What follows belongs to an exercise in optimizing a design on an open flow for small area and a short achievable clock period; a production flow would make more cautious choices.
At most, simulation tests tie the RTL to the original design; equivalence was not proved.
Some runs may be left out. An edit can pass the tests and still lose a function that they never use.
The RTL of runs 2 to 9 was laid out without a check of its function.

==> flow/config.mk <==
export PLATFORM = sky130hd
export DESIGN_NAME = SCPU
export DESIGN_NICKNAME = SCPU
export VERILOG_FILES = /design/flow/design.v
export SDC_FILE = /design/flow/constraint.sdc
export NUM_CORES = 8
export LEC_CHECK = 0
export CAP_MARGIN = 20
export CORE_MARGIN = 2
export CORE_UTILIZATION = 40
export SLEW_MARGIN = 20
==> flow/constraint.sdc <==
create_clock -name core_clock -period 8.0 [get_ports {clk}]
set_input_delay 1.6000 -clock core_clock [delete_from_list [all_inputs] [get_ports {clk}]]
set_output_delay 1.6000 -clock core_clock [all_outputs]
set_load 0.01 [all_outputs]
==> flow/design.v <==
module SCPU(
    clk,
    rst_n,
    in_valid,
    instruction,
    MEM_out,
    busy,
    out_valid,
    out0,
    out1,
    out2,
    out3,
    out4,
    out5,
    out6,
    out7,
    out8,
    out9,
    out10,
    out11,
    out12,
    out13,
    out14,
    out15,
    WEN,
    ADDR,
    MEM_in
);
input clk, rst_n, in_valid;
input [18:0] instruction;  
output reg busy, out_valid;
output reg signed [15:0] out0, out1, out2, out3, out4, out5, out6, out7, out8, out9, out10, out11, out12, out13, out14, out15;
input signed [15:0] MEM_out;  
output reg WEN;  
output reg signed [15:0] MEM_in;  
output reg [12:0] ADDR;  
reg [18:0] instruction_ff,instruction_ff2;  
reg signed [15:0] rs,rt,rd,rl;  
reg [3:0] func,func_ff;  
reg signed [15:0] rs_ff,rt_ff,rd_ff,rl_ff;  
reg signed [7:0] imm,imm_ff;  
reg signed [31:0] mul,mul_ff;  
reg signed [15:0] data_out,data_out_ff;  
reg signed [15:0] data_out2,data_out2_ff;  
reg WEN_ff; 
reg signed [15:0] MEM_in_ff;
reg [12:0] ADDR_ff;
reg valid_ff,valid_ff2;  
always @(posedge clk or negedge rst_n) begin
	if(!rst_n)begin
		rs <= 0;
		rd <= 0;
		rt <= 0;
		rl <= 0;
		func <= 0;
		imm <= 0;
		instruction_ff <= 0;
		valid_ff <= 0;
	end
	else begin
		valid_ff <= in_valid;
		if(in_valid) begin  
			if(instruction[18:16]==0) begin 
				func <= instruction[3:0] ;
				if( instruction[15:12] == 0 ) rs <= out0;
				else if( instruction[15:12] == 1 ) rs <= out1;
				else if( instruction[15:12] == 2 ) rs <= out2;
				else if( instruction[15:12] == 3 ) rs <= out3;
				else if( instruction[15:12] == 4 ) rs <= out4;
				else if( instruction[15:12] == 5 ) rs <= out5;
				else if( instruction[15:12] == 6 ) rs <= out6;
				else if( instruction[15:12] == 7 ) rs <= out7;
				else if( instruction[15:12] == 8 ) rs <= out8;
				else if( instruction[15:12] == 9 ) rs <= out9;
				else if( instruction[15:12] == 10 ) rs <= out10;
				else if( instruction[15:12] == 11 ) rs <= out11;
				else if( instruction[15:12] == 12 ) rs <= out12;
				else if( instruction[15:12] == 13 ) rs <= out13;
				else if( instruction[15:12] == 14 ) rs <= out14;
				else rs <= out15;
				if( instruction[11:8] == 0 ) rt <= out0;
				else if( instruction[11:8] == 1 ) rt <= out1;
				else if( instruction[11:8] == 2 ) rt <= out2;
				else if( instruction[11:8] == 3 ) rt <= out3;
				else if( instruction[11:8] == 4 ) rt <= out4;
				else if( instruction[11:8] == 5 ) rt <= out5;
				else if( instruction[11:8] == 6 ) rt <= out6;
				else if( instruction[11:8] == 7 ) rt <= out7;
				else if( instruction[11:8] == 8 ) rt <= out8;
				else if( instruction[11:8] == 9 ) rt <= out9;
				else if( instruction[11:8] == 10 ) rt <= out10;
				else if( instruction[11:8] == 11 ) rt <= out11;
				else if( instruction[11:8] == 12 ) rt <= out12;
				else if( instruction[11:8] == 13 ) rt <= out13;
				else if( instruction[11:8] == 14 ) rt <= out14;
				else rt <= out15;
				if( instruction[7:4] == 0 ) rd <= out0;
				else if( instruction[7:4] == 1 ) rd <= out1;
				else if( instruction[7:4] == 2 ) rd <= out2;
				else if( instruction[7:4] == 3 ) rd <= out3;
				else if( instruction[7:4] == 4 ) rd <= out4;
				else if( instruction[7:4] == 5 ) rd <= out5;
				else if( instruction[7:4] == 6 ) rd <= out6;
				else if( instruction[7:4] == 7 ) rd <= out7;
				else if( instruction[7:4] == 8 ) rd <= out8;
				else if( instruction[7:4] == 9 ) rd <= out9;
				else if( instruction[7:4] == 10 ) rd <= out10;
				else if( instruction[7:4] == 11 ) rd <= out11;
				else if( instruction[7:4] == 12 ) rd <= out12;
				else if( instruction[7:4] == 13 ) rd <= out13;
				else if( instruction[7:4] == 14 ) rd <= out14;
				else rd <= out15;
			end
			else if((instruction[18:16]==1)||(instruction[18:16]==2)||(instruction[18:16]==7)) begin 
				if( instruction[15:12] == 0 ) rs <= out0;
				else if( instruction[15:12] == 1 ) rs <= out1;
				else if( instruction[15:12] == 2 ) rs <= out2;
				else if( instruction[15:12] == 3 ) rs <= out3;
				else if( instruction[15:12] == 4 ) rs <= out4;
				else if( instruction[15:12] == 5 ) rs <= out5;
				else if( instruction[15:12] == 6 ) rs <= out6;
				else if( instruction[15:12] == 7 ) rs <= out7;
				else if( instruction[15:12] == 8 ) rs <= out8;
				else if( instruction[15:12] == 9 ) rs <= out9;
				else if( instruction[15:12] == 10 ) rs <= out10;
				else if( instruction[15:12] == 11 ) rs <= out11;
				else if( instruction[15:12] == 12 ) rs <= out12;
				else if( instruction[15:12] == 13 ) rs <= out13;
				else if( instruction[15:12] == 14 ) rs <= out14;
				else rs <= out15;
				if( instruction[11:8] == 0 ) rt <= out0;
				else if( instruction[11:8] == 1 ) rt <= out1;
				else if( instruction[11:8] == 2 ) rt <= out2;
				else if( instruction[11:8] == 3 ) rt <= out3;
				else if( instruction[11:8] == 4 ) rt <= out4;
				else if( instruction[11:8] == 5 ) rt <= out5;
				else if( instruction[11:8] == 6 ) rt <= out6;
				else if( instruction[11:8] == 7 ) rt <= out7;
				else if( instruction[11:8] == 8 ) rt <= out8;
				else if( instruction[11:8] == 9 ) rt <= out9;
				else if( instruction[11:8] == 10 ) rt <= out10;
				else if( instruction[11:8] == 11 ) rt <= out11;
				else if( instruction[11:8] == 12 ) rt <= out12;
				else if( instruction[11:8] == 13 ) rt <= out13;
				else if( instruction[11:8] == 14 ) rt <= out14;
				else rt <= out15;
				if( instruction[7:4] == 0 ) rd <= out0;
				else if( instruction[7:4] == 1 ) rd <= out1;
				else if( instruction[7:4] == 2 ) rd <= out2;
				else if( instruction[7:4] == 3 ) rd <= out3;
				else if( instruction[7:4] == 4 ) rd <= out4;
				else if( instruction[7:4] == 5 ) rd <= out5;
				else if( instruction[7:4] == 6 ) rd <= out6;
				else if( instruction[7:4] == 7 ) rd <= out7;
				else if( instruction[7:4] == 8 ) rd <= out8;
				else if( instruction[7:4] == 9 ) rd <= out9;
				else if( instruction[7:4] == 10 ) rd <= out10;
				else if( instruction[7:4] == 11 ) rd <= out11;
				else if( instruction[7:4] == 12 ) rd <= out12;
				else if( instruction[7:4] == 13 ) rd <= out13;
				else if( instruction[7:4] == 14 ) rd <= out14;
				else rd <= out15;
				if( instruction[3:0] == 0 ) rl <= out0;
				else if( instruction[3:0] == 1 ) rl <= out1;
				else if( instruction[3:0] == 2 ) rl <= out2;
				else if( instruction[3:0] == 3 ) rl <= out3;
				else if( instruction[3:0] == 4 ) rl <= out4;
				else if( instruction[3:0] == 5 ) rl <= out5;
				else if( instruction[3:0] == 6 ) rl <= out6;
				else if( instruction[3:0] == 7 ) rl <= out7;
				else if( instruction[3:0] == 8 ) rl <= out8;
				else if( instruction[3:0] == 9 ) rl <= out9;
				else if( instruction[3:0] == 10 ) rl <= out10;
				else if( instruction[3:0] == 11 ) rl <= out11;
				else if( instruction[3:0] == 12 ) rl <= out12;
				else if( instruction[3:0] == 13 ) rl <= out13;
				else if( instruction[3:0] == 14 ) rl <= out14;
				else rl <= out15;
			end
			else if((instruction[18:16]==3)||(instruction[18:16]==4)||(instruction[18:16]==5)||(instruction[18:16]==6)) begin
				imm <= instruction[7:0] ;
				if( instruction[15:12] == 0 ) rs <= out0;
				else if( instruction[15:12] == 1 ) rs <= out1;
				else if( instruction[15:12] == 2 ) rs <= out2;
				else if( instruction[15:12] == 3 ) rs <= out3;
				else if( instruction[15:12] == 4 ) rs <= out4;
				else if( instruction[15:12] == 5 ) rs <= out5;
				else if( instruction[15:12] == 6 ) rs <= out6;
				else if( instruction[15:12] == 7 ) rs <= out7;
				else if( instruction[15:12] == 8 ) rs <= out8;
				else if( instruction[15:12] == 9 ) rs <= out9;
				else if( instruction[15:12] == 10 ) rs <= out10;
				else if( instruction[15:12] == 11 ) rs <= out11;
				else if( instruction[15:12] == 12 ) rs <= out12;
				else if( instruction[15:12] == 13 ) rs <= out13;
				else if( instruction[15:12] == 14 ) rs <= out14;
				else rs <= out15;
				if( instruction[11:8] == 0 ) rt <= out0;
				else if( instruction[11:8] == 1 ) rt <= out1;
				else if( instruction[11:8] == 2 ) rt <= out2;
				else if( instruction[11:8] == 3 ) rt <= out3;
				else if( instruction[11:8] == 4 ) rt <= out4;
				else if( instruction[11:8] == 5 ) rt <= out5;
				else if( instruction[11:8] == 6 ) rt <= out6;
				else if( instruction[11:8] == 7 ) rt <= out7;
				else if( instruction[11:8] == 8 ) rt <= out8;
				else if( instruction[11:8] == 9 ) rt <= out9;
				else if( instruction[11:8] == 10 ) rt <= out10;
				else if( instruction[11:8] == 11 ) rt <= out11;
				else if( instruction[11:8] == 12 ) rt <= out12;
				else if( instruction[11:8] == 13 ) rt <= out13;
				else if( instruction[11:8] == 14 ) rt <= out14;
				else rt <= out15;
			end
			else begin
				rs <= 0;
				rt <= 0;
				rd <= 0;
				rl <= 0;
				func <= 0;
				imm <= 0;
			end
			instruction_ff <= instruction ;  
		end
	end
end
always @(posedge clk) begin
	rs_ff <= rs;
	rt_ff <= rt;
	instruction_ff2 <= instruction_ff ;
end
always @(posedge clk or negedge rst_n) begin
	if(!rst_n) valid_ff2 <= 0;
	else valid_ff2 <= valid_ff;
end
always @ (*) begin
	data_out = 0;
	data_out2 = 0;
	mul = 0;
	WEN = 1;
	ADDR = rs[12:0] + imm;
	MEM_in = rt;
	if(instruction_ff[18:16]==0) begin
		case(func) 
			3'b000:		data_out= rs & rt ;    
			3'b001 : 	data_out = rs | rt ;   
			3'b010 : 	data_out = rs ^ rt ;   
			3'b011 :	data_out = rs + rt ;   
			3'b100 :	data_out = rs - rt ;   
		endcase
	end
	else if(instruction_ff[18:16]==1) begin 
		mul = rs * rt;
	end
	else if(instruction_ff[18:16]==2) begin 
		if(rs==rt) begin
			data_out = 1;
			data_out2 = 0;
		end
		else begin
			data_out = 0;
			data_out2 = 1;
		end
	end
	else if(instruction_ff[18:16]==3) begin
		data_out = rs + imm ;
	end
	else if(instruction_ff[18:16]==4) begin
		data_out = rs - imm ;
	end
	if(instruction_ff[18:16]==5) begin
		WEN = !valid_ff;  
		ADDR = rs[12:0] + imm;
		MEM_in = rt;
	end
	else if(instruction_ff[18:16]==6) begin
		WEN = 1;  
		ADDR = rs[12:0] + imm;
	end
	else if(instruction_ff[18:16]==7) begin
		if(rs<rt) begin
			data_out = 1;  
			data_out2 = 0;  
		end
		else begin
			data_out = 0;   
			data_out2 = 1;   
		end
	end
end
always @(posedge clk or negedge rst_n) begin
	if(!rst_n)begin
		out0 <= 0;
		out1 <= 0;
		out2 <= 0;
		out3 <= 0;
		out4 <= 0;
		out5 <= 0;
		out6 <= 0;
		out7 <= 0;
		out8 <= 0;
		out9 <= 0;
		out10 <= 0;
		out11 <= 0;
		out12 <= 0;
		out13 <= 0;
		out14 <= 0;
		out15 <= 0;
		out_valid <= 0;
		busy <= 0;
	end
	else begin
		if(!valid_ff2) begin
			out_valid <= 0;
		end
		else if(instruction_ff2[18:16]==0) begin
			out_valid <= 1;  
			if( instruction_ff2[7:4] == 0 ) out0 <= data_out_ff;
			else if( instruction_ff2[7:4] == 1 ) out1 <= data_out_ff;
			else if( instruction_ff2[7:4] == 2 ) out2 <= data_out_ff;
			else if( instruction_ff2[7:4] == 3 ) out3 <= data_out_ff;
			else if( instruction_ff2[7:4] == 4 ) out4 <= data_out_ff;
			else if( instruction_ff2[7:4] == 5 ) out5 <= data_out_ff;
			else if( instruction_ff2[7:4] == 6 ) out6 <= data_out_ff;
			else if( instruction_ff2[7:4] == 7 ) out7 <= data_out_ff;
			else if( instruction_ff2[7:4] == 8 ) out8 <= data_out_ff;
			else if( instruction_ff2[7:4] == 9 ) out9 <= data_out_ff;
			else if( instruction_ff2[7:4] == 10 ) out10 <= data_out_ff;
			else if( instruction_ff2[7:4] == 11 ) out11 <= data_out_ff;
			else if( instruction_ff2[7:4] == 12 ) out12 <= data_out_ff;
			else if( instruction_ff2[7:4] == 13 ) out13 <= data_out_ff;
			else if( instruction_ff2[7:4] == 14 ) out14 <= data_out_ff;
			else out15 <= data_out_ff;
		end
		else if(instruction_ff2[18:16]==1) begin 
			out_valid <= 1;
			if( instruction_ff2[7:4] == 0 ) out0 <= mul_ff[31:16];
			else if( instruction_ff2[7:4] == 1 ) out1 <= mul_ff[31:16];
			else if( instruction_ff2[7:4] == 2 ) out2 <= mul_ff[31:16];
			else if( instruction_ff2[7:4] == 3 ) out3 <= mul_ff[31:16];
			else if( instruction_ff2[7:4] == 4 ) out4 <= mul_ff[31:16];
			else if( instruction_ff2[7:4] == 5 ) out5 <= mul_ff[31:16];
			else if( instruction_ff2[7:4] == 6 ) out6 <= mul_ff[31:16];
			else if( instruction_ff2[7:4] == 7 ) out7 <= mul_ff[31:16];
			else if( instruction_ff2[7:4] == 8 ) out8 <= mul_ff[31:16];
			else if( instruction_ff2[7:4] == 9 ) out9 <= mul_ff[31:16];
			else if( instruction_ff2[7:4] == 10 ) out10 <= mul_ff[31:16];
			else if( instruction_ff2[7:4] == 11 ) out11 <= mul_ff[31:16];
			else if( instruction_ff2[7:4] == 12 ) out12 <= mul_ff[31:16];
			else if( instruction_ff2[7:4] == 13 ) out13 <= mul_ff[31:16];
			else if( instruction_ff2[7:4] == 14 ) out14 <= mul_ff[31:16];
			else out15 <= mul_ff[31:16];
			if( instruction_ff2[3:0] == 0 ) out0 <= mul_ff[15:0];
			else if( instruction_ff2[3:0] == 1 ) out1 <= mul_ff[15:0];
			else if( instruction_ff2[3:0] == 2 ) out2 <= mul_ff[15:0];
			else if( instruction_ff2[3:0] == 3 ) out3 <= mul_ff[15:0];
			else if( instruction_ff2[3:0] == 4 ) out4 <= mul_ff[15:0];
			else if( instruction_ff2[3:0] == 5 ) out5 <= mul_ff[15:0];
			else if( instruction_ff2[3:0] == 6 ) out6 <= mul_ff[15:0];
			else if( instruction_ff2[3:0] == 7 ) out7 <= mul_ff[15:0];
			else if( instruction_ff2[3:0] == 8 ) out8 <= mul_ff[15:0];
			else if( instruction_ff2[3:0] == 9 ) out9 <= mul_ff[15:0];
			else if( instruction_ff2[3:0] == 10 ) out10 <= mul_ff[15:0];
			else if( instruction_ff2[3:0] == 11 ) out11 <= mul_ff[15:0];
			else if( instruction_ff2[3:0] == 12 ) out12 <= mul_ff[15:0];
			else if( instruction_ff2[3:0] == 13 ) out13 <= mul_ff[15:0];
			else if( instruction_ff2[3:0] == 14 ) out14 <= mul_ff[15:0];
			else out15 <= mul_ff[15:0];
		end
		else if(instruction_ff2[18:16]==2) begin
			out_valid <= 1;
			if( instruction_ff2[7:4] == 0 ) out0 <= data_out_ff;
			else if( instruction_ff2[7:4] == 1 ) out1 <= data_out_ff;
			else if( instruction_ff2[7:4] == 2 ) out2 <= data_out_ff;
			else if( instruction_ff2[7:4] == 3 ) out3 <= data_out_ff;
			else if( instruction_ff2[7:4] == 4 ) out4 <= data_out_ff;
			else if( instruction_ff2[7:4] == 5 ) out5 <= data_out_ff;
			else if( instruction_ff2[7:4] == 6 ) out6 <= data_out_ff;
			else if( instruction_ff2[7:4] == 7 ) out7 <= data_out_ff;
			else if( instruction_ff2[7:4] == 8 ) out8 <= data_out_ff;
			else if( instruction_ff2[7:4] == 9 ) out9 <= data_out_ff;
			else if( instruction_ff2[7:4] == 10 ) out10 <= data_out_ff;
			else if( instruction_ff2[7:4] == 11 ) out11 <= data_out_ff;
			else if( instruction_ff2[7:4] == 12 ) out12 <= data_out_ff;
			else if( instruction_ff2[7:4] == 13 ) out13 <= data_out_ff;
			else if( instruction_ff2[7:4] == 14 ) out14 <= data_out_ff;
			else out15 <= data_out_ff;
			if( instruction_ff2[3:0] == 0 ) out0 <= data_out2_ff;
			else if( instruction_ff2[3:0] == 1 ) out1 <= data_out2_ff;
			else if( instruction_ff2[3:0] == 2 ) out2 <= data_out2_ff;
			else if( instruction_ff2[3:0] == 3 ) out3 <= data_out2_ff;
			else if( instruction_ff2[3:0] == 4 ) out4 <= data_out2_ff;
			else if( instruction_ff2[3:0] == 5 ) out5 <= data_out2_ff;
			else if( instruction_ff2[3:0] == 6 ) out6 <= data_out2_ff;
			else if( instruction_ff2[3:0] == 7 ) out7 <= data_out2_ff;
			else if( instruction_ff2[3:0] == 8 ) out8 <= data_out2_ff;
			else if( instruction_ff2[3:0] == 9 ) out9 <= data_out2_ff;
			else if( instruction_ff2[3:0] == 10 ) out10 <= data_out2_ff;
			else if( instruction_ff2[3:0] == 11 ) out11 <= data_out2_ff;
			else if( instruction_ff2[3:0] == 12 ) out12 <= data_out2_ff;
			else if( instruction_ff2[3:0] == 13 ) out13 <= data_out2_ff;
			else if( instruction_ff2[3:0] == 14 ) out14 <= data_out2_ff;
			else out15 <= data_out2_ff;
		end
		else if(instruction_ff2[18:16]==7) begin
			out_valid <= 1;
			if( instruction_ff2[7:4] == 0 ) out0 <= data_out_ff;
			else if( instruction_ff2[7:4] == 1 ) out1 <= data_out_ff;
			else if( instruction_ff2[7:4] == 2 ) out2 <= data_out_ff;
			else if( instruction_ff2[7:4] == 3 ) out3 <= data_out_ff;
			else if( instruction_ff2[7:4] == 4 ) out4 <= data_out_ff;
			else if( instruction_ff2[7:4] == 5 ) out5 <= data_out_ff;
			else if( instruction_ff2[7:4] == 6 ) out6 <= data_out_ff;
			else if( instruction_ff2[7:4] == 7 ) out7 <= data_out_ff;
			else if( instruction_ff2[7:4] == 8 ) out8 <= data_out_ff;
			else if( instruction_ff2[7:4] == 9 ) out9 <= data_out_ff;
			else if( instruction_ff2[7:4] == 10 ) out10 <= data_out_ff;
			else if( instruction_ff2[7:4] == 11 ) out11 <= data_out_ff;
			else if( instruction_ff2[7:4] == 12 ) out12 <= data_out_ff;
			else if( instruction_ff2[7:4] == 13 ) out13 <= data_out_ff;
			else if( instruction_ff2[7:4] == 14 ) out14 <= data_out_ff;
			else out15 <= data_out_ff;
			if( instruction_ff2[3:0] == 0 ) out0 <= data_out2_ff;
			else if( instruction_ff2[3:0] == 1 ) out1 <= data_out2_ff;
			else if( instruction_ff2[3:0] == 2 ) out2 <= data_out2_ff;
			else if( instruction_ff2[3:0] == 3 ) out3 <= data_out2_ff;
			else if( instruction_ff2[3:0] == 4 ) out4 <= data_out2_ff;
			else if( instruction_ff2[3:0] == 5 ) out5 <= data_out2_ff;
			else if( instruction_ff2[3:0] == 6 ) out6 <= data_out2_ff;
			else if( instruction_ff2[3:0] == 7 ) out7 <= data_out2_ff;
			else if( instruction_ff2[3:0] == 8 ) out8 <= data_out2_ff;
			else if( instruction_ff2[3:0] == 9 ) out9 <= data_out2_ff;
			else if( instruction_ff2[3:0] == 10 ) out10 <= data_out2_ff;
			else if( instruction_ff2[3:0] == 11 ) out11 <= data_out2_ff;
			else if( instruction_ff2[3:0] == 12 ) out12 <= data_out2_ff;
			else if( instruction_ff2[3:0] == 13 ) out13 <= data_out2_ff;
			else if( instruction_ff2[3:0] == 14 ) out14 <= data_out2_ff;
			else out15 <= data_out2_ff;
		end
		else if(instruction_ff2[18:16]==3) begin
			out_valid <= 1;
			if( instruction_ff2[11:8] == 0 ) out0 <= data_out_ff;
			else if( instruction_ff2[11:8] == 1 ) out1 <= data_out_ff;
			else if( instruction_ff2[11:8] == 2 ) out2 <= data_out_ff;
			else if( instruction_ff2[11:8] == 3 ) out3 <= data_out_ff;
			else if( instruction_ff2[11:8] == 4 ) out4 <= data_out_ff;
			else if( instruction_ff2[11:8] == 5 ) out5 <= data_out_ff;
			else if( instruction_ff2[11:8] == 6 ) out6 <= data_out_ff;
			else if( instruction_ff2[11:8] == 7 ) out7 <= data_out_ff;
			else if( instruction_ff2[11:8] == 8 ) out8 <= data_out_ff;
			else if( instruction_ff2[11:8] == 9 ) out9 <= data_out_ff;
			else if( instruction_ff2[11:8] == 10 ) out10 <= data_out_ff;
			else if( instruction_ff2[11:8] == 11 ) out11 <= data_out_ff;
			else if( instruction_ff2[11:8] == 12 ) out12 <= data_out_ff;
			else if( instruction_ff2[11:8] == 13 ) out13 <= data_out_ff;
			else if( instruction_ff2[11:8] == 14 ) out14 <= data_out_ff;
			else out15 <= data_out_ff;
		end
		else if(instruction_ff2[18:16]==4) begin
			out_valid <= 1;
			if( instruction_ff2[11:8] == 0 ) out0 <= data_out_ff;
			else if( instruction_ff2[11:8] == 1 ) out1 <= data_out_ff;
			else if( instruction_ff2[11:8] == 2 ) out2 <= data_out_ff;
			else if( instruction_ff2[11:8] == 3 ) out3 <= data_out_ff;
			else if( instruction_ff2[11:8] == 4 ) out4 <= data_out_ff;
			else if( instruction_ff2[11:8] == 5 ) out5 <= data_out_ff;
			else if( instruction_ff2[11:8] == 6 ) out6 <= data_out_ff;
			else if( instruction_ff2[11:8] == 7 ) out7 <= data_out_ff;
			else if( instruction_ff2[11:8] == 8 ) out8 <= data_out_ff;
			else if( instruction_ff2[11:8] == 9 ) out9 <= data_out_ff;
			else if( instruction_ff2[11:8] == 10 ) out10 <= data_out_ff;
			else if( instruction_ff2[11:8] == 11 ) out11 <= data_out_ff;
			else if( instruction_ff2[11:8] == 12 ) out12 <= data_out_ff;
			else if( instruction_ff2[11:8] == 13 ) out13 <= data_out_ff;
			else if( instruction_ff2[11:8] == 14 ) out14 <= data_out_ff;
			else out15 <= data_out_ff;
		end
		else if(instruction_ff2[18:16]==5) begin
			out_valid <= 1;
		end
		else if(instruction_ff2[18:16]==6) begin
			out_valid <= 1;
			if( instruction_ff2[11:8] == 0 ) out0 <= MEM_out;
			else if( instruction_ff2[11:8] == 1 ) out1 <= MEM_out;
			else if( instruction_ff2[11:8] == 2 ) out2 <= MEM_out;
			else if( instruction_ff2[11:8] == 3 ) out3 <= MEM_out;
			else if( instruction_ff2[11:8] == 4 ) out4 <= MEM_out;
			else if( instruction_ff2[11:8] == 5 ) out5 <= MEM_out;
			else if( instruction_ff2[11:8] == 6 ) out6 <= MEM_out;
			else if( instruction_ff2[11:8] == 7 ) out7 <= MEM_out;
			else if( instruction_ff2[11:8] == 8 ) out8 <= MEM_out;
			else if( instruction_ff2[11:8] == 9 ) out9 <= MEM_out;
			else if( instruction_ff2[11:8] == 10 ) out10 <= MEM_out;
			else if( instruction_ff2[11:8] == 11 ) out11 <= MEM_out;
			else if( instruction_ff2[11:8] == 12 ) out12 <= MEM_out;
			else if( instruction_ff2[11:8] == 13 ) out13 <= MEM_out;
			else if( instruction_ff2[11:8] == 14 ) out14 <= MEM_out;
			else out15 <= MEM_out;
		end
	end
end
always @(posedge clk) begin
	data_out_ff <= data_out;
	data_out2_ff <= data_out2;
	mul_ff <= mul;
end
endmodule
==> flow/run.sh <==
#!/bin/bash
# synth_recipe.tcl (not shown) runs the flow's synth.tcl, then flattens the netlist and writes it again
# the make line also repeats each setting of config.mk as NAME=value (left out here)
make -C /OpenROAD-flow-scripts/flow DESIGN_CONFIG=/design/flow/config.mk WORK_HOME=/design/flow/orfs CLKGATE_MAP_FILE= SYNTH_SCRIPT=/design/flow/synth_recipe.tcl finish
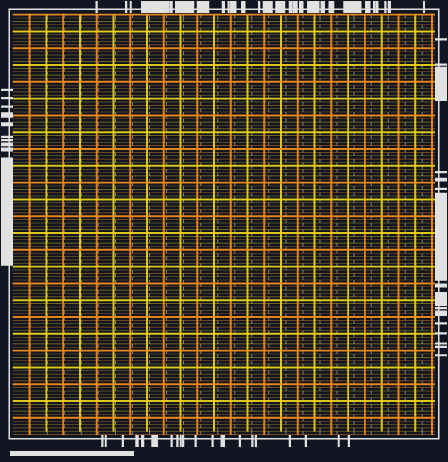
**Above:** run 1 (PDN straps and rails).
Bar = 100 um. Pins as bars on the die edge. Tap cells in grey.
| net | colour |
|---|---|
| VSS | orange |
| VDD | yellow |
met1 rails: 126
tap cells: 1524
met5 straps: 25
rows: 125
signal pins: 326

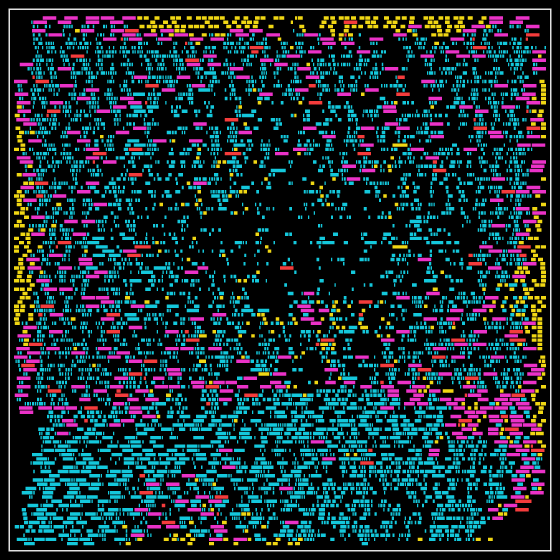
**Above:** run 1 (cells coloured by class).
| class | colour | cells |
|---|---|---|
| flops | magenta | 382 |
| combinational and other logic | cyan | 5705 |
| clock drivers and dummy loads | red | 101 |
| other buffers and delay cells | yellow | 510 |

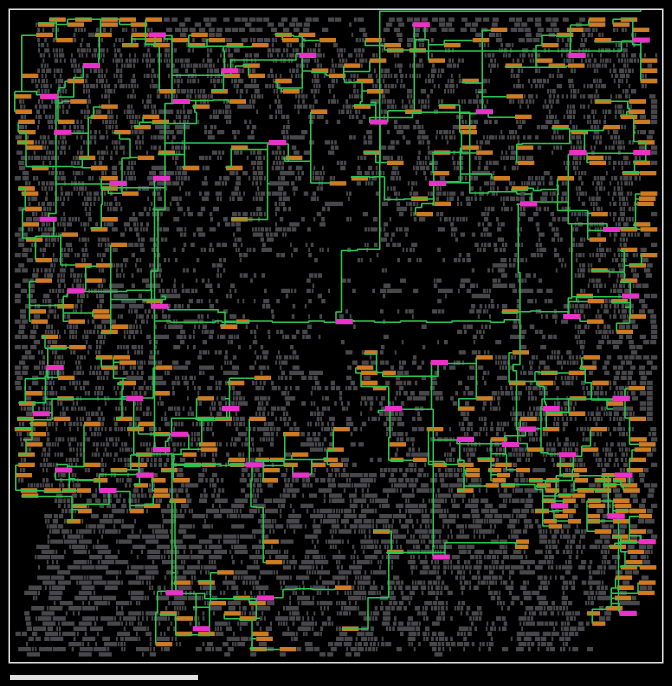
**Above:** run 1 (clock distribution).
Bar = 100 um.
[clock wires] green | length: 7870 um
[clock drivers] magenta | count: 54
[flip-flops] orange | count: 382
routed clock nets: 55
flops lie: all over the die

==> results.toml, run 1 <==
[outcome]
outcome = "timing/DRC/antenna clean"

[job]
maxCapViolCount = 0

[critical_path]
required_ns = 8.56
critPathKind = "register to register"
path_delay_family = "adder cells"
cp-end-kind = "register"
cp.arrival_ns = 7.55
path_common_cell = "fa_1"
crit_path_start = "rs[9]"
path_buf_inv = 3
crit_slowest_cell = "dfrtp_1"
reg2reg_from = "rs[9]"
slowest_delay_ns = 0.89

[timing]
setup_viol = 0
tightest_slew_ns = 1.41
rsz0062_at_grt = "no"
finalSetupTns_ns = 0
timing.final.ws_setup_ns = 1.00
finClkSkew_ns = 0.0458
slew_viol_final = 0
finalHoldViolCount = 0
max_freq_ghz = 0.143
period_needed_ns = 7.00
hold_slack_ns = 0.368

[finish]
finalNetCount = 7118
seq_share = 0.174
layout_common_cells = "nand2_1, nor2_1, a21oi_1"
nonClkBufAreaFrac = 0.0884
nFlopsAndLatches = 382
multi_input_area_mm2 = 0.0338
multi_input_area_share = 0.636
area_delta_synth_final_pct = 13.4
diodes = 47
top_register = "mul_ff"
clock_area_frac = 0.0347
signal_buffers = 510
multi_input_comb_cells = 5303
seq_area_mm2 = 0.00928
layout_commonest_cell = "nand2_1"
final_area_mm2 = 0.0532
nClkBuffers = 70
fillerInstances = 11700
num-nonclk-inverters = 402

[logic_synthesis]
yosysWarnings = 1
async_flop_share = 0.832
synth-seq-cells = 382
synth_area_leaders = "dfrtp_1, nand2_1, fa_1, a31oi_1, a21oi_1"
synth_nets = 7157
synth_ff_type = "dfrtp_1"
yosysUniqueCellTypes = 112
syn_area_mm2 = 0.0469
synth_xor_area_frac = 0.0112
synth-edff-count = 0
yosys-mux-area-fraction = 0.0445
synth_top_family_by_area = "compound AO/OA/AOI/OAI gates"
synth_cells = 6692
yosys.area.top_type = "dfrtp_1"

[global_route]
gr-total-overflow = 0
grt_use_total = 0.502
grt_pass1_vias = 52000
grt_pass1_wl_um = 425000

[clocking]
hold_buffers = 0
max-clock-path-buffers = 3
cts-buffers-inserted = 54
cts_resized = 0
cts-root-buf = "clkbuf_16"
clock-sinks = 382
cts_setup_buffers = 0
clock_latency_ns = 0.70
h-tree-depth = 2

[detailed_routing]
wl_per_cell_um = 37.5
wirelength_um = 310000
dr.pass1.iters = 12
vias = 57900
drt-initial-drc-count = 11200
viasPerCell = 7.01
post-route-drc-count = 0

[die]
nWellTaps = 1524
rows = 125
dieArea_mm2 = 0.120
die_w_um = 346
start_util = 0.404

[placement]
gp_congestion = 1.08
placed_area_mm2 = 0.0511
port_buffers = 324
place.detailed.hpwl_um = 209000

[hold_path]
hold_path_startpoint = "instruction_ff[2]"
hp-class = "register to register"
run 1: synthesized netlist by cell type (41+ instances only):
cell / count
nand2_1: 1654
xnor2_1: 41
nor3_1: 146
a221oi_1: 127
o21ai_1: 58
nor2_1: 627
nand3_1: 76
dfrtp_1: 318
o22ai_1: 74
mux2i_1: 52
fa_1: 266
a31oi_1: 393
a311oi_1: 120
buf_1: 46
clkbuf_1: 385
dfxtp_1: 64
ha_1: 161
buf_2: 138
o21ai_0: 389
inv_1: 384
mux2_2: 68
a21oi_1: 476
run 1: worst paths after layout:
kind	end	slack (ns)	cells past startpoint
max	mul_ff[30]	1.00	19
min	instruction_ff2[2]	0.37	0
max reg2reg	mul_ff[30]	1.00	19
min reg2reg	instruction_ff2[2]	0.37	0
max in group asynchronous	out14[14]	5.53	2
min in group asynchronous	imm[5]	0.98	1
run 1: layer usage:
metal | part of all wire | vias up | track usage
li1 | - | 23200 | -
met5 | 0.0022 | - | 0.0256
met1 | 0.37 | 27700 | 0.645
met3 | 0.17 | 1408 | 0.245
met2 | 0.37 | 5510 | 0.640
met4 | 0.088 | 36 | 0.357
**Run 1: top view of the die**

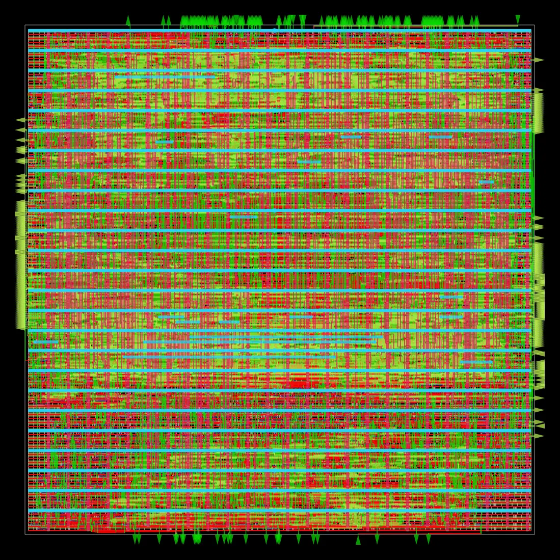

==> run 2: a larger rewrite; changed files in full <==
==> flow/design.v <==
module SCPU(clk, rst_n, in_valid, instruction, MEM_out, busy, out_valid, out0, out1, out2, out3, out4, out5, out6, out7, out8, out9, out10, out11, out12, out13, out14, out15, WEN, ADDR, MEM_in);
input clk, rst_n, in_valid;
input [18:0] instruction;
input [15:0] MEM_out;
output busy, out_valid, WEN;
output [12:0] ADDR;
output [15:0] MEM_in;
output reg [15:0] out0, out1, out2, out3, out4, out5, out6, out7, out8, out9, out10, out11, out12, out13, out14, out15;
assign busy = 1'b0;
wire [3:0] rs_a = instruction[15:12];
wire [3:0] rt_a = instruction[11:8];
reg [15:0] rdA, rdB;
always @(*) begin
  case (rs_a)
    4'd0: rdA = out0;
    4'd1: rdA = out1;
    4'd2: rdA = out2;
    4'd3: rdA = out3;
    4'd4: rdA = out4;
    4'd5: rdA = out5;
    4'd6: rdA = out6;
    4'd7: rdA = out7;
    4'd8: rdA = out8;
    4'd9: rdA = out9;
    4'd10: rdA = out10;
    4'd11: rdA = out11;
    4'd12: rdA = out12;
    4'd13: rdA = out13;
    4'd14: rdA = out14;
    4'd15: rdA = out15;
  endcase
  case (rt_a)
    4'd0: rdB = out0;
    4'd1: rdB = out1;
    4'd2: rdB = out2;
    4'd3: rdB = out3;
    4'd4: rdB = out4;
    4'd5: rdB = out5;
    4'd6: rdB = out6;
    4'd7: rdB = out7;
    4'd8: rdB = out8;
    4'd9: rdB = out9;
    4'd10: rdB = out10;
    4'd11: rdB = out11;
    4'd12: rdB = out12;
    4'd13: rdB = out13;
    4'd14: rdB = out14;
    4'd15: rdB = out15;
  endcase
end
reg v1;
reg [2:0] op1;
reg [11:0] f1;
reg [15:0] A, B;
always @(posedge clk or negedge rst_n)
  if (!rst_n) v1 <= 1'b0; else v1 <= in_valid;
always @(posedge clk) begin
  op1 <= instruction[18:16];
  f1 <= instruction[11:0];
  A <= rdA;
  B <= rdB;
end
wire [7:0] imm = f1[7:0];
wire [3:0] func = f1[3:0];
assign WEN = ~(v1 & (op1 == 3'd5));
assign ADDR = A[12:0] + {5'b0, imm};
assign MEM_in = B;
wire mm = (op1 == 3'd1);
wire [16:0] bx = {B, 1'b0};
wire [7:0] one, two, ng, sx, nsx;
wire [16:0] ax = {A[15], A};
assign one[0] = mm & (bx[1] ^ bx[0]);
assign two[0] = mm & ((bx[2] & ~bx[1] & ~bx[0]) | (~bx[2] & bx[1] & bx[0]));
assign ng[0] = mm & bx[2];
assign one[1] = mm & (bx[3] ^ bx[2]);
assign two[1] = mm & ((bx[4] & ~bx[3] & ~bx[2]) | (~bx[4] & bx[3] & bx[2]));
assign ng[1] = mm & bx[4];
assign one[2] = mm & (bx[5] ^ bx[4]);
assign two[2] = mm & ((bx[6] & ~bx[5] & ~bx[4]) | (~bx[6] & bx[5] & bx[4]));
assign ng[2] = mm & bx[6];
assign one[3] = mm & (bx[7] ^ bx[6]);
assign two[3] = mm & ((bx[8] & ~bx[7] & ~bx[6]) | (~bx[8] & bx[7] & bx[6]));
assign ng[3] = mm & bx[8];
assign one[4] = mm & (bx[9] ^ bx[8]);
assign two[4] = mm & ((bx[10] & ~bx[9] & ~bx[8]) | (~bx[10] & bx[9] & bx[8]));
assign ng[4] = mm & bx[10];
assign one[5] = mm & (bx[11] ^ bx[10]);
assign two[5] = mm & ((bx[12] & ~bx[11] & ~bx[10]) | (~bx[12] & bx[11] & bx[10]));
assign ng[5] = mm & bx[12];
assign one[6] = mm & (bx[13] ^ bx[12]);
assign two[6] = mm & ((bx[14] & ~bx[13] & ~bx[12]) | (~bx[14] & bx[13] & bx[12]));
assign ng[6] = mm & bx[14];
assign one[7] = mm & (bx[15] ^ bx[14]);
assign two[7] = mm & ((bx[16] & ~bx[15] & ~bx[14]) | (~bx[16] & bx[15] & bx[14]));
assign ng[7] = mm & bx[16];
wire [16:0] pp0;
assign pp0 = (({17{one[0]}} & ax) | ({17{two[0]}} & {ax[15:0], 1'b0})) ^ {17{ng[0]}};
assign sx[0] = mm & pp0[16];
assign nsx[0] = mm & ~pp0[16];
wire [16:0] pp1;
assign pp1 = (({17{one[1]}} & ax) | ({17{two[1]}} & {ax[15:0], 1'b0})) ^ {17{ng[1]}};
assign sx[1] = mm & pp1[16];
assign nsx[1] = mm & ~pp1[16];
wire [16:0] pp2;
assign pp2 = (({17{one[2]}} & ax) | ({17{two[2]}} & {ax[15:0], 1'b0})) ^ {17{ng[2]}};
assign sx[2] = mm & pp2[16];
assign nsx[2] = mm & ~pp2[16];
wire [16:0] pp3;
assign pp3 = (({17{one[3]}} & ax) | ({17{two[3]}} & {ax[15:0], 1'b0})) ^ {17{ng[3]}};
assign sx[3] = mm & pp3[16];
assign nsx[3] = mm & ~pp3[16];
wire [16:0] pp4;
assign pp4 = (({17{one[4]}} & ax) | ({17{two[4]}} & {ax[15:0], 1'b0})) ^ {17{ng[4]}};
assign sx[4] = mm & pp4[16];
assign nsx[4] = mm & ~pp4[16];
wire [16:0] pp5;
assign pp5 = (({17{one[5]}} & ax) | ({17{two[5]}} & {ax[15:0], 1'b0})) ^ {17{ng[5]}};
assign sx[5] = mm & pp5[16];
assign nsx[5] = mm & ~pp5[16];
wire [16:0] pp6;
assign pp6 = (({17{one[6]}} & ax) | ({17{two[6]}} & {ax[15:0], 1'b0})) ^ {17{ng[6]}};
assign sx[6] = mm & pp6[16];
assign nsx[6] = mm & ~pp6[16];
wire [16:0] pp7;
assign pp7 = (({17{one[7]}} & ax) | ({17{two[7]}} & {ax[15:0], 1'b0})) ^ {17{ng[7]}};
assign sx[7] = mm & pp7[16];
assign nsx[7] = mm & ~pp7[16];
wire hs0, hc0, hs1, hc1, fs0, fc0, hs2, hc2, fs1, fc1, hs3, hc3, fs2, fc2, fs3, fc3, hs4, hc4, fs4, fc4, fs5, fc5, hs5, hc5, fs6, fc6, fs7, fc7, hs6, hc6, fs8, fc8, fs9, fc9, hs7, hc7, fs10, fc10, fs11, fc11, hs8, hc8, fs12, fc12, fs13, fc13, fs14, fc14, hs9, hc9, hs10, hc10, hs11, hc11, fs15, fc15, hs12, hc12, fs16, fc16, hs13, hc13, fs17, fc17, fs18, fc18, fs19, fc19, fs20, fc20, fs21, fc21, fs22, fc22, fs23, fc23, fs24, fc24, fs25, fc25, fs26, fc26, fs27, fc27, fs28, fc28, fs29, fc29, fs30, fc30, fs31, fc31, fs32, fc32, fs33, fc33, fs34, fc34, fs35, fc35, fs36, fc36, fs37, fc37, fs38, fc38, fs39, fc39, fs40, fc40, fs41, fc41, fs42, fc42, fs43, fc43, hs14, hc14, fs44, fc44, hs15, hc15, hs16, hc16, hs17, hc17, fs45, fc45, fs46, fc46, fs47, fc47, fs48, fc48, fs49, fc49, fs50, fc50, fs51, fc51, fs52, fc52, fs53, fc53, fs54, fc54, fs55, fc55, fs56, fc56, fs57, fc57, fs58, fc58, fs59, fc59, fs60, fc60, fs61, fc61, fs62, fc62, fs63, fc63, fs64, fc64, fs65, fc65, hs18, hc18, hs19, hc19, hs20, hc20, fs66, fc66, fs67, fc67, fs68, fc68, fs69, fc69, fs70, fc70, fs71, fc71, fs72, fc72, fs73, fc73, fs74, fc74, fs75, fc75, fs76, fc76, fs77, fc77, fs78, fc78, fs79, fc79, fs80, fc80, fs81, fc81, fs82, fc82, fs83, fc83, fs84, fc84, fs85, fc85, fs86, fc86, fs87, fc87, fs88, fc88, fs89, fc89, fs90, fc90, hs21, hc21;
assign hs0 = pp0[10] ^ pp1[8];
assign hc0 = pp0[10] & pp1[8];
assign hs1 = pp0[11] ^ pp1[9];
assign hc1 = pp0[11] & pp1[9];
assign fs0 = pp0[12] ^ pp1[10] ^ pp2[8];
assign fc0 = (pp0[12] & pp1[10]) | (pp0[12] & pp2[8]) | (pp1[10] & pp2[8]);
assign hs2 = pp3[6] ^ pp4[4];
assign hc2 = pp3[6] & pp4[4];
assign fs1 = pp0[13] ^ pp1[11] ^ pp2[9];
assign fc1 = (pp0[13] & pp1[11]) | (pp0[13] & pp2[9]) | (pp1[11] & pp2[9]);
assign hs3 = pp3[7] ^ pp4[5];
assign hc3 = pp3[7] & pp4[5];
assign fs2 = pp0[14] ^ pp1[12] ^ pp2[10];
assign fc2 = (pp0[14] & pp1[12]) | (pp0[14] & pp2[10]) | (pp1[12] & pp2[10]);
assign fs3 = pp3[8] ^ pp4[6] ^ pp5[4];
assign fc3 = (pp3[8] & pp4[6]) | (pp3[8] & pp5[4]) | (pp4[6] & pp5[4]);
assign hs4 = pp6[2] ^ pp7[0];
assign hc4 = pp6[2] & pp7[0];
assign fs4 = pp0[15] ^ pp1[13] ^ pp2[11];
assign fc4 = (pp0[15] & pp1[13]) | (pp0[15] & pp2[11]) | (pp1[13] & pp2[11]);
assign fs5 = pp3[9] ^ pp4[7] ^ pp5[5];
assign fc5 = (pp3[9] & pp4[7]) | (pp3[9] & pp5[5]) | (pp4[7] & pp5[5]);
assign hs5 = pp6[3] ^ pp7[1];
assign hc5 = pp6[3] & pp7[1];
assign fs6 = sx[0] ^ pp1[14] ^ pp2[12];
assign fc6 = (sx[0] & pp1[14]) | (sx[0] & pp2[12]) | (pp1[14] & pp2[12]);
assign fs7 = pp3[10] ^ pp4[8] ^ pp5[6];
assign fc7 = (pp3[10] & pp4[8]) | (pp3[10] & pp5[6]) | (pp4[8] & pp5[6]);
assign hs6 = pp6[4] ^ pp7[2];
assign hc6 = pp6[4] & pp7[2];
assign fs8 = sx[0] ^ pp1[15] ^ pp2[13];
assign fc8 = (sx[0] & pp1[15]) | (sx[0] & pp2[13]) | (pp1[15] & pp2[13]);
assign fs9 = pp3[11] ^ pp4[9] ^ pp5[7];
assign fc9 = (pp3[11] & pp4[9]) | (pp3[11] & pp5[7]) | (pp4[9] & pp5[7]);
assign hs7 = pp6[5] ^ pp7[3];
assign hc7 = pp6[5] & pp7[3];
assign fs10 = nsx[0] ^ nsx[1] ^ pp2[14];
assign fc10 = (nsx[0] & nsx[1]) | (nsx[0] & pp2[14]) | (nsx[1] & pp2[14]);
assign fs11 = pp3[12] ^ pp4[10] ^ pp5[8];
assign fc11 = (pp3[12] & pp4[10]) | (pp3[12] & pp5[8]) | (pp4[10] & pp5[8]);
assign hs8 = pp6[6] ^ pp7[4];
assign hc8 = pp6[6] & pp7[4];
assign fs12 = mm ^ pp2[15] ^ pp3[13];
assign fc12 = (mm & pp2[15]) | (mm & pp3[13]) | (pp2[15] & pp3[13]);
assign fs13 = pp4[11] ^ pp5[9] ^ pp6[7];
assign fc13 = (pp4[11] & pp5[9]) | (pp4[11] & pp6[7]) | (pp5[9] & pp6[7]);
assign fs14 = nsx[2] ^ pp3[14] ^ pp4[12];
assign fc14 = (nsx[2] & pp3[14]) | (nsx[2] & pp4[12]) | (pp3[14] & pp4[12]);
assign hs9 = mm ^ pp3[15];
assign hc9 = mm & pp3[15];
assign hs10 = pp0[6] ^ pp1[4];
assign hc10 = pp0[6] & pp1[4];
assign hs11 = pp0[7] ^ pp1[5];
assign hc11 = pp0[7] & pp1[5];
assign fs15 = pp0[8] ^ pp1[6] ^ pp2[4];
assign fc15 = (pp0[8] & pp1[6]) | (pp0[8] & pp2[4]) | (pp1[6] & pp2[4]);
assign hs12 = pp3[2] ^ pp4[0];
assign hc12 = pp3[2] & pp4[0];
assign fs16 = pp0[9] ^ pp1[7] ^ pp2[5];
assign fc16 = (pp0[9] & pp1[7]) | (pp0[9] & pp2[5]) | (pp1[7] & pp2[5]);
assign hs13 = pp3[3] ^ pp4[1];
assign hc13 = pp3[3] & pp4[1];
assign fs17 = pp2[6] ^ pp3[4] ^ pp4[2];
assign fc17 = (pp2[6] & pp3[4]) | (pp2[6] & pp4[2]) | (pp3[4] & pp4[2]);
assign fs18 = pp5[0] ^ ng[5] ^ hs0;
assign fc18 = (pp5[0] & ng[5]) | (pp5[0] & hs0) | (ng[5] & hs0);
assign fs19 = pp2[7] ^ pp3[5] ^ pp4[3];
assign fc19 = (pp2[7] & pp3[5]) | (pp2[7] & pp4[3]) | (pp3[5] & pp4[3]);
assign fs20 = pp5[1] ^ hc0 ^ hs1;
assign fc20 = (pp5[1] & hc0) | (pp5[1] & hs1) | (hc0 & hs1);
assign fs21 = pp5[2] ^ pp6[0] ^ ng[6];
assign fc21 = (pp5[2] & pp6[0]) | (pp5[2] & ng[6]) | (pp6[0] & ng[6]);
assign fs22 = hc1 ^ fs0 ^ hs2;
assign fc22 = (hc1 & fs0) | (hc1 & hs2) | (fs0 & hs2);
assign fs23 = pp5[3] ^ pp6[1] ^ fc0;
assign fc23 = (pp5[3] & pp6[1]) | (pp5[3] & fc0) | (pp6[1] & fc0);
assign fs24 = hc2 ^ fs1 ^ hs3;
assign fc24 = (hc2 & fs1) | (hc2 & hs3) | (fs1 & hs3);
assign fs25 = ng[7] ^ fc1 ^ hc3;
assign fc25 = (ng[7] & fc1) | (ng[7] & hc3) | (fc1 & hc3);
assign fs26 = fs2 ^ fs3 ^ hs4;
assign fc26 = (fs2 & fs3) | (fs2 & hs4) | (fs3 & hs4);
assign fs27 = fc2 ^ fc3 ^ hc4;
assign fc27 = (fc2 & fc3) | (fc2 & hc4) | (fc3 & hc4);
assign fs28 = fs4 ^ fs5 ^ hs5;
assign fc28 = (fs4 & fs5) | (fs4 & hs5) | (fs5 & hs5);
assign fs29 = fc4 ^ fc5 ^ hc5;
assign fc29 = (fc4 & fc5) | (fc4 & hc5) | (fc5 & hc5);
assign fs30 = fs6 ^ fs7 ^ hs6;
assign fc30 = (fs6 & fs7) | (fs6 & hs6) | (fs7 & hs6);
assign fs31 = fc6 ^ fc7 ^ hc6;
assign fc31 = (fc6 & fc7) | (fc6 & hc6) | (fc7 & hc6);
assign fs32 = fs8 ^ fs9 ^ hs7;
assign fc32 = (fs8 & fs9) | (fs8 & hs7) | (fs9 & hs7);
assign fs33 = fc8 ^ fc9 ^ hc7;
assign fc33 = (fc8 & fc9) | (fc8 & hc7) | (fc9 & hc7);
assign fs34 = fs10 ^ fs11 ^ hs8;
assign fc34 = (fs10 & fs11) | (fs10 & hs8) | (fs11 & hs8);
assign fs35 = pp7[5] ^ fc10 ^ fc11;
assign fc35 = (pp7[5] & fc10) | (pp7[5] & fc11) | (fc10 & fc11);
assign fs36 = hc8 ^ fs12 ^ fs13;
assign fc36 = (hc8 & fs12) | (hc8 & fs13) | (fs12 & fs13);
assign fs37 = pp5[10] ^ pp6[8] ^ pp7[6];
assign fc37 = (pp5[10] & pp6[8]) | (pp5[10] & pp7[6]) | (pp6[8] & pp7[6]);
assign fs38 = fc12 ^ fc13 ^ fs14;
assign fc38 = (fc12 & fc13) | (fc12 & fs14) | (fc13 & fs14);
assign fs39 = pp4[13] ^ pp5[11] ^ pp6[9];
assign fc39 = (pp4[13] & pp5[11]) | (pp4[13] & pp6[9]) | (pp5[11] & pp6[9]);
assign fs40 = pp7[7] ^ fc14 ^ hs9;
assign fc40 = (pp7[7] & fc14) | (pp7[7] & hs9) | (fc14 & hs9);
assign fs41 = nsx[3] ^ pp4[14] ^ pp5[12];
assign fc41 = (nsx[3] & pp4[14]) | (nsx[3] & pp5[12]) | (pp4[14] & pp5[12]);
assign fs42 = pp6[10] ^ pp7[8] ^ hc9;
assign fc42 = (pp6[10] & pp7[8]) | (pp6[10] & hc9) | (pp7[8] & hc9);
assign fs43 = mm ^ pp4[15] ^ pp5[13];
assign fc43 = (mm & pp4[15]) | (mm & pp5[13]) | (pp4[15] & pp5[13]);
assign hs14 = pp6[11] ^ pp7[9];
assign hc14 = pp6[11] & pp7[9];
assign fs44 = nsx[4] ^ pp5[14] ^ pp6[12];
assign fc44 = (nsx[4] & pp5[14]) | (nsx[4] & pp6[12]) | (pp5[14] & pp6[12]);
assign hs15 = mm ^ pp5[15];
assign hc15 = mm & pp5[15];
assign hs16 = pp0[4] ^ pp1[2];
assign hc16 = pp0[4] & pp1[2];
assign hs17 = pp0[5] ^ pp1[3];
assign hc17 = pp0[5] & pp1[3];
assign fs45 = pp2[2] ^ pp3[0] ^ ng[3];
assign fc45 = (pp2[2] & pp3[0]) | (pp2[2] & ng[3]) | (pp3[0] & ng[3]);
assign fs46 = pp2[3] ^ pp3[1] ^ hc10;
assign fc46 = (pp2[3] & pp3[1]) | (pp2[3] & hc10) | (pp3[1] & hc10);
assign fs47 = ng[4] ^ hc11 ^ fs15;
assign fc47 = (ng[4] & hc11) | (ng[4] & fs15) | (hc11 & fs15);
assign fs48 = fc15 ^ hc12 ^ fs16;
assign fc48 = (fc15 & hc12) | (fc15 & fs16) | (hc12 & fs16);
assign fs49 = fc16 ^ hc13 ^ fs17;
assign fc49 = (fc16 & hc13) | (fc16 & fs17) | (hc13 & fs17);
assign fs50 = fc17 ^ fc18 ^ fs19;
assign fc50 = (fc17 & fc18) | (fc17 & fs19) | (fc18 & fs19);
assign fs51 = fc19 ^ fc20 ^ fs21;
assign fc51 = (fc19 & fc20) | (fc19 & fs21) | (fc20 & fs21);
assign fs52 = fc21 ^ fc22 ^ fs23;
assign fc52 = (fc21 & fc22) | (fc21 & fs23) | (fc22 & fs23);
assign fs53 = fc23 ^ fc24 ^ fs25;
assign fc53 = (fc23 & fc24) | (fc23 & fs25) | (fc24 & fs25);
assign fs54 = fc25 ^ fc26 ^ fs27;
assign fc54 = (fc25 & fc26) | (fc25 & fs27) | (fc26 & fs27);
assign fs55 = fc27 ^ fc28 ^ fs29;
assign fc55 = (fc27 & fc28) | (fc27 & fs29) | (fc28 & fs29);
assign fs56 = fc29 ^ fc30 ^ fs31;
assign fc56 = (fc29 & fc30) | (fc29 & fs31) | (fc30 & fs31);
assign fs57 = fc31 ^ fc32 ^ fs33;
assign fc57 = (fc31 & fc32) | (fc31 & fs33) | (fc32 & fs33);
assign fs58 = fc33 ^ fc34 ^ fs35;
assign fc58 = (fc33 & fc34) | (fc33 & fs35) | (fc34 & fs35);
assign fs59 = fc35 ^ fc36 ^ fs37;
assign fc59 = (fc35 & fc36) | (fc35 & fs37) | (fc36 & fs37);
assign fs60 = fc37 ^ fc38 ^ fs39;
assign fc60 = (fc37 & fc38) | (fc37 & fs39) | (fc38 & fs39);
assign fs61 = fc39 ^ fc40 ^ fs41;
assign fc61 = (fc39 & fc40) | (fc39 & fs41) | (fc40 & fs41);
assign fs62 = fc41 ^ fc42 ^ fs43;
assign fc62 = (fc41 & fc42) | (fc41 & fs43) | (fc42 & fs43);
assign fs63 = pp7[10] ^ fc43 ^ hc14;
assign fc63 = (pp7[10] & fc43) | (pp7[10] & hc14) | (fc43 & hc14);
assign fs64 = pp6[13] ^ pp7[11] ^ fc44;
assign fc64 = (pp6[13] & pp7[11]) | (pp6[13] & fc44) | (pp7[11] & fc44);
assign fs65 = nsx[5] ^ pp6[14] ^ pp7[12];
assign fc65 = (nsx[5] & pp6[14]) | (nsx[5] & pp7[12]) | (pp6[14] & pp7[12]);
assign hs18 = mm ^ pp6[15];
assign hc18 = mm & pp6[15];
assign hs19 = pp0[2] ^ pp1[0];
assign hc19 = pp0[2] & pp1[0];
assign hs20 = pp0[3] ^ pp1[1];
assign hc20 = pp0[3] & pp1[1];
assign fs66 = pp2[0] ^ ng[2] ^ hs16;
assign fc66 = (pp2[0] & ng[2]) | (pp2[0] & hs16) | (ng[2] & hs16);
assign fs67 = pp2[1] ^ hc16 ^ hs17;
assign fc67 = (pp2[1] & hc16) | (pp2[1] & hs17) | (hc16 & hs17);
assign fs68 = hs10 ^ hc17 ^ fs45;
assign fc68 = (hs10 & hc17) | (hs10 & fs45) | (hc17 & fs45);
assign fs69 = hs11 ^ fc45 ^ fs46;
assign fc69 = (hs11 & fc45) | (hs11 & fs46) | (fc45 & fs46);
assign fs70 = hs12 ^ fc46 ^ fs47;
assign fc70 = (hs12 & fc46) | (hs12 & fs47) | (fc46 & fs47);
assign fs71 = hs13 ^ fc47 ^ fs48;
assign fc71 = (hs13 & fc47) | (hs13 & fs48) | (fc47 & fs48);
assign fs72 = fs18 ^ fc48 ^ fs49;
assign fc72 = (fs18 & fc48) | (fs18 & fs49) | (fc48 & fs49);
assign fs73 = fs20 ^ fc49 ^ fs50;
assign fc73 = (fs20 & fc49) | (fs20 & fs50) | (fc49 & fs50);
assign fs74 = fs22 ^ fc50 ^ fs51;
assign fc74 = (fs22 & fc50) | (fs22 & fs51) | (fc50 & fs51);
assign fs75 = fs24 ^ fc51 ^ fs52;
assign fc75 = (fs24 & fc51) | (fs24 & fs52) | (fc51 & fs52);
assign fs76 = fs26 ^ fc52 ^ fs53;
assign fc76 = (fs26 & fc52) | (fs26 & fs53) | (fc52 & fs53);
assign fs77 = fs28 ^ fc53 ^ fs54;
assign fc77 = (fs28 & fc53) | (fs28 & fs54) | (fc53 & fs54);
assign fs78 = fs30 ^ fc54 ^ fs55;
assign fc78 = (fs30 & fc54) | (fs30 & fs55) | (fc54 & fs55);
assign fs79 = fs32 ^ fc55 ^ fs56;
assign fc79 = (fs32 & fc55) | (fs32 & fs56) | (fc55 & fs56);
assign fs80 = fs34 ^ fc56 ^ fs57;
assign fc80 = (fs34 & fc56) | (fs34 & fs57) | (fc56 & fs57);
assign fs81 = fs36 ^ fc57 ^ fs58;
assign fc81 = (fs36 & fc57) | (fs36 & fs58) | (fc57 & fs58);
assign fs82 = fs38 ^ fc58 ^ fs59;
assign fc82 = (fs38 & fc58) | (fs38 & fs59) | (fc58 & fs59);
assign fs83 = fs40 ^ fc59 ^ fs60;
assign fc83 = (fs40 & fc59) | (fs40 & fs60) | (fc59 & fs60);
assign fs84 = fs42 ^ fc60 ^ fs61;
assign fc84 = (fs42 & fc60) | (fs42 & fs61) | (fc60 & fs61);
assign fs85 = hs14 ^ fc61 ^ fs62;
assign fc85 = (hs14 & fc61) | (hs14 & fs62) | (fc61 & fs62);
assign fs86 = fs44 ^ fc62 ^ fs63;
assign fc86 = (fs44 & fc62) | (fs44 & fs63) | (fc62 & fs63);
assign fs87 = hs15 ^ fc63 ^ fs64;
assign fc87 = (hs15 & fc63) | (hs15 & fs64) | (fc63 & fs64);
assign fs88 = hc15 ^ fc64 ^ fs65;
assign fc88 = (hc15 & fc64) | (hc15 & fs65) | (fc64 & fs65);
assign fs89 = pp7[13] ^ fc65 ^ hs18;
assign fc89 = (pp7[13] & fc65) | (pp7[13] & hs18) | (fc65 & hs18);
assign fs90 = nsx[6] ^ pp7[14] ^ hc18;
assign fc90 = (nsx[6] & pp7[14]) | (nsx[6] & hc18) | (pp7[14] & hc18);
assign hs21 = mm ^ pp7[15];
assign hc21 = mm & pp7[15];
wire addlike = ((op1 == 3'd0) & ((func == 4'd3) | (func == 4'd4))) | (op1 == 3'd3) | (op1 == 3'd4);
wire sub = ((op1 == 3'd0) & (func == 4'd4)) | (op1 == 3'd4);
wire eq = (A == B);
wire lt = ($signed(A) < $signed(B));
wire cmp = (op1 == 3'd2) ? eq : lt;
wire iscmp = (op1 == 3'd2) | (op1 == 3'd7);
reg [15:0] sh;
always @(*) begin
  sh = 16'd0;
  if (addlike) sh = A;
  else if (op1 == 3'd0) begin
    case (func)
      4'd0: sh = A & B;
      4'd1: sh = A | B;
      4'd2: sh = A ^ B;
      default: sh = 16'd0;
    endcase
  end else if (iscmp) sh = {15'd0, cmp};
end
wire [15:0] ch0 = (op1 == 3'd0) ? B : {{8{imm[7]}}, imm};
wire [15:0] ch = addlike ? (ch0 ^ {16{sub}}) : 16'd0;
wire [15:0] sl = {{15{sub}}, sub | (iscmp & ~cmp)};
wire [15:0] cl = {15'd0, sub};
wire [31:0] aluS = {sh, sl};
wire [31:0] aluC = {ch, cl};
reg v2, we1, we2, ld2;
reg [3:0] d1, d2;
reg q0_0, q0_1, q1_0, q2_0, q2_1, q3_0, q3_1, q4_0, q4_1, q5_0, q5_1, q6_0, q6_1, q7_0, q7_1, q8_0, q8_1, q9_0, q9_1, q10_0, q10_1, q11_0, q11_1, q12_0, q12_1, q13_0, q13_1, q14_0, q14_1, q15_0, q15_1, q16_0, q16_1, q17_0, q17_1, q18_0, q18_1, q19_0, q19_1, q20_0, q20_1, q21_0, q21_1, q22_0, q22_1, q23_0, q23_1, q24_0, q24_1, q25_0, q25_1, q26_0, q26_1, q27_0, q27_1, q28_0, q28_1, q29_0, q29_1, q30_0, q30_1, q31_0, q31_1;
always @(posedge clk or negedge rst_n)
  if (!rst_n) begin v2 <= 1'b0; we1 <= 1'b0; we2 <= 1'b0; end
  else begin
    v2 <= v1;
    we1 <= v1 & (op1 != 3'd5);
    we2 <= v1 & ((op1 == 3'd1) | (op1 == 3'd2) | (op1 == 3'd7));
  end
always @(posedge clk) begin
  ld2 <= (op1 == 3'd6);
  d1 <= ((op1 == 3'd3) | (op1 == 3'd4) | (op1 == 3'd6)) ? f1[11:8] : f1[7:4];
  d2 <= f1[3:0];
  q0_0 <= pp0[0] | aluS[0];
  q0_1 <= ng[0] | aluC[0];
  q1_0 <= pp0[1] | aluS[1];
  q2_0 <= ng[1] | aluS[2];
  q2_1 <= hs19;
  q3_0 <= hc19 | aluS[3];
  q3_1 <= hs20;
  q4_0 <= hc20 | aluS[4];
  q4_1 <= fs66;
  q5_0 <= fc66 | aluS[5];
  q5_1 <= fs67;
  q6_0 <= fc67 | aluS[6];
  q6_1 <= fs68;
  q7_0 <= fc68 | aluS[7];
  q7_1 <= fs69;
  q8_0 <= fc69 | aluS[8];
  q8_1 <= fs70;
  q9_0 <= fc70 | aluS[9];
  q9_1 <= fs71;
  q10_0 <= fc71 | aluS[10];
  q10_1 <= fs72;
  q11_0 <= fc72 | aluS[11];
  q11_1 <= fs73;
  q12_0 <= fc73 | aluS[12];
  q12_1 <= fs74;
  q13_0 <= fc74 | aluS[13];
  q13_1 <= fs75;
  q14_0 <= fc75 | aluS[14];
  q14_1 <= fs76;
  q15_0 <= fc76 | aluS[15];
  q15_1 <= fs77;
  q16_0 <= fc77 | aluS[16];
  q16_1 <= fs78 | aluC[16];
  q17_0 <= fc78 | aluS[17];
  q17_1 <= fs79 | aluC[17];
  q18_0 <= fc79 | aluS[18];
  q18_1 <= fs80 | aluC[18];
  q19_0 <= fc80 | aluS[19];
  q19_1 <= fs81 | aluC[19];
  q20_0 <= fc81 | aluS[20];
  q20_1 <= fs82 | aluC[20];
  q21_0 <= fc82 | aluS[21];
  q21_1 <= fs83 | aluC[21];
  q22_0 <= fc83 | aluS[22];
  q22_1 <= fs84 | aluC[22];
  q23_0 <= fc84 | aluS[23];
  q23_1 <= fs85 | aluC[23];
  q24_0 <= fc85 | aluS[24];
  q24_1 <= fs86 | aluC[24];
  q25_0 <= fc86 | aluS[25];
  q25_1 <= fs87 | aluC[25];
  q26_0 <= fc87 | aluS[26];
  q26_1 <= fs88 | aluC[26];
  q27_0 <= fc88 | aluS[27];
  q27_1 <= fs89 | aluC[27];
  q28_0 <= fc89 | aluS[28];
  q28_1 <= fs90 | aluC[28];
  q29_0 <= fc90 | aluS[29];
  q29_1 <= hs21 | aluC[29];
  q30_0 <= nsx[7] | aluS[30];
  q30_1 <= hc21 | aluC[30];
  q31_0 <= mm | aluS[31];
  q31_1 <= aluC[31];
end
wire [31:0] fS = { q31_0 , q30_0 , q29_0 , q28_0 , q27_0 , q26_0 , q25_0 , q24_0 , q23_0 , q22_0 , q21_0 , q20_0 , q19_0 , q18_0 , q17_0 , q16_0 , q15_0 , q14_0 , q13_0 , q12_0 , q11_0 , q10_0 , q9_0 , q8_0 , q7_0 , q6_0 , q5_0 , q4_0 , q3_0 , q2_0 , q1_0 , q0_0 };
wire [31:0] fC = { q31_1 , q30_1 , q29_1 , q28_1 , q27_1 , q26_1 , q25_1 , q24_1 , q23_1 , q22_1 , q21_1 , q20_1 , q19_1 , q18_1 , q17_1 , q16_1 , q15_1 , q14_1 , q13_1 , q12_1 , q11_1 , q10_1 , q9_1 , q8_1 , q7_1 , q6_1 , q5_1 , q4_1 , q3_1 , q2_1 , 1'b0 , q0_1 };
wire [31:0] P = fS + fC;
wire [15:0] W1 = ld2 ? MEM_out : P[31:16];
wire [15:0] W2 = P[15:0];
reg out_valid_r;
assign out_valid = out_valid_r;
always @(posedge clk or negedge rst_n)
  if (!rst_n) begin
    out_valid_r <= 1'b0;
    out0 <= 16'd0;
    out1 <= 16'd0;
    out2 <= 16'd0;
    out3 <= 16'd0;
    out4 <= 16'd0;
    out5 <= 16'd0;
    out6 <= 16'd0;
    out7 <= 16'd0;
    out8 <= 16'd0;
    out9 <= 16'd0;
    out10 <= 16'd0;
    out11 <= 16'd0;
    out12 <= 16'd0;
    out13 <= 16'd0;
    out14 <= 16'd0;
    out15 <= 16'd0;
  end else begin
    out_valid_r <= v2;
    if (we2 && d2 == 4'd0) out0 <= W2; else if (we1 && d1 == 4'd0) out0 <= W1;
    if (we2 && d2 == 4'd1) out1 <= W2; else if (we1 && d1 == 4'd1) out1 <= W1;
    if (we2 && d2 == 4'd2) out2 <= W2; else if (we1 && d1 == 4'd2) out2 <= W1;
    if (we2 && d2 == 4'd3) out3 <= W2; else if (we1 && d1 == 4'd3) out3 <= W1;
    if (we2 && d2 == 4'd4) out4 <= W2; else if (we1 && d1 == 4'd4) out4 <= W1;
    if (we2 && d2 == 4'd5) out5 <= W2; else if (we1 && d1 == 4'd5) out5 <= W1;
    if (we2 && d2 == 4'd6) out6 <= W2; else if (we1 && d1 == 4'd6) out6 <= W1;
    if (we2 && d2 == 4'd7) out7 <= W2; else if (we1 && d1 == 4'd7) out7 <= W1;
    if (we2 && d2 == 4'd8) out8 <= W2; else if (we1 && d1 == 4'd8) out8 <= W1;
    if (we2 && d2 == 4'd9) out9 <= W2; else if (we1 && d1 == 4'd9) out9 <= W1;
    if (we2 && d2 == 4'd10) out10 <= W2; else if (we1 && d1 == 4'd10) out10 <= W1;
    if (we2 && d2 == 4'd11) out11 <= W2; else if (we1 && d1 == 4'd11) out11 <= W1;
    if (we2 && d2 == 4'd12) out12 <= W2; else if (we1 && d1 == 4'd12) out12 <= W1;
    if (we2 && d2 == 4'd13) out13 <= W2; else if (we1 && d1 == 4'd13) out13 <= W1;
    if (we2 && d2 == 4'd14) out14 <= W2; else if (we1 && d1 == 4'd14) out14 <= W1;
    if (we2 && d2 == 4'd15) out15 <= W2; else if (we1 && d1 == 4'd15) out15 <= W1;
  end
endmodule
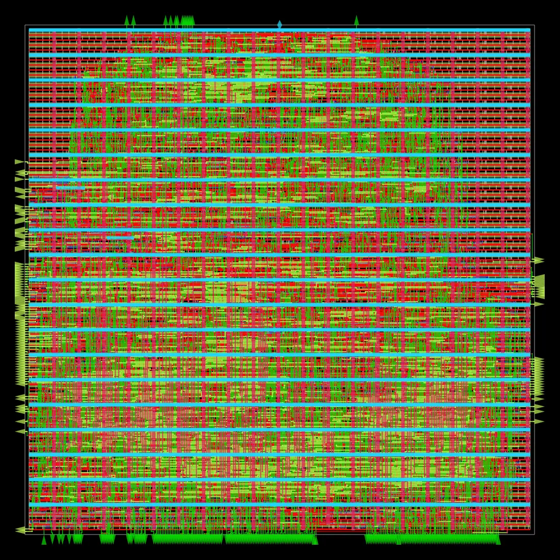
**Above:** run 2 (top view of the die).
DIE AREA: 0.0770 mm2
Die H: 277 um
Routed WL: 154000 um
Site Rows: 100
I/O pins: 326

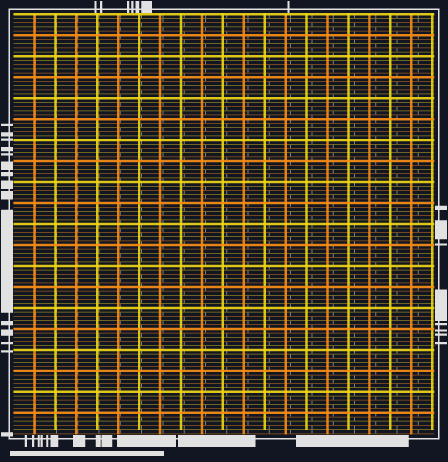
**Above:** run 2 (PDN straps and rails).
Bar = 100 um. Pins as bars on the die edge. Tap cells in grey.
| net | colour |
|---|---|
| VDD | yellow |
| VSS | orange |
signal pins: 326
met5 straps: 20
rows: 100
tap cells: 969

==> results.toml, run 2 <==
[outcome]
outcome = "timing/DRC/antenna clean"

[global_route]
grt_pass1_wl_um = 222000
met3_usage = 0.112
met1_usage = 0.530
grt_use_total = 0.386
gr-total-overflow = 0

[hold_path]
hp-class = "register to register"
hold_path_startpoint = "v2"

[logic_synthesis]
yosys.area.top_type = "dfrtp_1"
async_flop_share = 0.687
yosysMostFrequentCell = "nand2_1"
synth-seq-cells = 380
syn_area_mm2 = 0.0299
synth_cells = 3885
yosysWarnings = 1
synth_nets = 4118
synth-edff-count = 0
synth_ff_type = "dfrtp_1"

[finish]
fillerInstances = 7245
layout_common_cells = "nand2_1, o21ai_0, nor2_1"
area_delta_synth_final_pct = 19.6
seq_area_mm2 = 0.00892
finalNetCount = 4268
layout_commonest_cell = "nand2_1"

[clocking]
cts_setup_buffers = 0
max-clock-path-buffers = 3
hold_buffers = 0
clock_latency_ns = 0.61
cts-buffers-inserted = 43
cts_resized = 0
cts-root-buf = "clkbuf_16"
h-tree-depth = 2

[timing]
setup_viol = 0
finClkSkew_ns = 0.0316
max_freq_ghz = 0.172
slew_viol_final = 0
finalHoldViolCount = 0
finalSetupTns_ns = 0
period_needed_ns = 5.80

[critical_path]
path_delay_family = "compound AO/OA/AOI/OAI gates"
cp.depth = 12
reg2reg_from = "B[6]"
reg2reg_to = "q16_0"
cp-end-kind = "primary output"
required_ns = 6.40
slowest_delay_ns = 0.81
crit_slowest_cell = "dfxtp_1"
endpoint = "ADDR[12]"

[job]
maxCapViolCount = 0

[detailed_routing]
met2_length_um = 63000
dr.pass1.iters = 7
drt-initial-drc-count = 5628
wl_met1_um = 60500
dr.max_layer_used = "met5"
post-route-drc-count = 0
vias = 34100
wl_met3_um = 20900
wl_per_cell_um = 30.7

[placement]
place.detailed.hpwl_um = 109000
port_buffers = 324
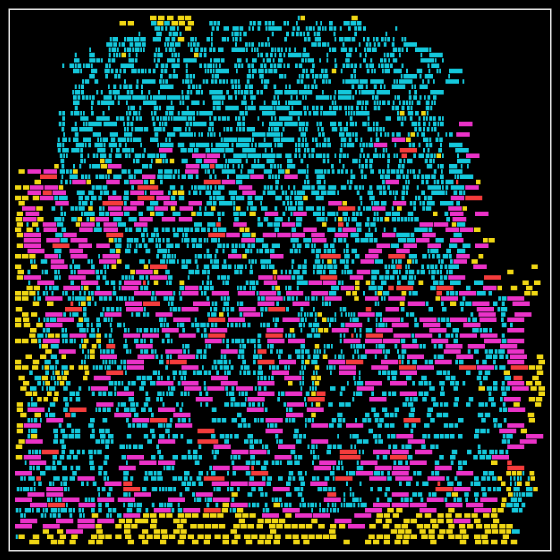
**Above:** run 2 (cells coloured by class).
| class | colour | cells |
|---|---|---|
| combinational and other logic | cyan | 3152 |
| other buffers and delay cells | yellow | 458 |
| flops | magenta | 380 |
| clock drivers and dummy loads | red | 77 |

[run 2: kinds of logic after synthesis]
| logic type | count (synthesis) | synth area share |
|---|---|---|
| buf+inv | 503 | 0.0638 |
| other cells | 1 | 0.000125 |
| fa+ha+maj | 210 | 0.108 |
| simple gates | 1147 | 0.165 |
| mux | 32 | 0.0109 |
| xor+xnor | 78 | 0.0228 |
| compound gates | 1534 | 0.331 |
| flops | 380 | 0.298 |
[run 2: through the flow]
stage	instance area (um2)	cells
floorplan	29900	3885
global placement	34200	4958
detailed placement	34300	4959
CTS	35800	5036
global route	35800	5036
finish	35800	5038
[run 2: cell type report]
class	count	area share
Multi-Input combinational cell	3002	0.539
Timing Repair Buffer	458	0.119
Clock inverter	24	0.00853
Antenna cell	2	0.000140
Inverter	150	0.0157
Tap cell	969	0.0339
Clock buffer	53	0.0337
Sequential cell	380	0.249
**Run 2: metal layers overlaid**

Bar = 100 um.
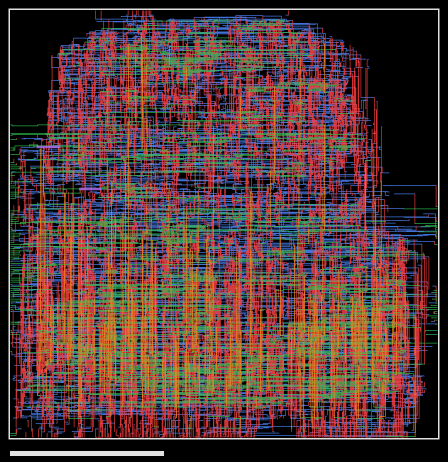

==> run 2 -> run 3 <==
--- a/flow/config.mk
+++ b/flow/config.mk
@@ -8,4 +8,5 @@
 export CAP_MARGIN = 20
 export CORE_MARGIN = 2
 export CORE_UTILIZATION = 40
+export SETUP_SLACK_MARGIN = 5
 export SLEW_MARGIN = 20
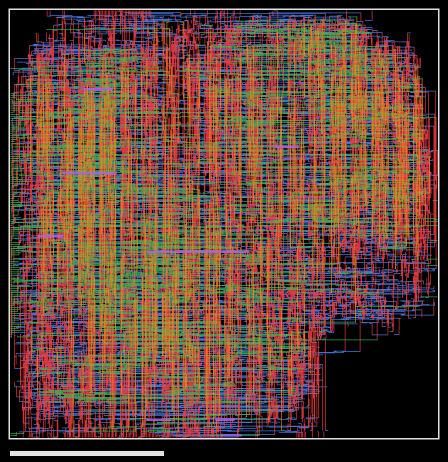
**Above:** run 3 (metal layers overlaid).
Bar = 100 um.
| layer | colour | wire length |
|---|---|---|
| metal 1 | blue | 65.9 mm |
| metal 4 | orange | 19200 um |
| metal 5 | purple | 180 um |
| metal 3 | green | 28.3 mm |
| metal 2 | red | 75.2 mm |

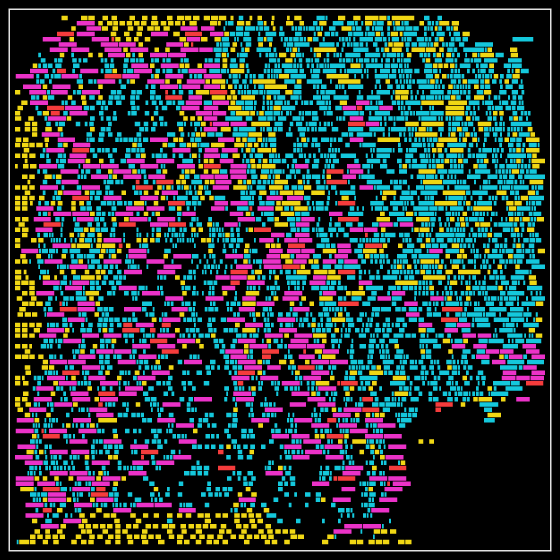
**Above:** run 3 (cells coloured by class).
| class | colour | cells |
|---|---|---|
| clock drivers and dummy loads | red | 82 |
| other buffers and delay cells | yellow | 886 |
| flops | magenta | 380 |
| combinational and other logic | cyan | 3163 |

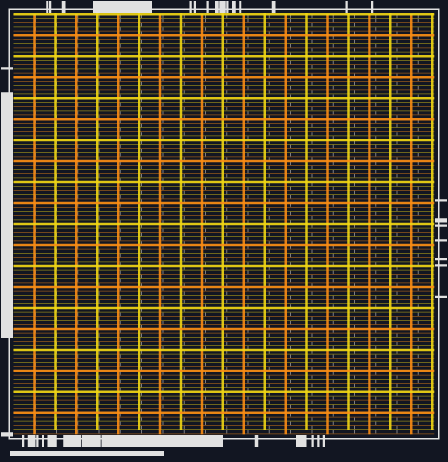
**Above:** run 3 (PDN straps and rails).
Bar = 100 um. Pins as bars on the die edge. Tap cells in grey.
| net | colour |
|---|---|
| VDD | yellow |
| VSS | orange |
met1 rails: 101
tap cells: 969
signal pins: 326

==> results.toml, run 3 <==
[detailed_routing]
dr.max_layer_used = "met5"
wl_met3_um = 28300
vias = 38500
drt-initial-drc-count = 6850
dr.pass1.iters = 10
wirelength_um = 189000
wl_met1_um = 65900
met2_length_um = 75200
wl_per_cell_um = 34.4

[logic_synthesis]
synth-edff-count = 0
async_flop_share = 0.687
yosys.area.top_type = "dfrtp_1"
synth_ff_type = "dfrtp_1"
synth_top_area_frac = 0.218
synth-seq-cells = 380
synth_cells = 3885
synth_commonest_cells = "nand2_1, o21ai_0, nor2_1, clkbuf_1, a22oi_1"
synth_nets = 4118
synth_area_leaders = "dfrtp_1, dfxtp_1, a22oi_1, o21ai_0, fa_1"
syn_area_mm2 = 0.0299
yosysUniqueCellTypes = 79

[timing]
max_freq_ghz = 0.226
finalHoldViolCount = 0
period_needed_ns = 4.43
timing.final.ws_setup_ns = 3.57
hold_slack_ns = 0.356
slew_viol_final = 0
finClkSkew_ns = 0.101
tightest_slew_ns = 1.23
setup_viol = 0
rsz0062_at_grt = "yes"
finalSetupTns_ns = 0

[finish]
multi_input_area_mm2 = 0.0210
signal_buffers = 886
layout_common_cells = "nand2_1, buf_4, o21ai_0"
seq_share = 0.217
largest_class = "multi-input combinational cells"
final_cells = 5488
num-nonclk-inverters = 159
nClkBuffers = 59
clock_area_frac = 0.0361
layout_commonest_cell = "nand2_1"
area_delta_synth_final_pct = 42.6
nonClkBufAreaFrac = 0.204
final_area_mm2 = 0.0427
finalNetCount = 4708
multi_input_area_share = 0.491
fillerInstances = 6672
diodes = 8
multi_input_comb_cells = 3004
finish.utilization = 0.575

[outcome]
outcome = "timing/DRC/antenna clean"

[clocking]
hold_buffers = 0
max-clock-path-buffers = 3
h-tree-depth = 2
cts_resized = 1103
cts_setup_buffers = 346
clock_latency_ns = 0.64
clock-sinks = 380
cts-root-buf = "clkbuf_16"
cts-buffers-inserted = 44

[critical_path]
cp.arrival_ns = 2.83
path_buf_inv = 2
reg2reg_from = "A[3]"
ff2ff_setup_slack_ns = 4.05
required_ns = 6.40
critPathKind = "register to primary output"
r2r.worst_path.cells = 13
crit_slowest_cell = "dfxtp_4"
path_delay_family = "compound AO/OA/AOI/OAI gates"
reg2reg_to = "q16_0"
slowest_delay_ns = 0.38

[placement]
dp_cells = 4945
placed_area_mm2 = 0.0345
gp_congestion = 1.04
port_buffers = 324

[die]
die_h_um = 277
start_util = 0.403
nWellTaps = 969
rows = 100
dieArea_mm2 = 0.0770
die_w_um = 277
io_pins = 326

[global_route]
grt_pass1_wl_um = 264000
gr-total-overflow = 0
grt_pass1_vias = 35500
grt_use_total = 0.469

[hold_path]
hold_depth = 0
hp-class = "register to register"
hold-path-endpoint = "out_valid_r"
hold_path_startpoint = "v2"

[job]
maxCapViolCount = 0
==> run 3: worst max-delay path by stage <==
stage          startpoint       end  slack (ns)  depth (start not counted)
6_report             A[0]  ADDR[12]        3.57                         12
5_1_grt             f1[0]  ADDR[12]        3.50                         12
4_1_cts              A[0]  ADDR[12]        3.53                         12
3_5_place_dp       op1[0]     q20_0        2.98                         12
3_3_place_gp       op1[0]     q20_0        3.06                         12
2_1_floorplan       f1[0]  ADDR[12]        4.34                         11
==> run 3: logic make-up (layout without fill, tap and decap cells) <==
group,Yosys count,in the layout,share of synthesized area
AND/OR/NAND/NOR,1147,1148,0.165
flip-flops,380,380,0.298
multiplexers,32,32,0.0109
XOR/XNOR,78,78,0.0228
buffers and inverters,503,1127,0.0638
adder cells (fa/ha/maj),210,210,0.108
other,1,9,0.000125
AO/OA/AOI/OAI,1534,1535,0.331
==> run 3: routing by layer <==
metal / track usage / up-vias
met5: 0.00125 / -
met4: 0.343 / 16
met3: 0.173 / 1190
met2: 0.665 / 3758
met1: 0.580 / 18100
li1: - / 15400
**Run 3: clock distribution**

Bar = 100 um.
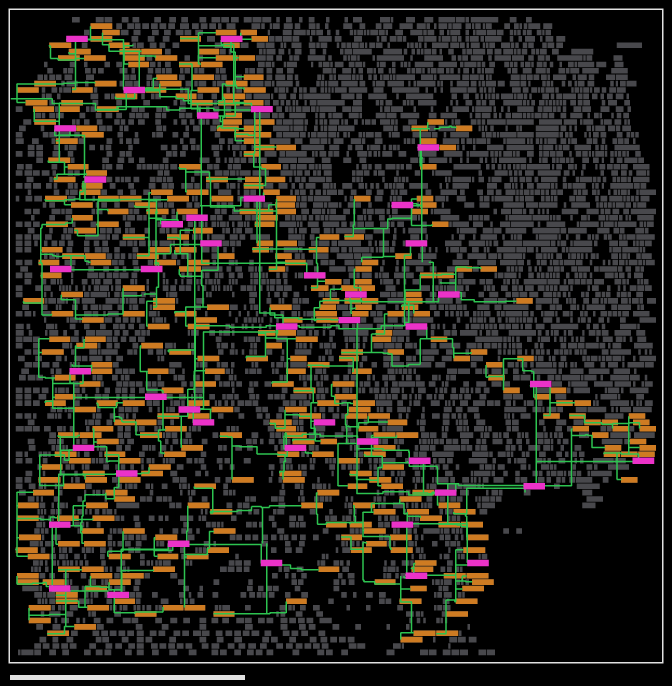

==> run 3 -> run 4 <==
--- a/flow/design.v
+++ b/flow/design.v
@@ -60,10 +60,14 @@
   A <= rdA;
   B <= rdB;
 end
+wire [8:0] alo_n = {1'b0, rdA[7:0]} + {1'b0, instruction[7:0]};
+reg [7:0] alo;
+reg ac8;
+always @(posedge clk) begin alo <= alo_n[7:0]; ac8 <= alo_n[8]; end
 wire [7:0] imm = f1[7:0];
 wire [3:0] func = f1[3:0];
 assign WEN = ~(v1 & (op1 == 3'd5));
-assign ADDR = A[12:0] + {5'b0, imm};
+assign ADDR = {A[12:8] + {4'b0, ac8}, alo};
 assign MEM_in = B;
 wire mm = (op1 == 3'd1);
 wire [16:0] bx = {B, 1'b0};
==> flow/flow/run.sh (new file) <==
#!/bin/bash
set -euo pipefail
bash standard.sh "BUFFER_PORTS_ARGS=-buffer_cell sky130_fd_sc_hd__buf_1" finish > standard.log 2>&1
==> flow/standard.sh (new file) <==
#!/bin/bash
# synth_recipe.tcl (not shown) runs the flow's synth.tcl, then flattens the netlist and writes it again
# the make line also repeats each setting of config.mk as NAME=value (left out here)
make -C /OpenROAD-flow-scripts/flow DESIGN_CONFIG=/design/flow/config.mk WORK_HOME=/design/flow/orfs CLKGATE_MAP_FILE= SYNTH_SCRIPT=/design/flow/synth_recipe.tcl "${@:-finish}"
removed: flow/run.sh
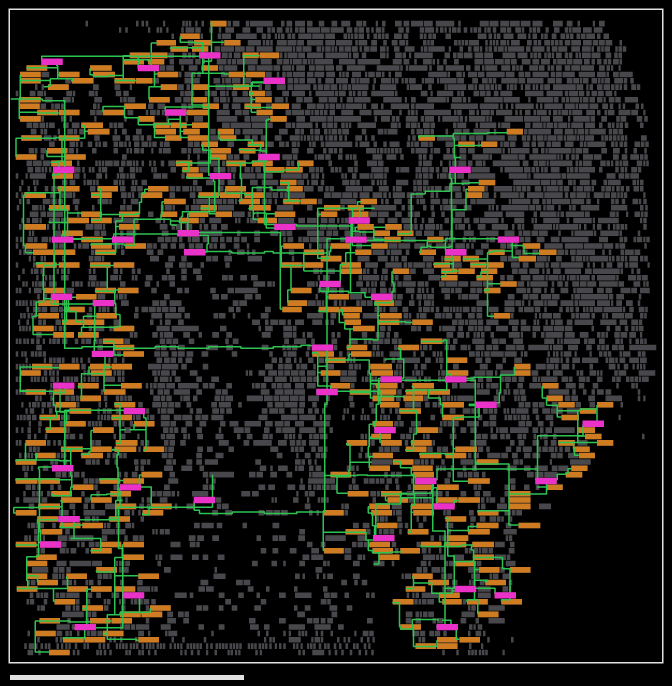
**Above:** run 4 (clock distribution).
Bar = 100 um.
Post-Route Skew: 0.0453 ns
clock insertion delay at the later pin of the skew report: 0.63 ns

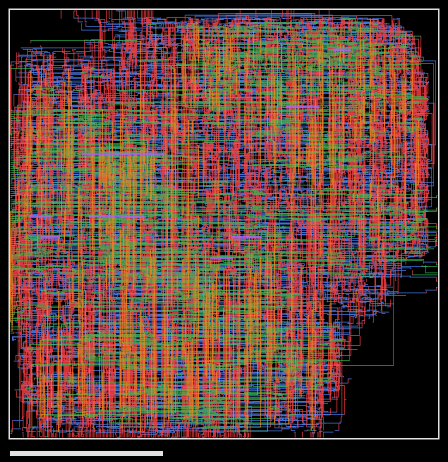
**Above:** run 4 (metal layers overlaid).
Bar = 100 um.
Routed WL: 193000 um
vias post-DR: 37700
WL/cell: 36.0 um
Overall Global Routing Usage: 0.472

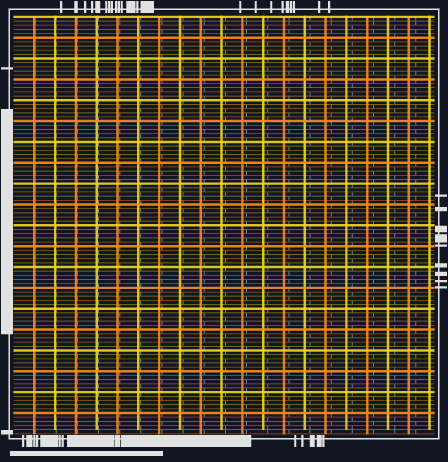
**Above:** run 4 (PDN straps and rails).
Bar = 100 um. Pins as bars on the die edge. Tap cells in grey.
Die H: 279 um
Horiz. Die Dim: 279 um
core area: 0.0747 mm2

==> results.toml, run 4 <==
[clocking]
cts-root-buf = "clkbuf_16"
max-clock-path-buffers = 3
cts_setup_buffers = 256
cts_resized = 629
hold_buffers = 0
h-tree-depth = 2
cts-buffers-inserted = 46
clock-sinks = 389

[die]
dieArea_mm2 = 0.0779
rows = 100
io_pins = 326
start_util = 0.406

[logic_synthesis]
async_flop_share = 0.671
yosysWarnings = 1
synth_compound_area_frac = 0.325
synth_cells = 3855
synth_area_leaders = "dfrtp_1, dfxtp_1, o21ai_0, fa_1, nor2_1"
yosys-mux-area-fraction = 0.0204
synthAdderAreaFrac = 0.109
synth_top_area_frac = 0.216
yosysUniqueCellTypes = 79
yosysMostFrequentCell = "o21ai_0"
synth-edff-count = 0
syn_area_mm2 = 0.0303
synth-seq-cells = 389
synth_ff_type = "dfrtp_1"
synth_xor_area_frac = 0.0234
synth_top_family_by_area = "compound AO/OA/AOI/OAI gates"
synthSimpleGateAreaFrac = 0.156
synth_commonest_cells = "o21ai_0, nor2_1, nand2_1, clkbuf_1, dfrtp_1"
yosys.area.top_type = "dfrtp_1"

[placement]
placed_area_mm2 = 0.0329
gp_congestion = 1.10
port_buffers = 324
dp_cells = 4915
place.detailed.hpwl_um = 128000

[critical_path]
slowest_delay_ns = 0.28
cp-end-kind = "register"
path_delay_family = "compound AO/OA/AOI/OAI gates"
ff2ff_setup_slack_ns = 4.28
reg2reg_to = "q16_0"
endpoint = "ac8"
required_ns = 8.52
crit_path_start = "instruction[13]"
cp.arrival_ns = 4.36
reg2reg_from = "B[8]"
critPathKind = "input pin to register"
path_buf_inv = 5

[global_route]
grt_pass1_wl_um = 263000
busiest_layer = "met2"
gr-total-overflow = 0
met3_usage = 0.175
met1_usage = 0.603
globalRouteMet2Util = 0.669
grt_pass1_vias = 33800

[hold_path]
hp-class = "register to register"

[detailed_routing]
met2_length_um = 77100
dr.pass1.iters = 11
post-route-drc-count = 0
wl_met3_um = 29100
dr.max_layer_used = "met5"
wl_met1_um = 69700
viasPerCell = 7.05

[outcome]
outcome = "timing/DRC/antenna clean"

[timing]
period_needed_ns = 3.84
hold_slack_ns = 0.371
rsz0062_at_grt = "yes"
timing.final.ws_setup_ns = 4.16
tightest_slew_ns = 1.22
setup_viol = 0
finalHoldViolCount = 0
slew_viol_final = 0
max_freq_ghz = 0.260

[finish]
layout_common_cells = "o21ai_0, nand2_1, nor2_1"
area_delta_synth_final_pct = 35.4
finish.utilization = 0.549
finalNetCount = 4573
layout_commonest_cell = "o21ai_0"
final_cells = 5349
fillerInstances = 6693

[job]
maxCapViolCount = 0
## run 4: cell types whose count changed in the layout (fill, tap and decap cells not counted), moves of 32 or more
cell             change
dlygate4sd2_1      -216
a22oi_1            -124
dfrtp_2            -135
o21a_1              +33
nor3_1              -32
buf_1              +288
nand2_1             -77
dfrtp_1            +135
clkdlybuf4s15_1     -34
buf_4              -117
## run 4: cell type report
class | instances | area (um2) | share of cell area
timing repair inverter | 3 | 25.0 | 0.000610
sequential | 389 | 9270 | 0.226
inverter | 156 | 742 | 0.0181
clock inverter | 17 | 206 | 0.00503
timing repair buffer | 789 | 6570 | 0.160
multi-input combinational | 2953 | 21600 | 0.527
antenna | 6 | 15.0 | 0.000366
tap | 969 | 1210 | 0.0296
clock buffer | 67 | 1350 | 0.0330
## run 4: worst min path at each step
| stage | startpoint | to | slack (ns) | cells past startpoint |
|---|---|---|---|---|
| final | v2 | out_valid_r | 0.37 | 0 |
| after global routing | v2 | out_valid_r | 0.39 | 0 |
| after CTS | v2 | out_valid_r | 0.37 | 0 |
| after detailed placement | v2 | out_valid_r | 0.34 | 0 |
| after global placement | v2 | out_valid_r | 0.34 | 0 |
| after floorplan | v2 | out_valid_r | 0.33 | 0 |
==> run 4 -> run 5 <==
--- a/flow/config.mk
+++ b/flow/config.mk
@@ -5,6 +5,7 @@
 export SDC_FILE = /design/flow/constraint.sdc
 export NUM_CORES = 8
 export LEC_CHECK = 0
+export ABC_CLOCK_PERIOD_IN_PS = 3000
 export CAP_MARGIN = 20
 export CORE_MARGIN = 2
 export CORE_UTILIZATION = 40
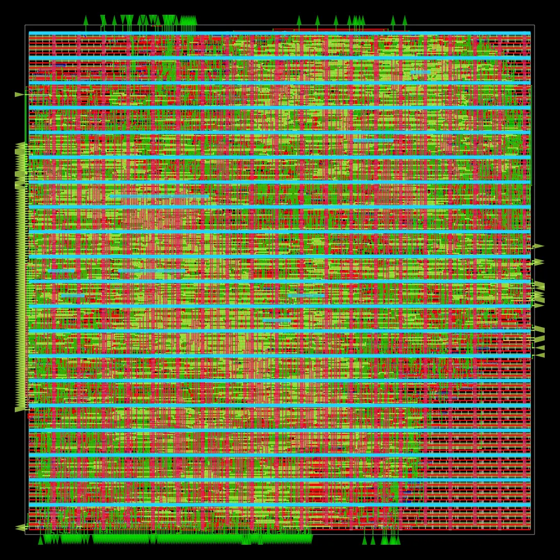
**Above:** run 5 (top view of the die).
DIE AREA: 0.0779 mm2
post-route cell area: 0.0410 mm2
fin util: 0.549

==> results.toml, run 5 <==
[finish]
finalNetCount = 4573
nClkBuffers = 67
fillerInstances = 6693
signal_buffers = 789
clock_area_frac = 0.0380
largest_class = "multi-input combinational cells"
layout_common_cells = "o21ai_0, nand2_1, nor2_1"

[timing]
tightest_slew_ns = 1.22
period_needed_ns = 3.84
finalSetupTns_ns = 0

[clocking]
hold_buffers = 0
clock_latency_ns = 0.63
cts_resized = 629

[die]
start_util = 0.406
die_h_um = 279
io_pins = 326
die_w_um = 279

[global_route]
grt_pass1_wl_um = 263000
globalRouteMet2Util = 0.669

[detailed_routing]
post-route-drc-count = 0
wl_met3_um = 29100
met2_length_um = 77100
vias = 37700
wl_met1_um = 69700

[logic_synthesis]
yosys.area.top_type = "dfrtp_1"
synth_ff_type = "dfrtp_1"
yosysMostFrequentCell = "o21ai_0"
yosysUniqueCellTypes = 79

[critical_path]
crit_path_start = "instruction[13]"
cp.depth = 18
reg2reg_from = "B[8]"
required_ns = 8.52
r2r.worst_path.cells = 17
path_delay_family = "compound AO/OA/AOI/OAI gates"

[hold_path]
hp-class = "register to register"

[outcome]
outcome = "timing/DRC/antenna clean"
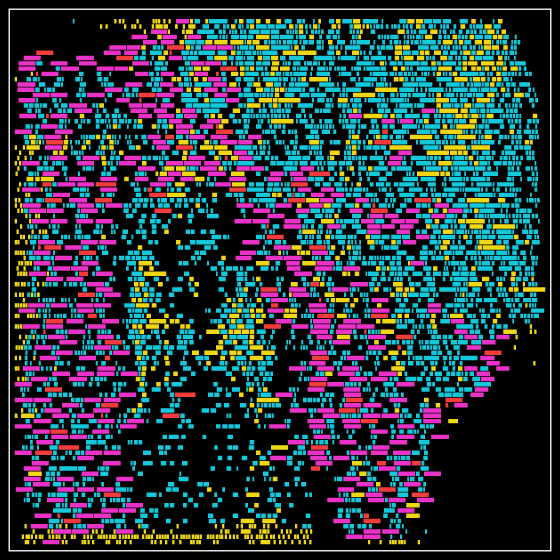
**Above:** run 5 (cells coloured by class).
| class | colour | cells |
|---|---|---|
| combinational and other logic | cyan | 3112 |
| flops | magenta | 389 |
| clock drivers and dummy loads | red | 84 |
| other buffers and delay cells | yellow | 789 |

==> run 5: worst min path at each step <==
stage	start	to	slack [ns]	depth (start not counted)
3_3_place_gp	v2	out_valid_r	0.34	0
6_report	v2	out_valid_r	0.37	0
2_1_floorplan	v2	out_valid_r	0.33	0
5_1_grt	v2	out_valid_r	0.39	0
3_5_place_dp	v2	out_valid_r	0.34	0
4_1_cts	v2	out_valid_r	0.37	0
==> run 5: cell families after synthesis <==
family                   count (synthesis)  synth area share
XOR/XNOR                                81            0.0234
other                                    1          0.000124
flip-flops                             389             0.300
multiplexers                            60            0.0204
buffers and inverters                  515            0.0657
AND/OR/NAND/NOR                       1095             0.156
adder cells (fa/ha/maj)                215             0.109
AO/OA/AOI/OAI                         1499             0.325
==> run 5: through the flow <==
| step | instances | setup slack (ns) |
|---|---|---|
| after global routing | 5343 | 4.09 |
| after detailed placement | 4915 | 2.61 |
| after floorplan | 3855 | 3.92 |
| after global placement | 4915 | 2.52 |
| final | 5349 | 4.16 |
| after CTS | 5284 | 4.11 |
==> run 5 -> run 6 <==
==> flow/config.mk (replaced) <==
export PLATFORM = sky130hd
export DESIGN_NAME = SCPU
export DESIGN_NICKNAME = SCPU
export VERILOG_FILES = /design/flow/design.v
export SDC_FILE = /design/flow/constraint.sdc
export NUM_CORES = 8
export LEC_CHECK = 0
export CAP_MARGIN = 20
export CORE_MARGIN = 2
export CORE_UTILIZATION = 60
export SETUP_SLACK_MARGIN = 5
export SLEW_MARGIN = 20
==> results.toml, run 6 <==
[outcome]
outcome = "stopped before the end"
failing_step = "global routing (5_1_grt)"
error = "[ERROR GRT-0116] Global routing finished with congestion. Check the congestion regions in the DRC Viewer."

[logic_synthesis]
synth_cells = 3855
yosysMostFrequentCell = "o21ai_0"
synth_area_leaders = "dfrtp_1, dfxtp_1, o21ai_0, fa_1, nor2_1"
synth-edff-count = 0
async_flop_share = 0.671
synth-seq-cells = 389
syn-mean-instance-area_um2 = 7.86
synth_nets = 4090
synth_commonest_cells = "o21ai_0, nor2_1, nand2_1, clkbuf_1, dfrtp_1"
synth_top_area_frac = 0.216
yosys.area.top_type = "dfrtp_1"
yosysUniqueCellTypes = 79
yosysWarnings = 1
syn_area_mm2 = 0.0303
synth_seq_area_share = 0.300
synth_ff_type = "dfrtp_1"

[placement]
place.detailed.hpwl_um = 113000
port_buffers = 324
placed_area_mm2 = 0.0324
dp_slack_ns = 2.72
dp_cells = 4611
gp_congestion = 1.19

[die]
io_pins = 326
start_util = 0.606
die_w_um = 229
rows = 82
die_h_um = 229

[clocking]
cts-root-buf = "clkbuf_16"
max-clock-path-buffers = 3
h-tree-depth = 2
cts-buffers-inserted = 40
clock-sinks = 389

[global_route]
grt_pass1_wl_um = 309000
grt_pass1_vias = 43300
gr-total-overflow = 49
grt_max_degree = 185
grt_use_total = 0.803
run 6: cell counts after synthesis:
Identical to the previous run, type by type.
run 6: worst max path at each step:
stage                      to       startpoint  slack (ns)  cells past startpoint
after detailed placement  ac8  instruction[14]        2.72                     16
after global placement    ac8  instruction[12]        2.73                     16
after floorplan           ac8  instruction[13]        3.92                     15
after CTS                 ac8  instruction[15]        3.92                     18
run 6: cell families after synthesis:
kind of cell,Yosys count,share of synthesized area
fa+ha+maj,215,0.109
compound gates,1499,0.325
other cells,1,0.000124
simple gates,1095,0.156
mux,60,0.0204
xor+xnor,81,0.0234
flops,389,0.300
buf+inv,515,0.0657
run 6: routing by layer:
metal / track usage / GRT overflow
met1: 0.830 / 0
met5: 0.338 / 1
met3: 0.672 / 2
met2: 0.940 / 24
met4: 0.758 / 22
run 6: timing repair:
item                       4_1_cts
setup endpoints to repair      348
setup buffers                  207
gates cloned                    27
gates resized for setup        553
pin swaps                      155
hold buffers                     0
==> run 6 -> run 7 <==
--- a/flow/config.mk
+++ b/flow/config.mk
@@ -5,8 +5,9 @@
 export SDC_FILE = /design/flow/constraint.sdc
 export NUM_CORES = 8
 export LEC_CHECK = 0
+export ABC_AREA = 1
 export CAP_MARGIN = 20
 export CORE_MARGIN = 2
-export CORE_UTILIZATION = 60
+export CORE_UTILIZATION = 40
 export SETUP_SLACK_MARGIN = 5
 export SLEW_MARGIN = 20
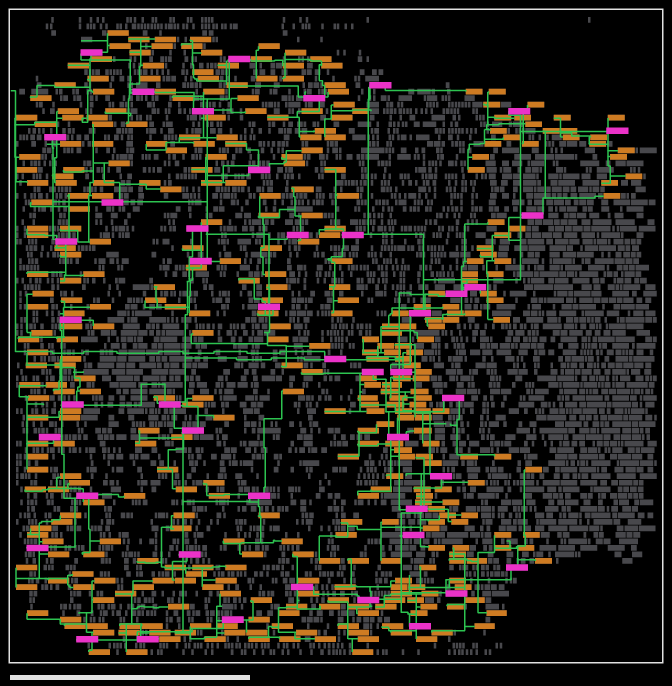
**Above:** run 7 (clock distribution).
Bar = 100 um.
[clock wires] green | length: 6060 um
[flip-flops] orange | count: 389
[clock drivers] magenta | count: 46
flops lie: all over the die
routed clock nets: 47

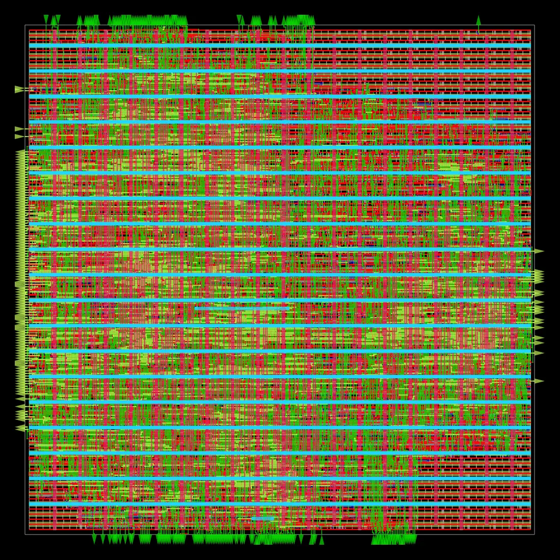
**Above:** run 7 (top view of the die).
Routed WL: 155000 um
Die H: 272 um
Horiz. Die Dim: 272 um
fin util: 0.516
DIE AREA: 0.0740 mm2

==> results.toml, run 7 <==
[detailed_routing]
vias = 32900
post-route-drc-count = 0
met2_length_um = 67600
drt-initial-drc-count = 3992
viasPerCell = 5.99
wl_met3_um = 17300

[timing]
hold_slack_ns = 0.345
finClkSkew_ns = 0.0461
tightest_slew_ns = 1.22
finalSetupTns_ns = 0

[logic_synthesis]
yosysWarnings = 1
synth_top_area_frac = 0.227
synthAdderAreaFrac = 0.108
synth-seq-cells = 389
syn_area_mm2 = 0.0287
synth-edff-count = 0
synth_top_family_by_area = "simple AND/OR/NAND/NOR gates"
yosysMostFrequentCell = "nand2_1"

[critical_path]
ff2ff_setup_slack_ns = 4.21
required_ns = 8.48
critPathKind = "register to register"

[finish]
multi_input_area_share = 0.490
finalNetCount = 4728
nFlopsAndLatches = 389
layout_commonest_cell = "nand2_1"
seq_area_mm2 = 0.00914
area_delta_synth_final_pct = 28.1
final_cells = 5488
multi_input_area_mm2 = 0.0180
num-nonclk-inverters = 793

[hold_path]
hp-class = "register to register"
hold_depth = 0

[clocking]
clock_latency_ns = 0.62
clock-sinks = 389
cts-root-buf = "clkbuf_16"
hold_buffers = 0

[die]
nWellTaps = 950
core_area_mm2 = 0.0714
rows = 98

[global_route]
grt_use_total = 0.402

[job]
maxCapViolCount = 0

[placement]
dp_cells = 5189
dp_slack_ns = 2.97
gp_congestion = 1.06

[outcome]
outcome = "timing/DRC/antenna clean"
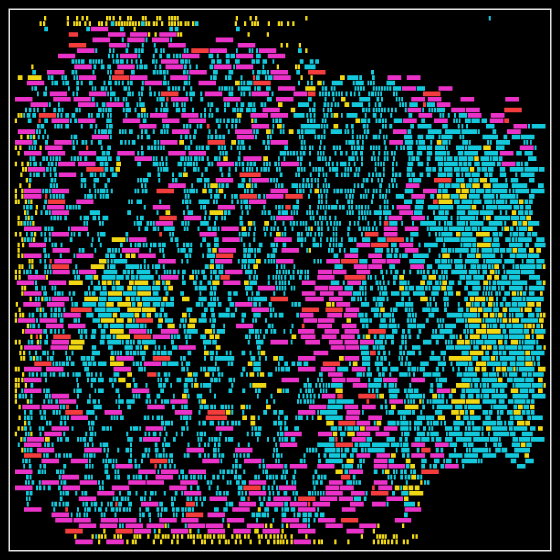
**Above:** run 7 (cells coloured by class).
| class | colour | cells |
|---|---|---|
| flops | magenta | 389 |
| combinational and other logic | cyan | 3483 |
| other buffers and delay cells | yellow | 573 |
| clock drivers and dummy loads | red | 86 |

run 7: cell types whose count changed after synthesis, sizes merged, moves of 198 or more:
| cell | delta |
|---|---|
| o21ai | -276 |
| o22ai | +265 |
| a22oi | -198 |
| nand2 | +538 |
| nand3 | +272 |
| inv | +617 |
run 7: path summary, 6_finish.rpt:
kind,startpoint,to
worst max-delay path,op1[0],q14_0
worst min-delay path,v2,out_valid_r
worst max register to register,op1[0],q14_0
worst min register to register,v2,out_valid_r
max in group asynchronous,rst_n,out1[4]
min in group asynchronous,rst_n,out10[9]
run 7: critical path: stages (launching register included):
cell and delay [ns]:
dfxtp_4 0.36, inv_4 0.04, nor2_4 0.17, nand2_8 0.15, buf_12 0.18, buf_6 0.12, nor2_4 0.18, clkinv_4 0.15
buf_12 0.15, xor2_2 0.17, fa_2 0.36, fa_1 0.49, fa_1 0.54, inv_2 0.04, fa_2 0.34, or2_4 0.23
run 7: cell families after synthesis:
family,count (synthesis)
and+or+nand+nor,1597
buffers and inverters,973
AOI/OAI and AO/OA,740
DFF,389
adders and majority gates,197
xor gates and xnor gates,150
muxes,3
other,1
**Run 7: metal layers overlaid**

Bar = 100 um.
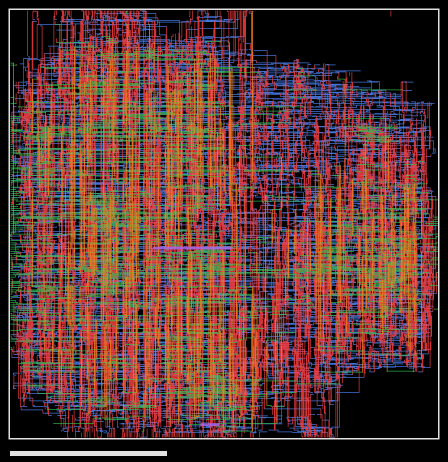

--- run 8: outline of the changes from run 7 ---
flow/design.v: 507 -> 568 lines; modules unchanged: 0
  SCPU: edited, 507 -> 164 lines
  scpu_rd: new, 18 lines
  scpu_ag: new, 9 lines
  scpu_mul: new, 277 lines
  scpu_alu: new, 30 lines
  scpu_fin: new, 70 lines
==> module scpu_rd as of run 8 <==
module scpu_rd(r, rs, rt, a, b);
input [255:0] r;
input [3:0] rs, rt;
output [15:0] a, b;
wire [15:0] sa = 16'd1 << rs;
wire [15:0] sb = 16'd1 << rt;
reg [15:0] ta, tb;
integer i;
always @(*) begin
  ta = 16'd0; tb = 16'd0;
  for (i = 0; i < 16; i = i + 1) begin
    ta = ta | (r[16*i +: 16] & {16{sa[i]}});
    tb = tb | (r[16*i +: 16] & {16{sb[i]}});
  end
end
assign a = ta;
assign b = tb;
endmodule
==> module scpu_ag as of run 8 <==
module scpu_ag(a, imm, lo, c8, hp1);
input [12:0] a;
input [7:0] imm;
output [7:0] lo;
output c8;
output [4:0] hp1;
assign {c8, lo} = {1'b0, a[7:0]} + {1'b0, imm};
assign hp1 = a[12:8] + 5'd1;
endmodule
==> module scpu_fin as of run 8 <==
module scpu_fin(q, p);
input [62:0] q;
output [31:0] p;
wire q0_0 = q[0];
wire q0_1 = q[1];
wire q1_0 = q[2];
wire q2_0 = q[3];
wire q2_1 = q[4];
wire q3_0 = q[5];
wire q3_1 = q[6];
wire q4_0 = q[7];
wire q4_1 = q[8];
wire q5_0 = q[9];
wire q5_1 = q[10];
wire q6_0 = q[11];
wire q6_1 = q[12];
wire q7_0 = q[13];
wire q7_1 = q[14];
wire q8_0 = q[15];
wire q8_1 = q[16];
wire q9_0 = q[17];
wire q9_1 = q[18];
wire q10_0 = q[19];
wire q10_1 = q[20];
wire q11_0 = q[21];
wire q11_1 = q[22];
wire q12_0 = q[23];
wire q12_1 = q[24];
wire q13_0 = q[25];
wire q13_1 = q[26];
wire q14_0 = q[27];
wire q14_1 = q[28];
wire q15_0 = q[29];
wire q15_1 = q[30];
wire q16_0 = q[31];
wire q16_1 = q[32];
wire q17_0 = q[33];
wire q17_1 = q[34];
wire q18_0 = q[35];
wire q18_1 = q[36];
wire q19_0 = q[37];
wire q19_1 = q[38];
wire q20_0 = q[39];
wire q20_1 = q[40];
wire q21_0 = q[41];
wire q21_1 = q[42];
wire q22_0 = q[43];
wire q22_1 = q[44];
wire q23_0 = q[45];
wire q23_1 = q[46];
wire q24_0 = q[47];
wire q24_1 = q[48];
wire q25_0 = q[49];
wire q25_1 = q[50];
wire q26_0 = q[51];
wire q26_1 = q[52];
wire q27_0 = q[53];
wire q27_1 = q[54];
wire q28_0 = q[55];
wire q28_1 = q[56];
wire q29_0 = q[57];
wire q29_1 = q[58];
wire q30_0 = q[59];
wire q30_1 = q[60];
wire q31_0 = q[61];
wire q31_1 = q[62];
wire [31:0] fs = {q31_0, q30_0, q29_0, q28_0, q27_0, q26_0, q25_0, q24_0, q23_0, q22_0, q21_0, q20_0, q19_0, q18_0, q17_0, q16_0, q15_0, q14_0, q13_0, q12_0, q11_0, q10_0, q9_0, q8_0, q7_0, q6_0, q5_0, q4_0, q3_0, q2_0, q1_0, q0_0};
wire [31:0] fc = {q31_1, q30_1, q29_1, q28_1, q27_1, q26_1, q25_1, q24_1, q23_1, q22_1, q21_1, q20_1, q19_1, q18_1, q17_1, q16_1, q15_1, q14_1, q13_1, q12_1, q11_1, q10_1, q9_1, q8_1, q7_1, q6_1, q5_1, q4_1, q3_1, q2_1, 1'b0, q0_1};
assign p = fs + fc;
endmodule
==> module scpu_alu as of run 8 <==
module scpu_alu(a, b, op, f, s, c);
input [15:0] a, b;
input [2:0] op;
input [7:0] f;
output [31:0] s, c;
wire [3:0] func = f[3:0];
wire addlike = ((op == 3'd0) & ((func == 4'd3) | (func == 4'd4))) | (op == 3'd3) | (op == 3'd4);
wire sub = ((op == 3'd0) & (func == 4'd4)) | (op == 3'd4);
wire eq = (a == b);
wire lt = ($signed(a) < $signed(b));
wire cmp = (op == 3'd2) ? eq : lt;
wire iscmp = (op == 3'd2) | (op == 3'd7);
reg [15:0] sh;
always @(*) begin
  sh = 16'd0;
  if (addlike) sh = a;
  else if (op == 3'd0) begin
    case (func)
      4'd0: sh = a & b;
      4'd1: sh = a | b;
      4'd2: sh = a ^ b;
      default: sh = 16'd0;
    endcase
  end else if (iscmp) sh = {15'd0, cmp};
end
wire [15:0] ch0 = (op == 3'd0) ? b : {{8{f[7]}}, f};
wire [15:0] ch = addlike ? (ch0 ^ {16{sub}}) : 16'd0;
assign s = {sh, {15{sub}}, sub | (iscmp & ~cmp)};
assign c = {ch, 15'd0, sub};
endmodule
--- a/flow/config.mk
+++ b/flow/config.mk
@@ -6,5 +6,4 @@
 export NUM_CORES = 8
 export LEC_CHECK = 0
-export ABC_AREA = 1
 export CAP_MARGIN = 20
 export CORE_MARGIN = 2
@@ -12,2 +11,4 @@
 export SETUP_SLACK_MARGIN = 5
 export SLEW_MARGIN = 20
+export SYNTH_HIERARCHICAL = 1
+export SYNTH_MINIMUM_KEEP_SIZE = 0
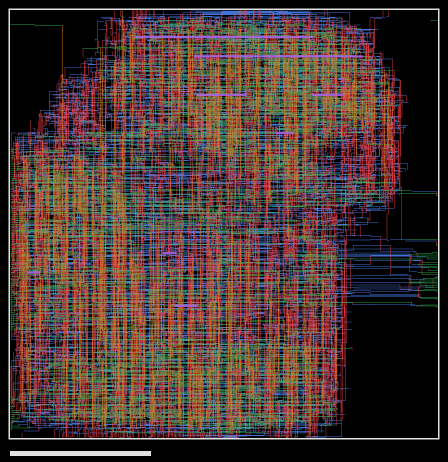
**Above:** run 8 (metal layers overlaid).
Bar = 100 um.
| layer | colour | wire length |
|---|---|---|
| metal 3 | green | 35.6 mm |
| metal 5 | purple | 339 um |
| metal 4 | orange | 20.3 mm |
| metal 1 | blue | 77.3 mm |
| metal 2 | red | 80.7 mm |

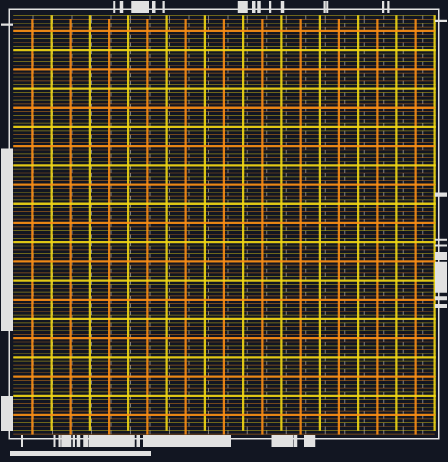
**Above:** run 8 (PDN straps and rails).
Bar = 100 um. Pins as bars on the die edge. Tap cells in grey.
| net | colour |
|---|---|
| VSS | orange |
| VDD | yellow |
rows: 109
met5 straps: 21
met1 rails: 110

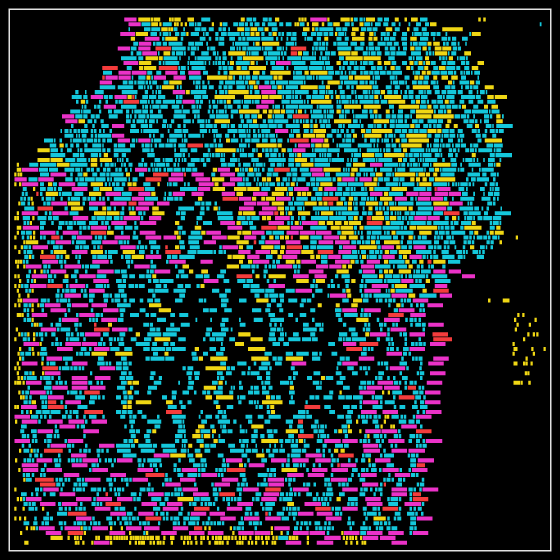
**Above:** run 8 (cells coloured by class).
| class | colour | cells |
|---|---|---|
| clock drivers and dummy loads | red | 84 |
| combinational and other logic | cyan | 3229 |
| other buffers and delay cells | yellow | 794 |
| flops | magenta | 395 |

==> results.toml, run 8 <==
[outcome]
outcome = "timing/DRC/antenna clean"

[timing]
tightest_slew_ns = 1.28
max_freq_ghz = 0.271
setup_viol = 0
rsz0062_at_grt = "yes"
slew_headroom = 0.146
period_needed_ns = 3.69
finalHoldViolCount = 0
finClkSkew_ns = 0.0387
timing.final.ws_setup_ns = 4.31
slew_viol_final = 0
period_share = 0.461
hold_slack_ns = 0.353
finalSetupTns_ns = 0

[die]
die_h_um = 303
dieArea_mm2 = 0.0919
io_pins = 326
rows = 109
start_util = 0.404
die_w_um = 303
core_area_mm2 = 0.0885

[detailed_routing]
final_antenna_net_count = 0
post-route-drc-count = 0
dr.pass1.iters = 9
drt-initial-drc-count = 7639
wl_per_cell_um = 37.7
vias = 41100
viasPerCell = 7.23
wirelength_um = 214000

[hold_path]
hold_depth = 0
hp-class = "register to register"
hold-path-endpoint = "ov"
hold_path_startpoint = "v2"

[clocking]
cts-root-buf = "clkbuf_16"
h-tree-depth = 2
hold_buffers = 0
clock_latency_ns = 0.63
clock-sinks = 395
cts_tree = "built"
max-clock-path-buffers = 3
cts-buffers-inserted = 46
clk_pin_slew_ns = 0.06

[finish]
final_layout_size_suffix_gt1_frac = 0.328
finish.utilization = 0.532
finalNetCount = 4702
area_delta_synth_final_pct = 31.5
layout_commonest_cell = "a21oi_1"
layout_common_cells = "a21oi_1, buf_1, nand3_1"
final_area_mm2 = 0.0471
final_cells = 5679

[critical_path]
start_kind = "register"
endpoint = "q18_1"
crit_path_start = "B[9]"
r2r.worst_path.cells = 11
cp_max_fo = 5
required_ns = 8.49
cp.arrival_ns = 4.18
reg2reg_from = "B[9]"
ff2ff_setup_slack_ns = 4.31
critPathKind = "register to register"
cp-end-kind = "register"
reg2reg_to = "q18_1"

[logic_synthesis]
synth_cells = 4210
yosysWarnings = 9
synth_nets = 4446
syn_area_mm2 = 0.0358
syn-mean-instance-area_um2 = 8.50

[placement]
dp_cells = 5183
port_buffers = 324
gp_congestion = 1.03
place.detailed.hpwl_um = 124000
placed_area_mm2 = 0.0365
dp_slack_ns = 3.04

[global_route]
grt_use_total = 0.435
antenna_found_initial = 15
grt_max_degree = 155
grt_pass1_vias = 36500
gr-total-overflow = 0
grt_pass1_wl_um = 286000

[job]
maxCapViolCount = 0
## run 8: final cells by class
cell class	instances	area, um2
Clock buffer	60	1290
Multi-Input combinational cell	3058	26000
Tap cell	1165	1460
Sequential cell	395	9430
Timing Repair inverter	1	16.3
Clock inverter	24	392
Antenna cell	12	30.0
Timing Repair Buffer	794	7690
Inverter	170	722
Fill cell	7675	41500
## run 8: per-layer routing
layer / GRT usage / part of all wire / vias up / wire (um)
met4: 0.274 / 0.095 / 16 / 20300
met2: 0.579 / 0.38 / 4004 / 80700
met1: 0.577 / 0.36 / 19900 / 77300
li1: - / - / 16000 / -
met5: 0.0104 / 0.0016 / - / 338
met3: 0.176 / 0.17 / 1142 / 35600
## run 8: worst max-delay path, stage by stage (launching register included)
cell and delay (ns):
dfxtp_4 0.37, buf_12 0.15, xor2_4 0.16, and2_4 0.19, a222oi_1 0.46, nand2b_4 0.23, fa_2 0.46, fa_2 0.35
fa_1 0.52, inv_2 0.04, fa_2 0.41, or2_4 0.24
## run 8: what timing repair did
action	CTS	global route
gates cloned	57	19
hold endpoints to repair	0	0
pin swaps	148	211
gates resized for setup	634	340
buffers inserted	223	100
endpoints found under the setup margin	410	286
**Run 8: top view of the die**

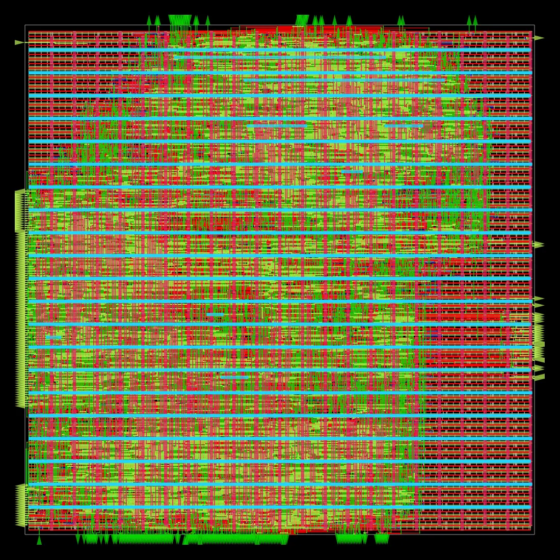

## Run 9: large edit since run 8, in outline
flow/design.v: 568 -> 569 lines; modules unchanged: 0
  SCPU: edited, 164 -> 163 lines
  scpu_s1: new, 23 lines
  scpu_s2: new, 303 lines
  scpu_s3: new, 80 lines
  removed: scpu_rd, scpu_ag, scpu_mul, scpu_alu, scpu_fin
==> module scpu_s1 as of run 9 <==
module scpu_s1(r, ins, rda, rdb, alo, ac8, ahp1);
input [255:0] r;
input [18:0] ins;
output [15:0] rda, rdb;
output [7:0] alo;
output ac8;
output [4:0] ahp1;
wire [15:0] sa = 16'd1 << ins[15:12];
wire [15:0] sb = 16'd1 << ins[11:8];
reg [15:0] ta, tb;
integer i;
always @(*) begin
  ta = 16'd0; tb = 16'd0;
  for (i = 0; i < 16; i = i + 1) begin
    ta = ta | (r[16*i +: 16] & {16{sa[i]}});
    tb = tb | (r[16*i +: 16] & {16{sb[i]}});
  end
end
assign rda = ta;
assign rdb = tb;
assign {ac8, alo} = {1'b0, ta[7:0]} + {1'b0, ins[7:0]};
assign ahp1 = ta[12:8] + 5'd1;
endmodule
--- a/flow/config.mk
+++ b/flow/config.mk
@@ -6,4 +6,5 @@
 export NUM_CORES = 8
 export LEC_CHECK = 0
+export ABC_AREA = 1
 export CAP_MARGIN = 20
 export CORE_MARGIN = 2
@@ -11,4 +12,2 @@
 export SETUP_SLACK_MARGIN = 5
 export SLEW_MARGIN = 20
-export SYNTH_HIERARCHICAL = 1
-export SYNTH_MINIMUM_KEEP_SIZE = 0
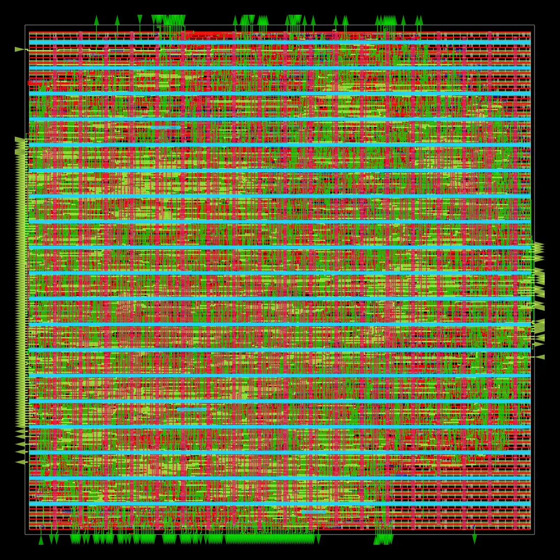
**Above:** run 9 (top view of the die).
Routed WL: 166000 um
Die H: 270 um

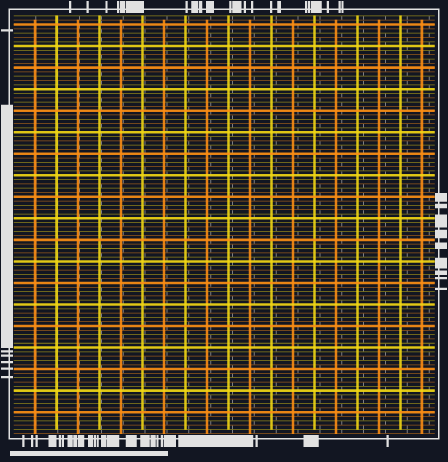
**Above:** run 9 (PDN straps and rails).
Bar = 100 um. Pins as bars on the die edge. Tap cells in grey.
| net | colour |
|---|---|
| VDD | yellow |
| VSS | orange |
met4 straps: 19
rows: 97
tap cells: 940
met5 straps: 19

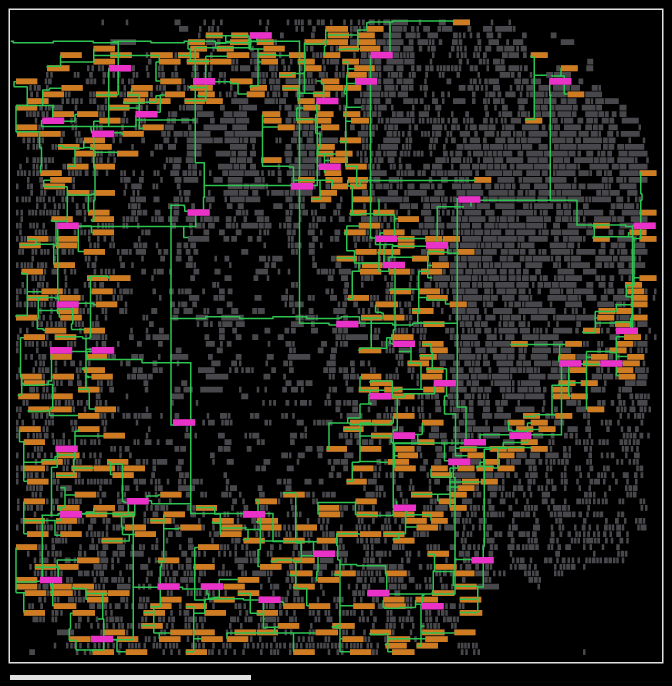
**Above:** run 9 (clock distribution).
Bar = 100 um.
clock insertion delay at the later pin of the skew report: 0.64 ns

==> results.toml, run 9 <==
[finish]
fillerInstances = 6888
finish.utilization = 0.521
final_area_mm2 = 0.0366
finalNetCount = 4607
layout_commonest_cell = "nand2_1"

[hold_path]
hp-class = "register to register"
hold-path-endpoint = "ov"
hold_path_startpoint = "v2"

[timing]
hold_slack_ns = 0.348
finalSetupTns_ns = 0
timing.final.ws_setup_ns = 4.52
slew_headroom = 0.176
setup_viol = 0
finClkSkew_ns = 0.0446
period_needed_ns = 3.48
tightest_slew_ns = 1.24

[global_route]
grt_max_degree = 148
met3_usage = 0.110
globalRouteMet2Util = 0.683
gr-total-overflow = 0
grt_pass1_vias = 30300

[detailed_routing]
dr.pass1.iters = 8
wl_met1_um = 58400

[clocking]
clk_pin_slew_ns = 0.06
cts-buffers-inserted = 48

[die]
start_util = 0.404
rows = 97
die_w_um = 270

[critical_path]
r2r.worst_path.cells = 13
endpoint = "alo_r[6]"
start_kind = "input pin"
cp_max_fo = 8
cp-end-kind = "register"

[logic_synthesis]
synth_seq_area_share = 0.336
synth_commonest_cells = "nand2_1, inv_1, nor2_1, o22ai_1, dfrtp_1"
syn_area_mm2 = 0.0284
yosysMostFrequentCell = "nand2_1"
yosysUniqueCellTypes = 53
synth_ff_type = "dfrtp_1"

[outcome]
outcome = "timing/DRC/antenna clean"

[placement]
place.detailed.hpwl_um = 124000
==> run 9: timing repair <==
action | 4_1_cts | 5_1_grt
pin swaps | 92 | 97
gates cloned | 5 | 0
hold buffers | 0 | 0
resized for setup | 327 | 184
setup endpoints to repair | 130 | 182
buffers inserted | 160 | 55
==> run 9: cell families (layout without fill, tap and decap cells) <==
| kind of cell | Yosys count | after routing | share of synthesized area |
|---|---|---|---|
| simple gates | 1605 | 1606 | 0.228 |
| compound gates | 795 | 795 | 0.173 |
| buf+inv | 711 | 1225 | 0.0998 |
| flops | 411 | 411 | 0.336 |
| fa+ha+maj | 209 | 209 | 0.115 |
| xor+xnor | 149 | 149 | 0.0460 |
| mux | 3 | 3 | 0.00110 |
| other cells | 1 | 7 | 0.000132 |
==> run 9: final cells by class <==
type	count	area, um2	share of cell area
flip-flops and latches	411	9670	0.264
repair inverters	1	5.00	0.000137
clock inverters	17	190	0.00520
repair buffers	586	3850	0.105
multi-input cells	2763	17900	0.489
well taps	940	1180	0.0322
clock buffers	72	1470	0.0401
inverters	549	2310	0.0631
diodes	6	15.0	0.000411

[separate check: timing with driven ports]
The flow's constraints put no driver on any port. The routed layouts listed below were extracted and timed again, unchanged, in two steps.
Step 1 sets driving cells, clkbuf_16 on the clock port and buf_2 on the other inputs (assumed; they add their load-dependent delay and slew).
Step 2 adds t to the input delays and takes it off the output delays; t is the mean of the earliest and latest rising clock arrival at the registers after step 1. Input paths then give back, and output paths get back, about the clock's delay inside the block.
a / b / c = no drivers / after step 1 / after step 2; a / b = the first two.
| run | t (ns) | setup slack, ns | hold slack, ns |
|---|---|---|---|
| run 1 | 0.753 | 1.001 / 1.001 / 1.001 | 0.368 / 0.368 / 0.368 |
| run 2 | 0.651 | 2.195 / 2.133 / 2.785 | 0.362 / 0.362 / 0.362 |
| run 3 | 0.663 | 3.571 / 3.502 / 4.052 | 0.356 / 0.356 / 0.356 |
| run 4 | 0.678 | 4.159 / 4.167 / 3.488 | 0.371 / 0.371 / 0.371 |
| run 5 | 0.678 | 4.159 / 4.167 / 3.488 | 0.371 / 0.371 / 0.371 |
| run 7 | 0.667 | 4.211 / 4.211 / 3.848 | 0.345 / 0.345 / 0.345 |
| run 8 | 0.679 | 4.309 / 4.309 / 3.956 | 0.353 / 0.353 / 0.353 |
| run 9 | 0.682 | 4.522 / 4.448 / 3.766 | 0.348 / 0.348 / 0.348 |
After both steps setup and hold are still met in every run listed. For run 9, which loses most, drivers alone change the setup slack by -0.074 ns; drivers and shift together by -0.756 ns.
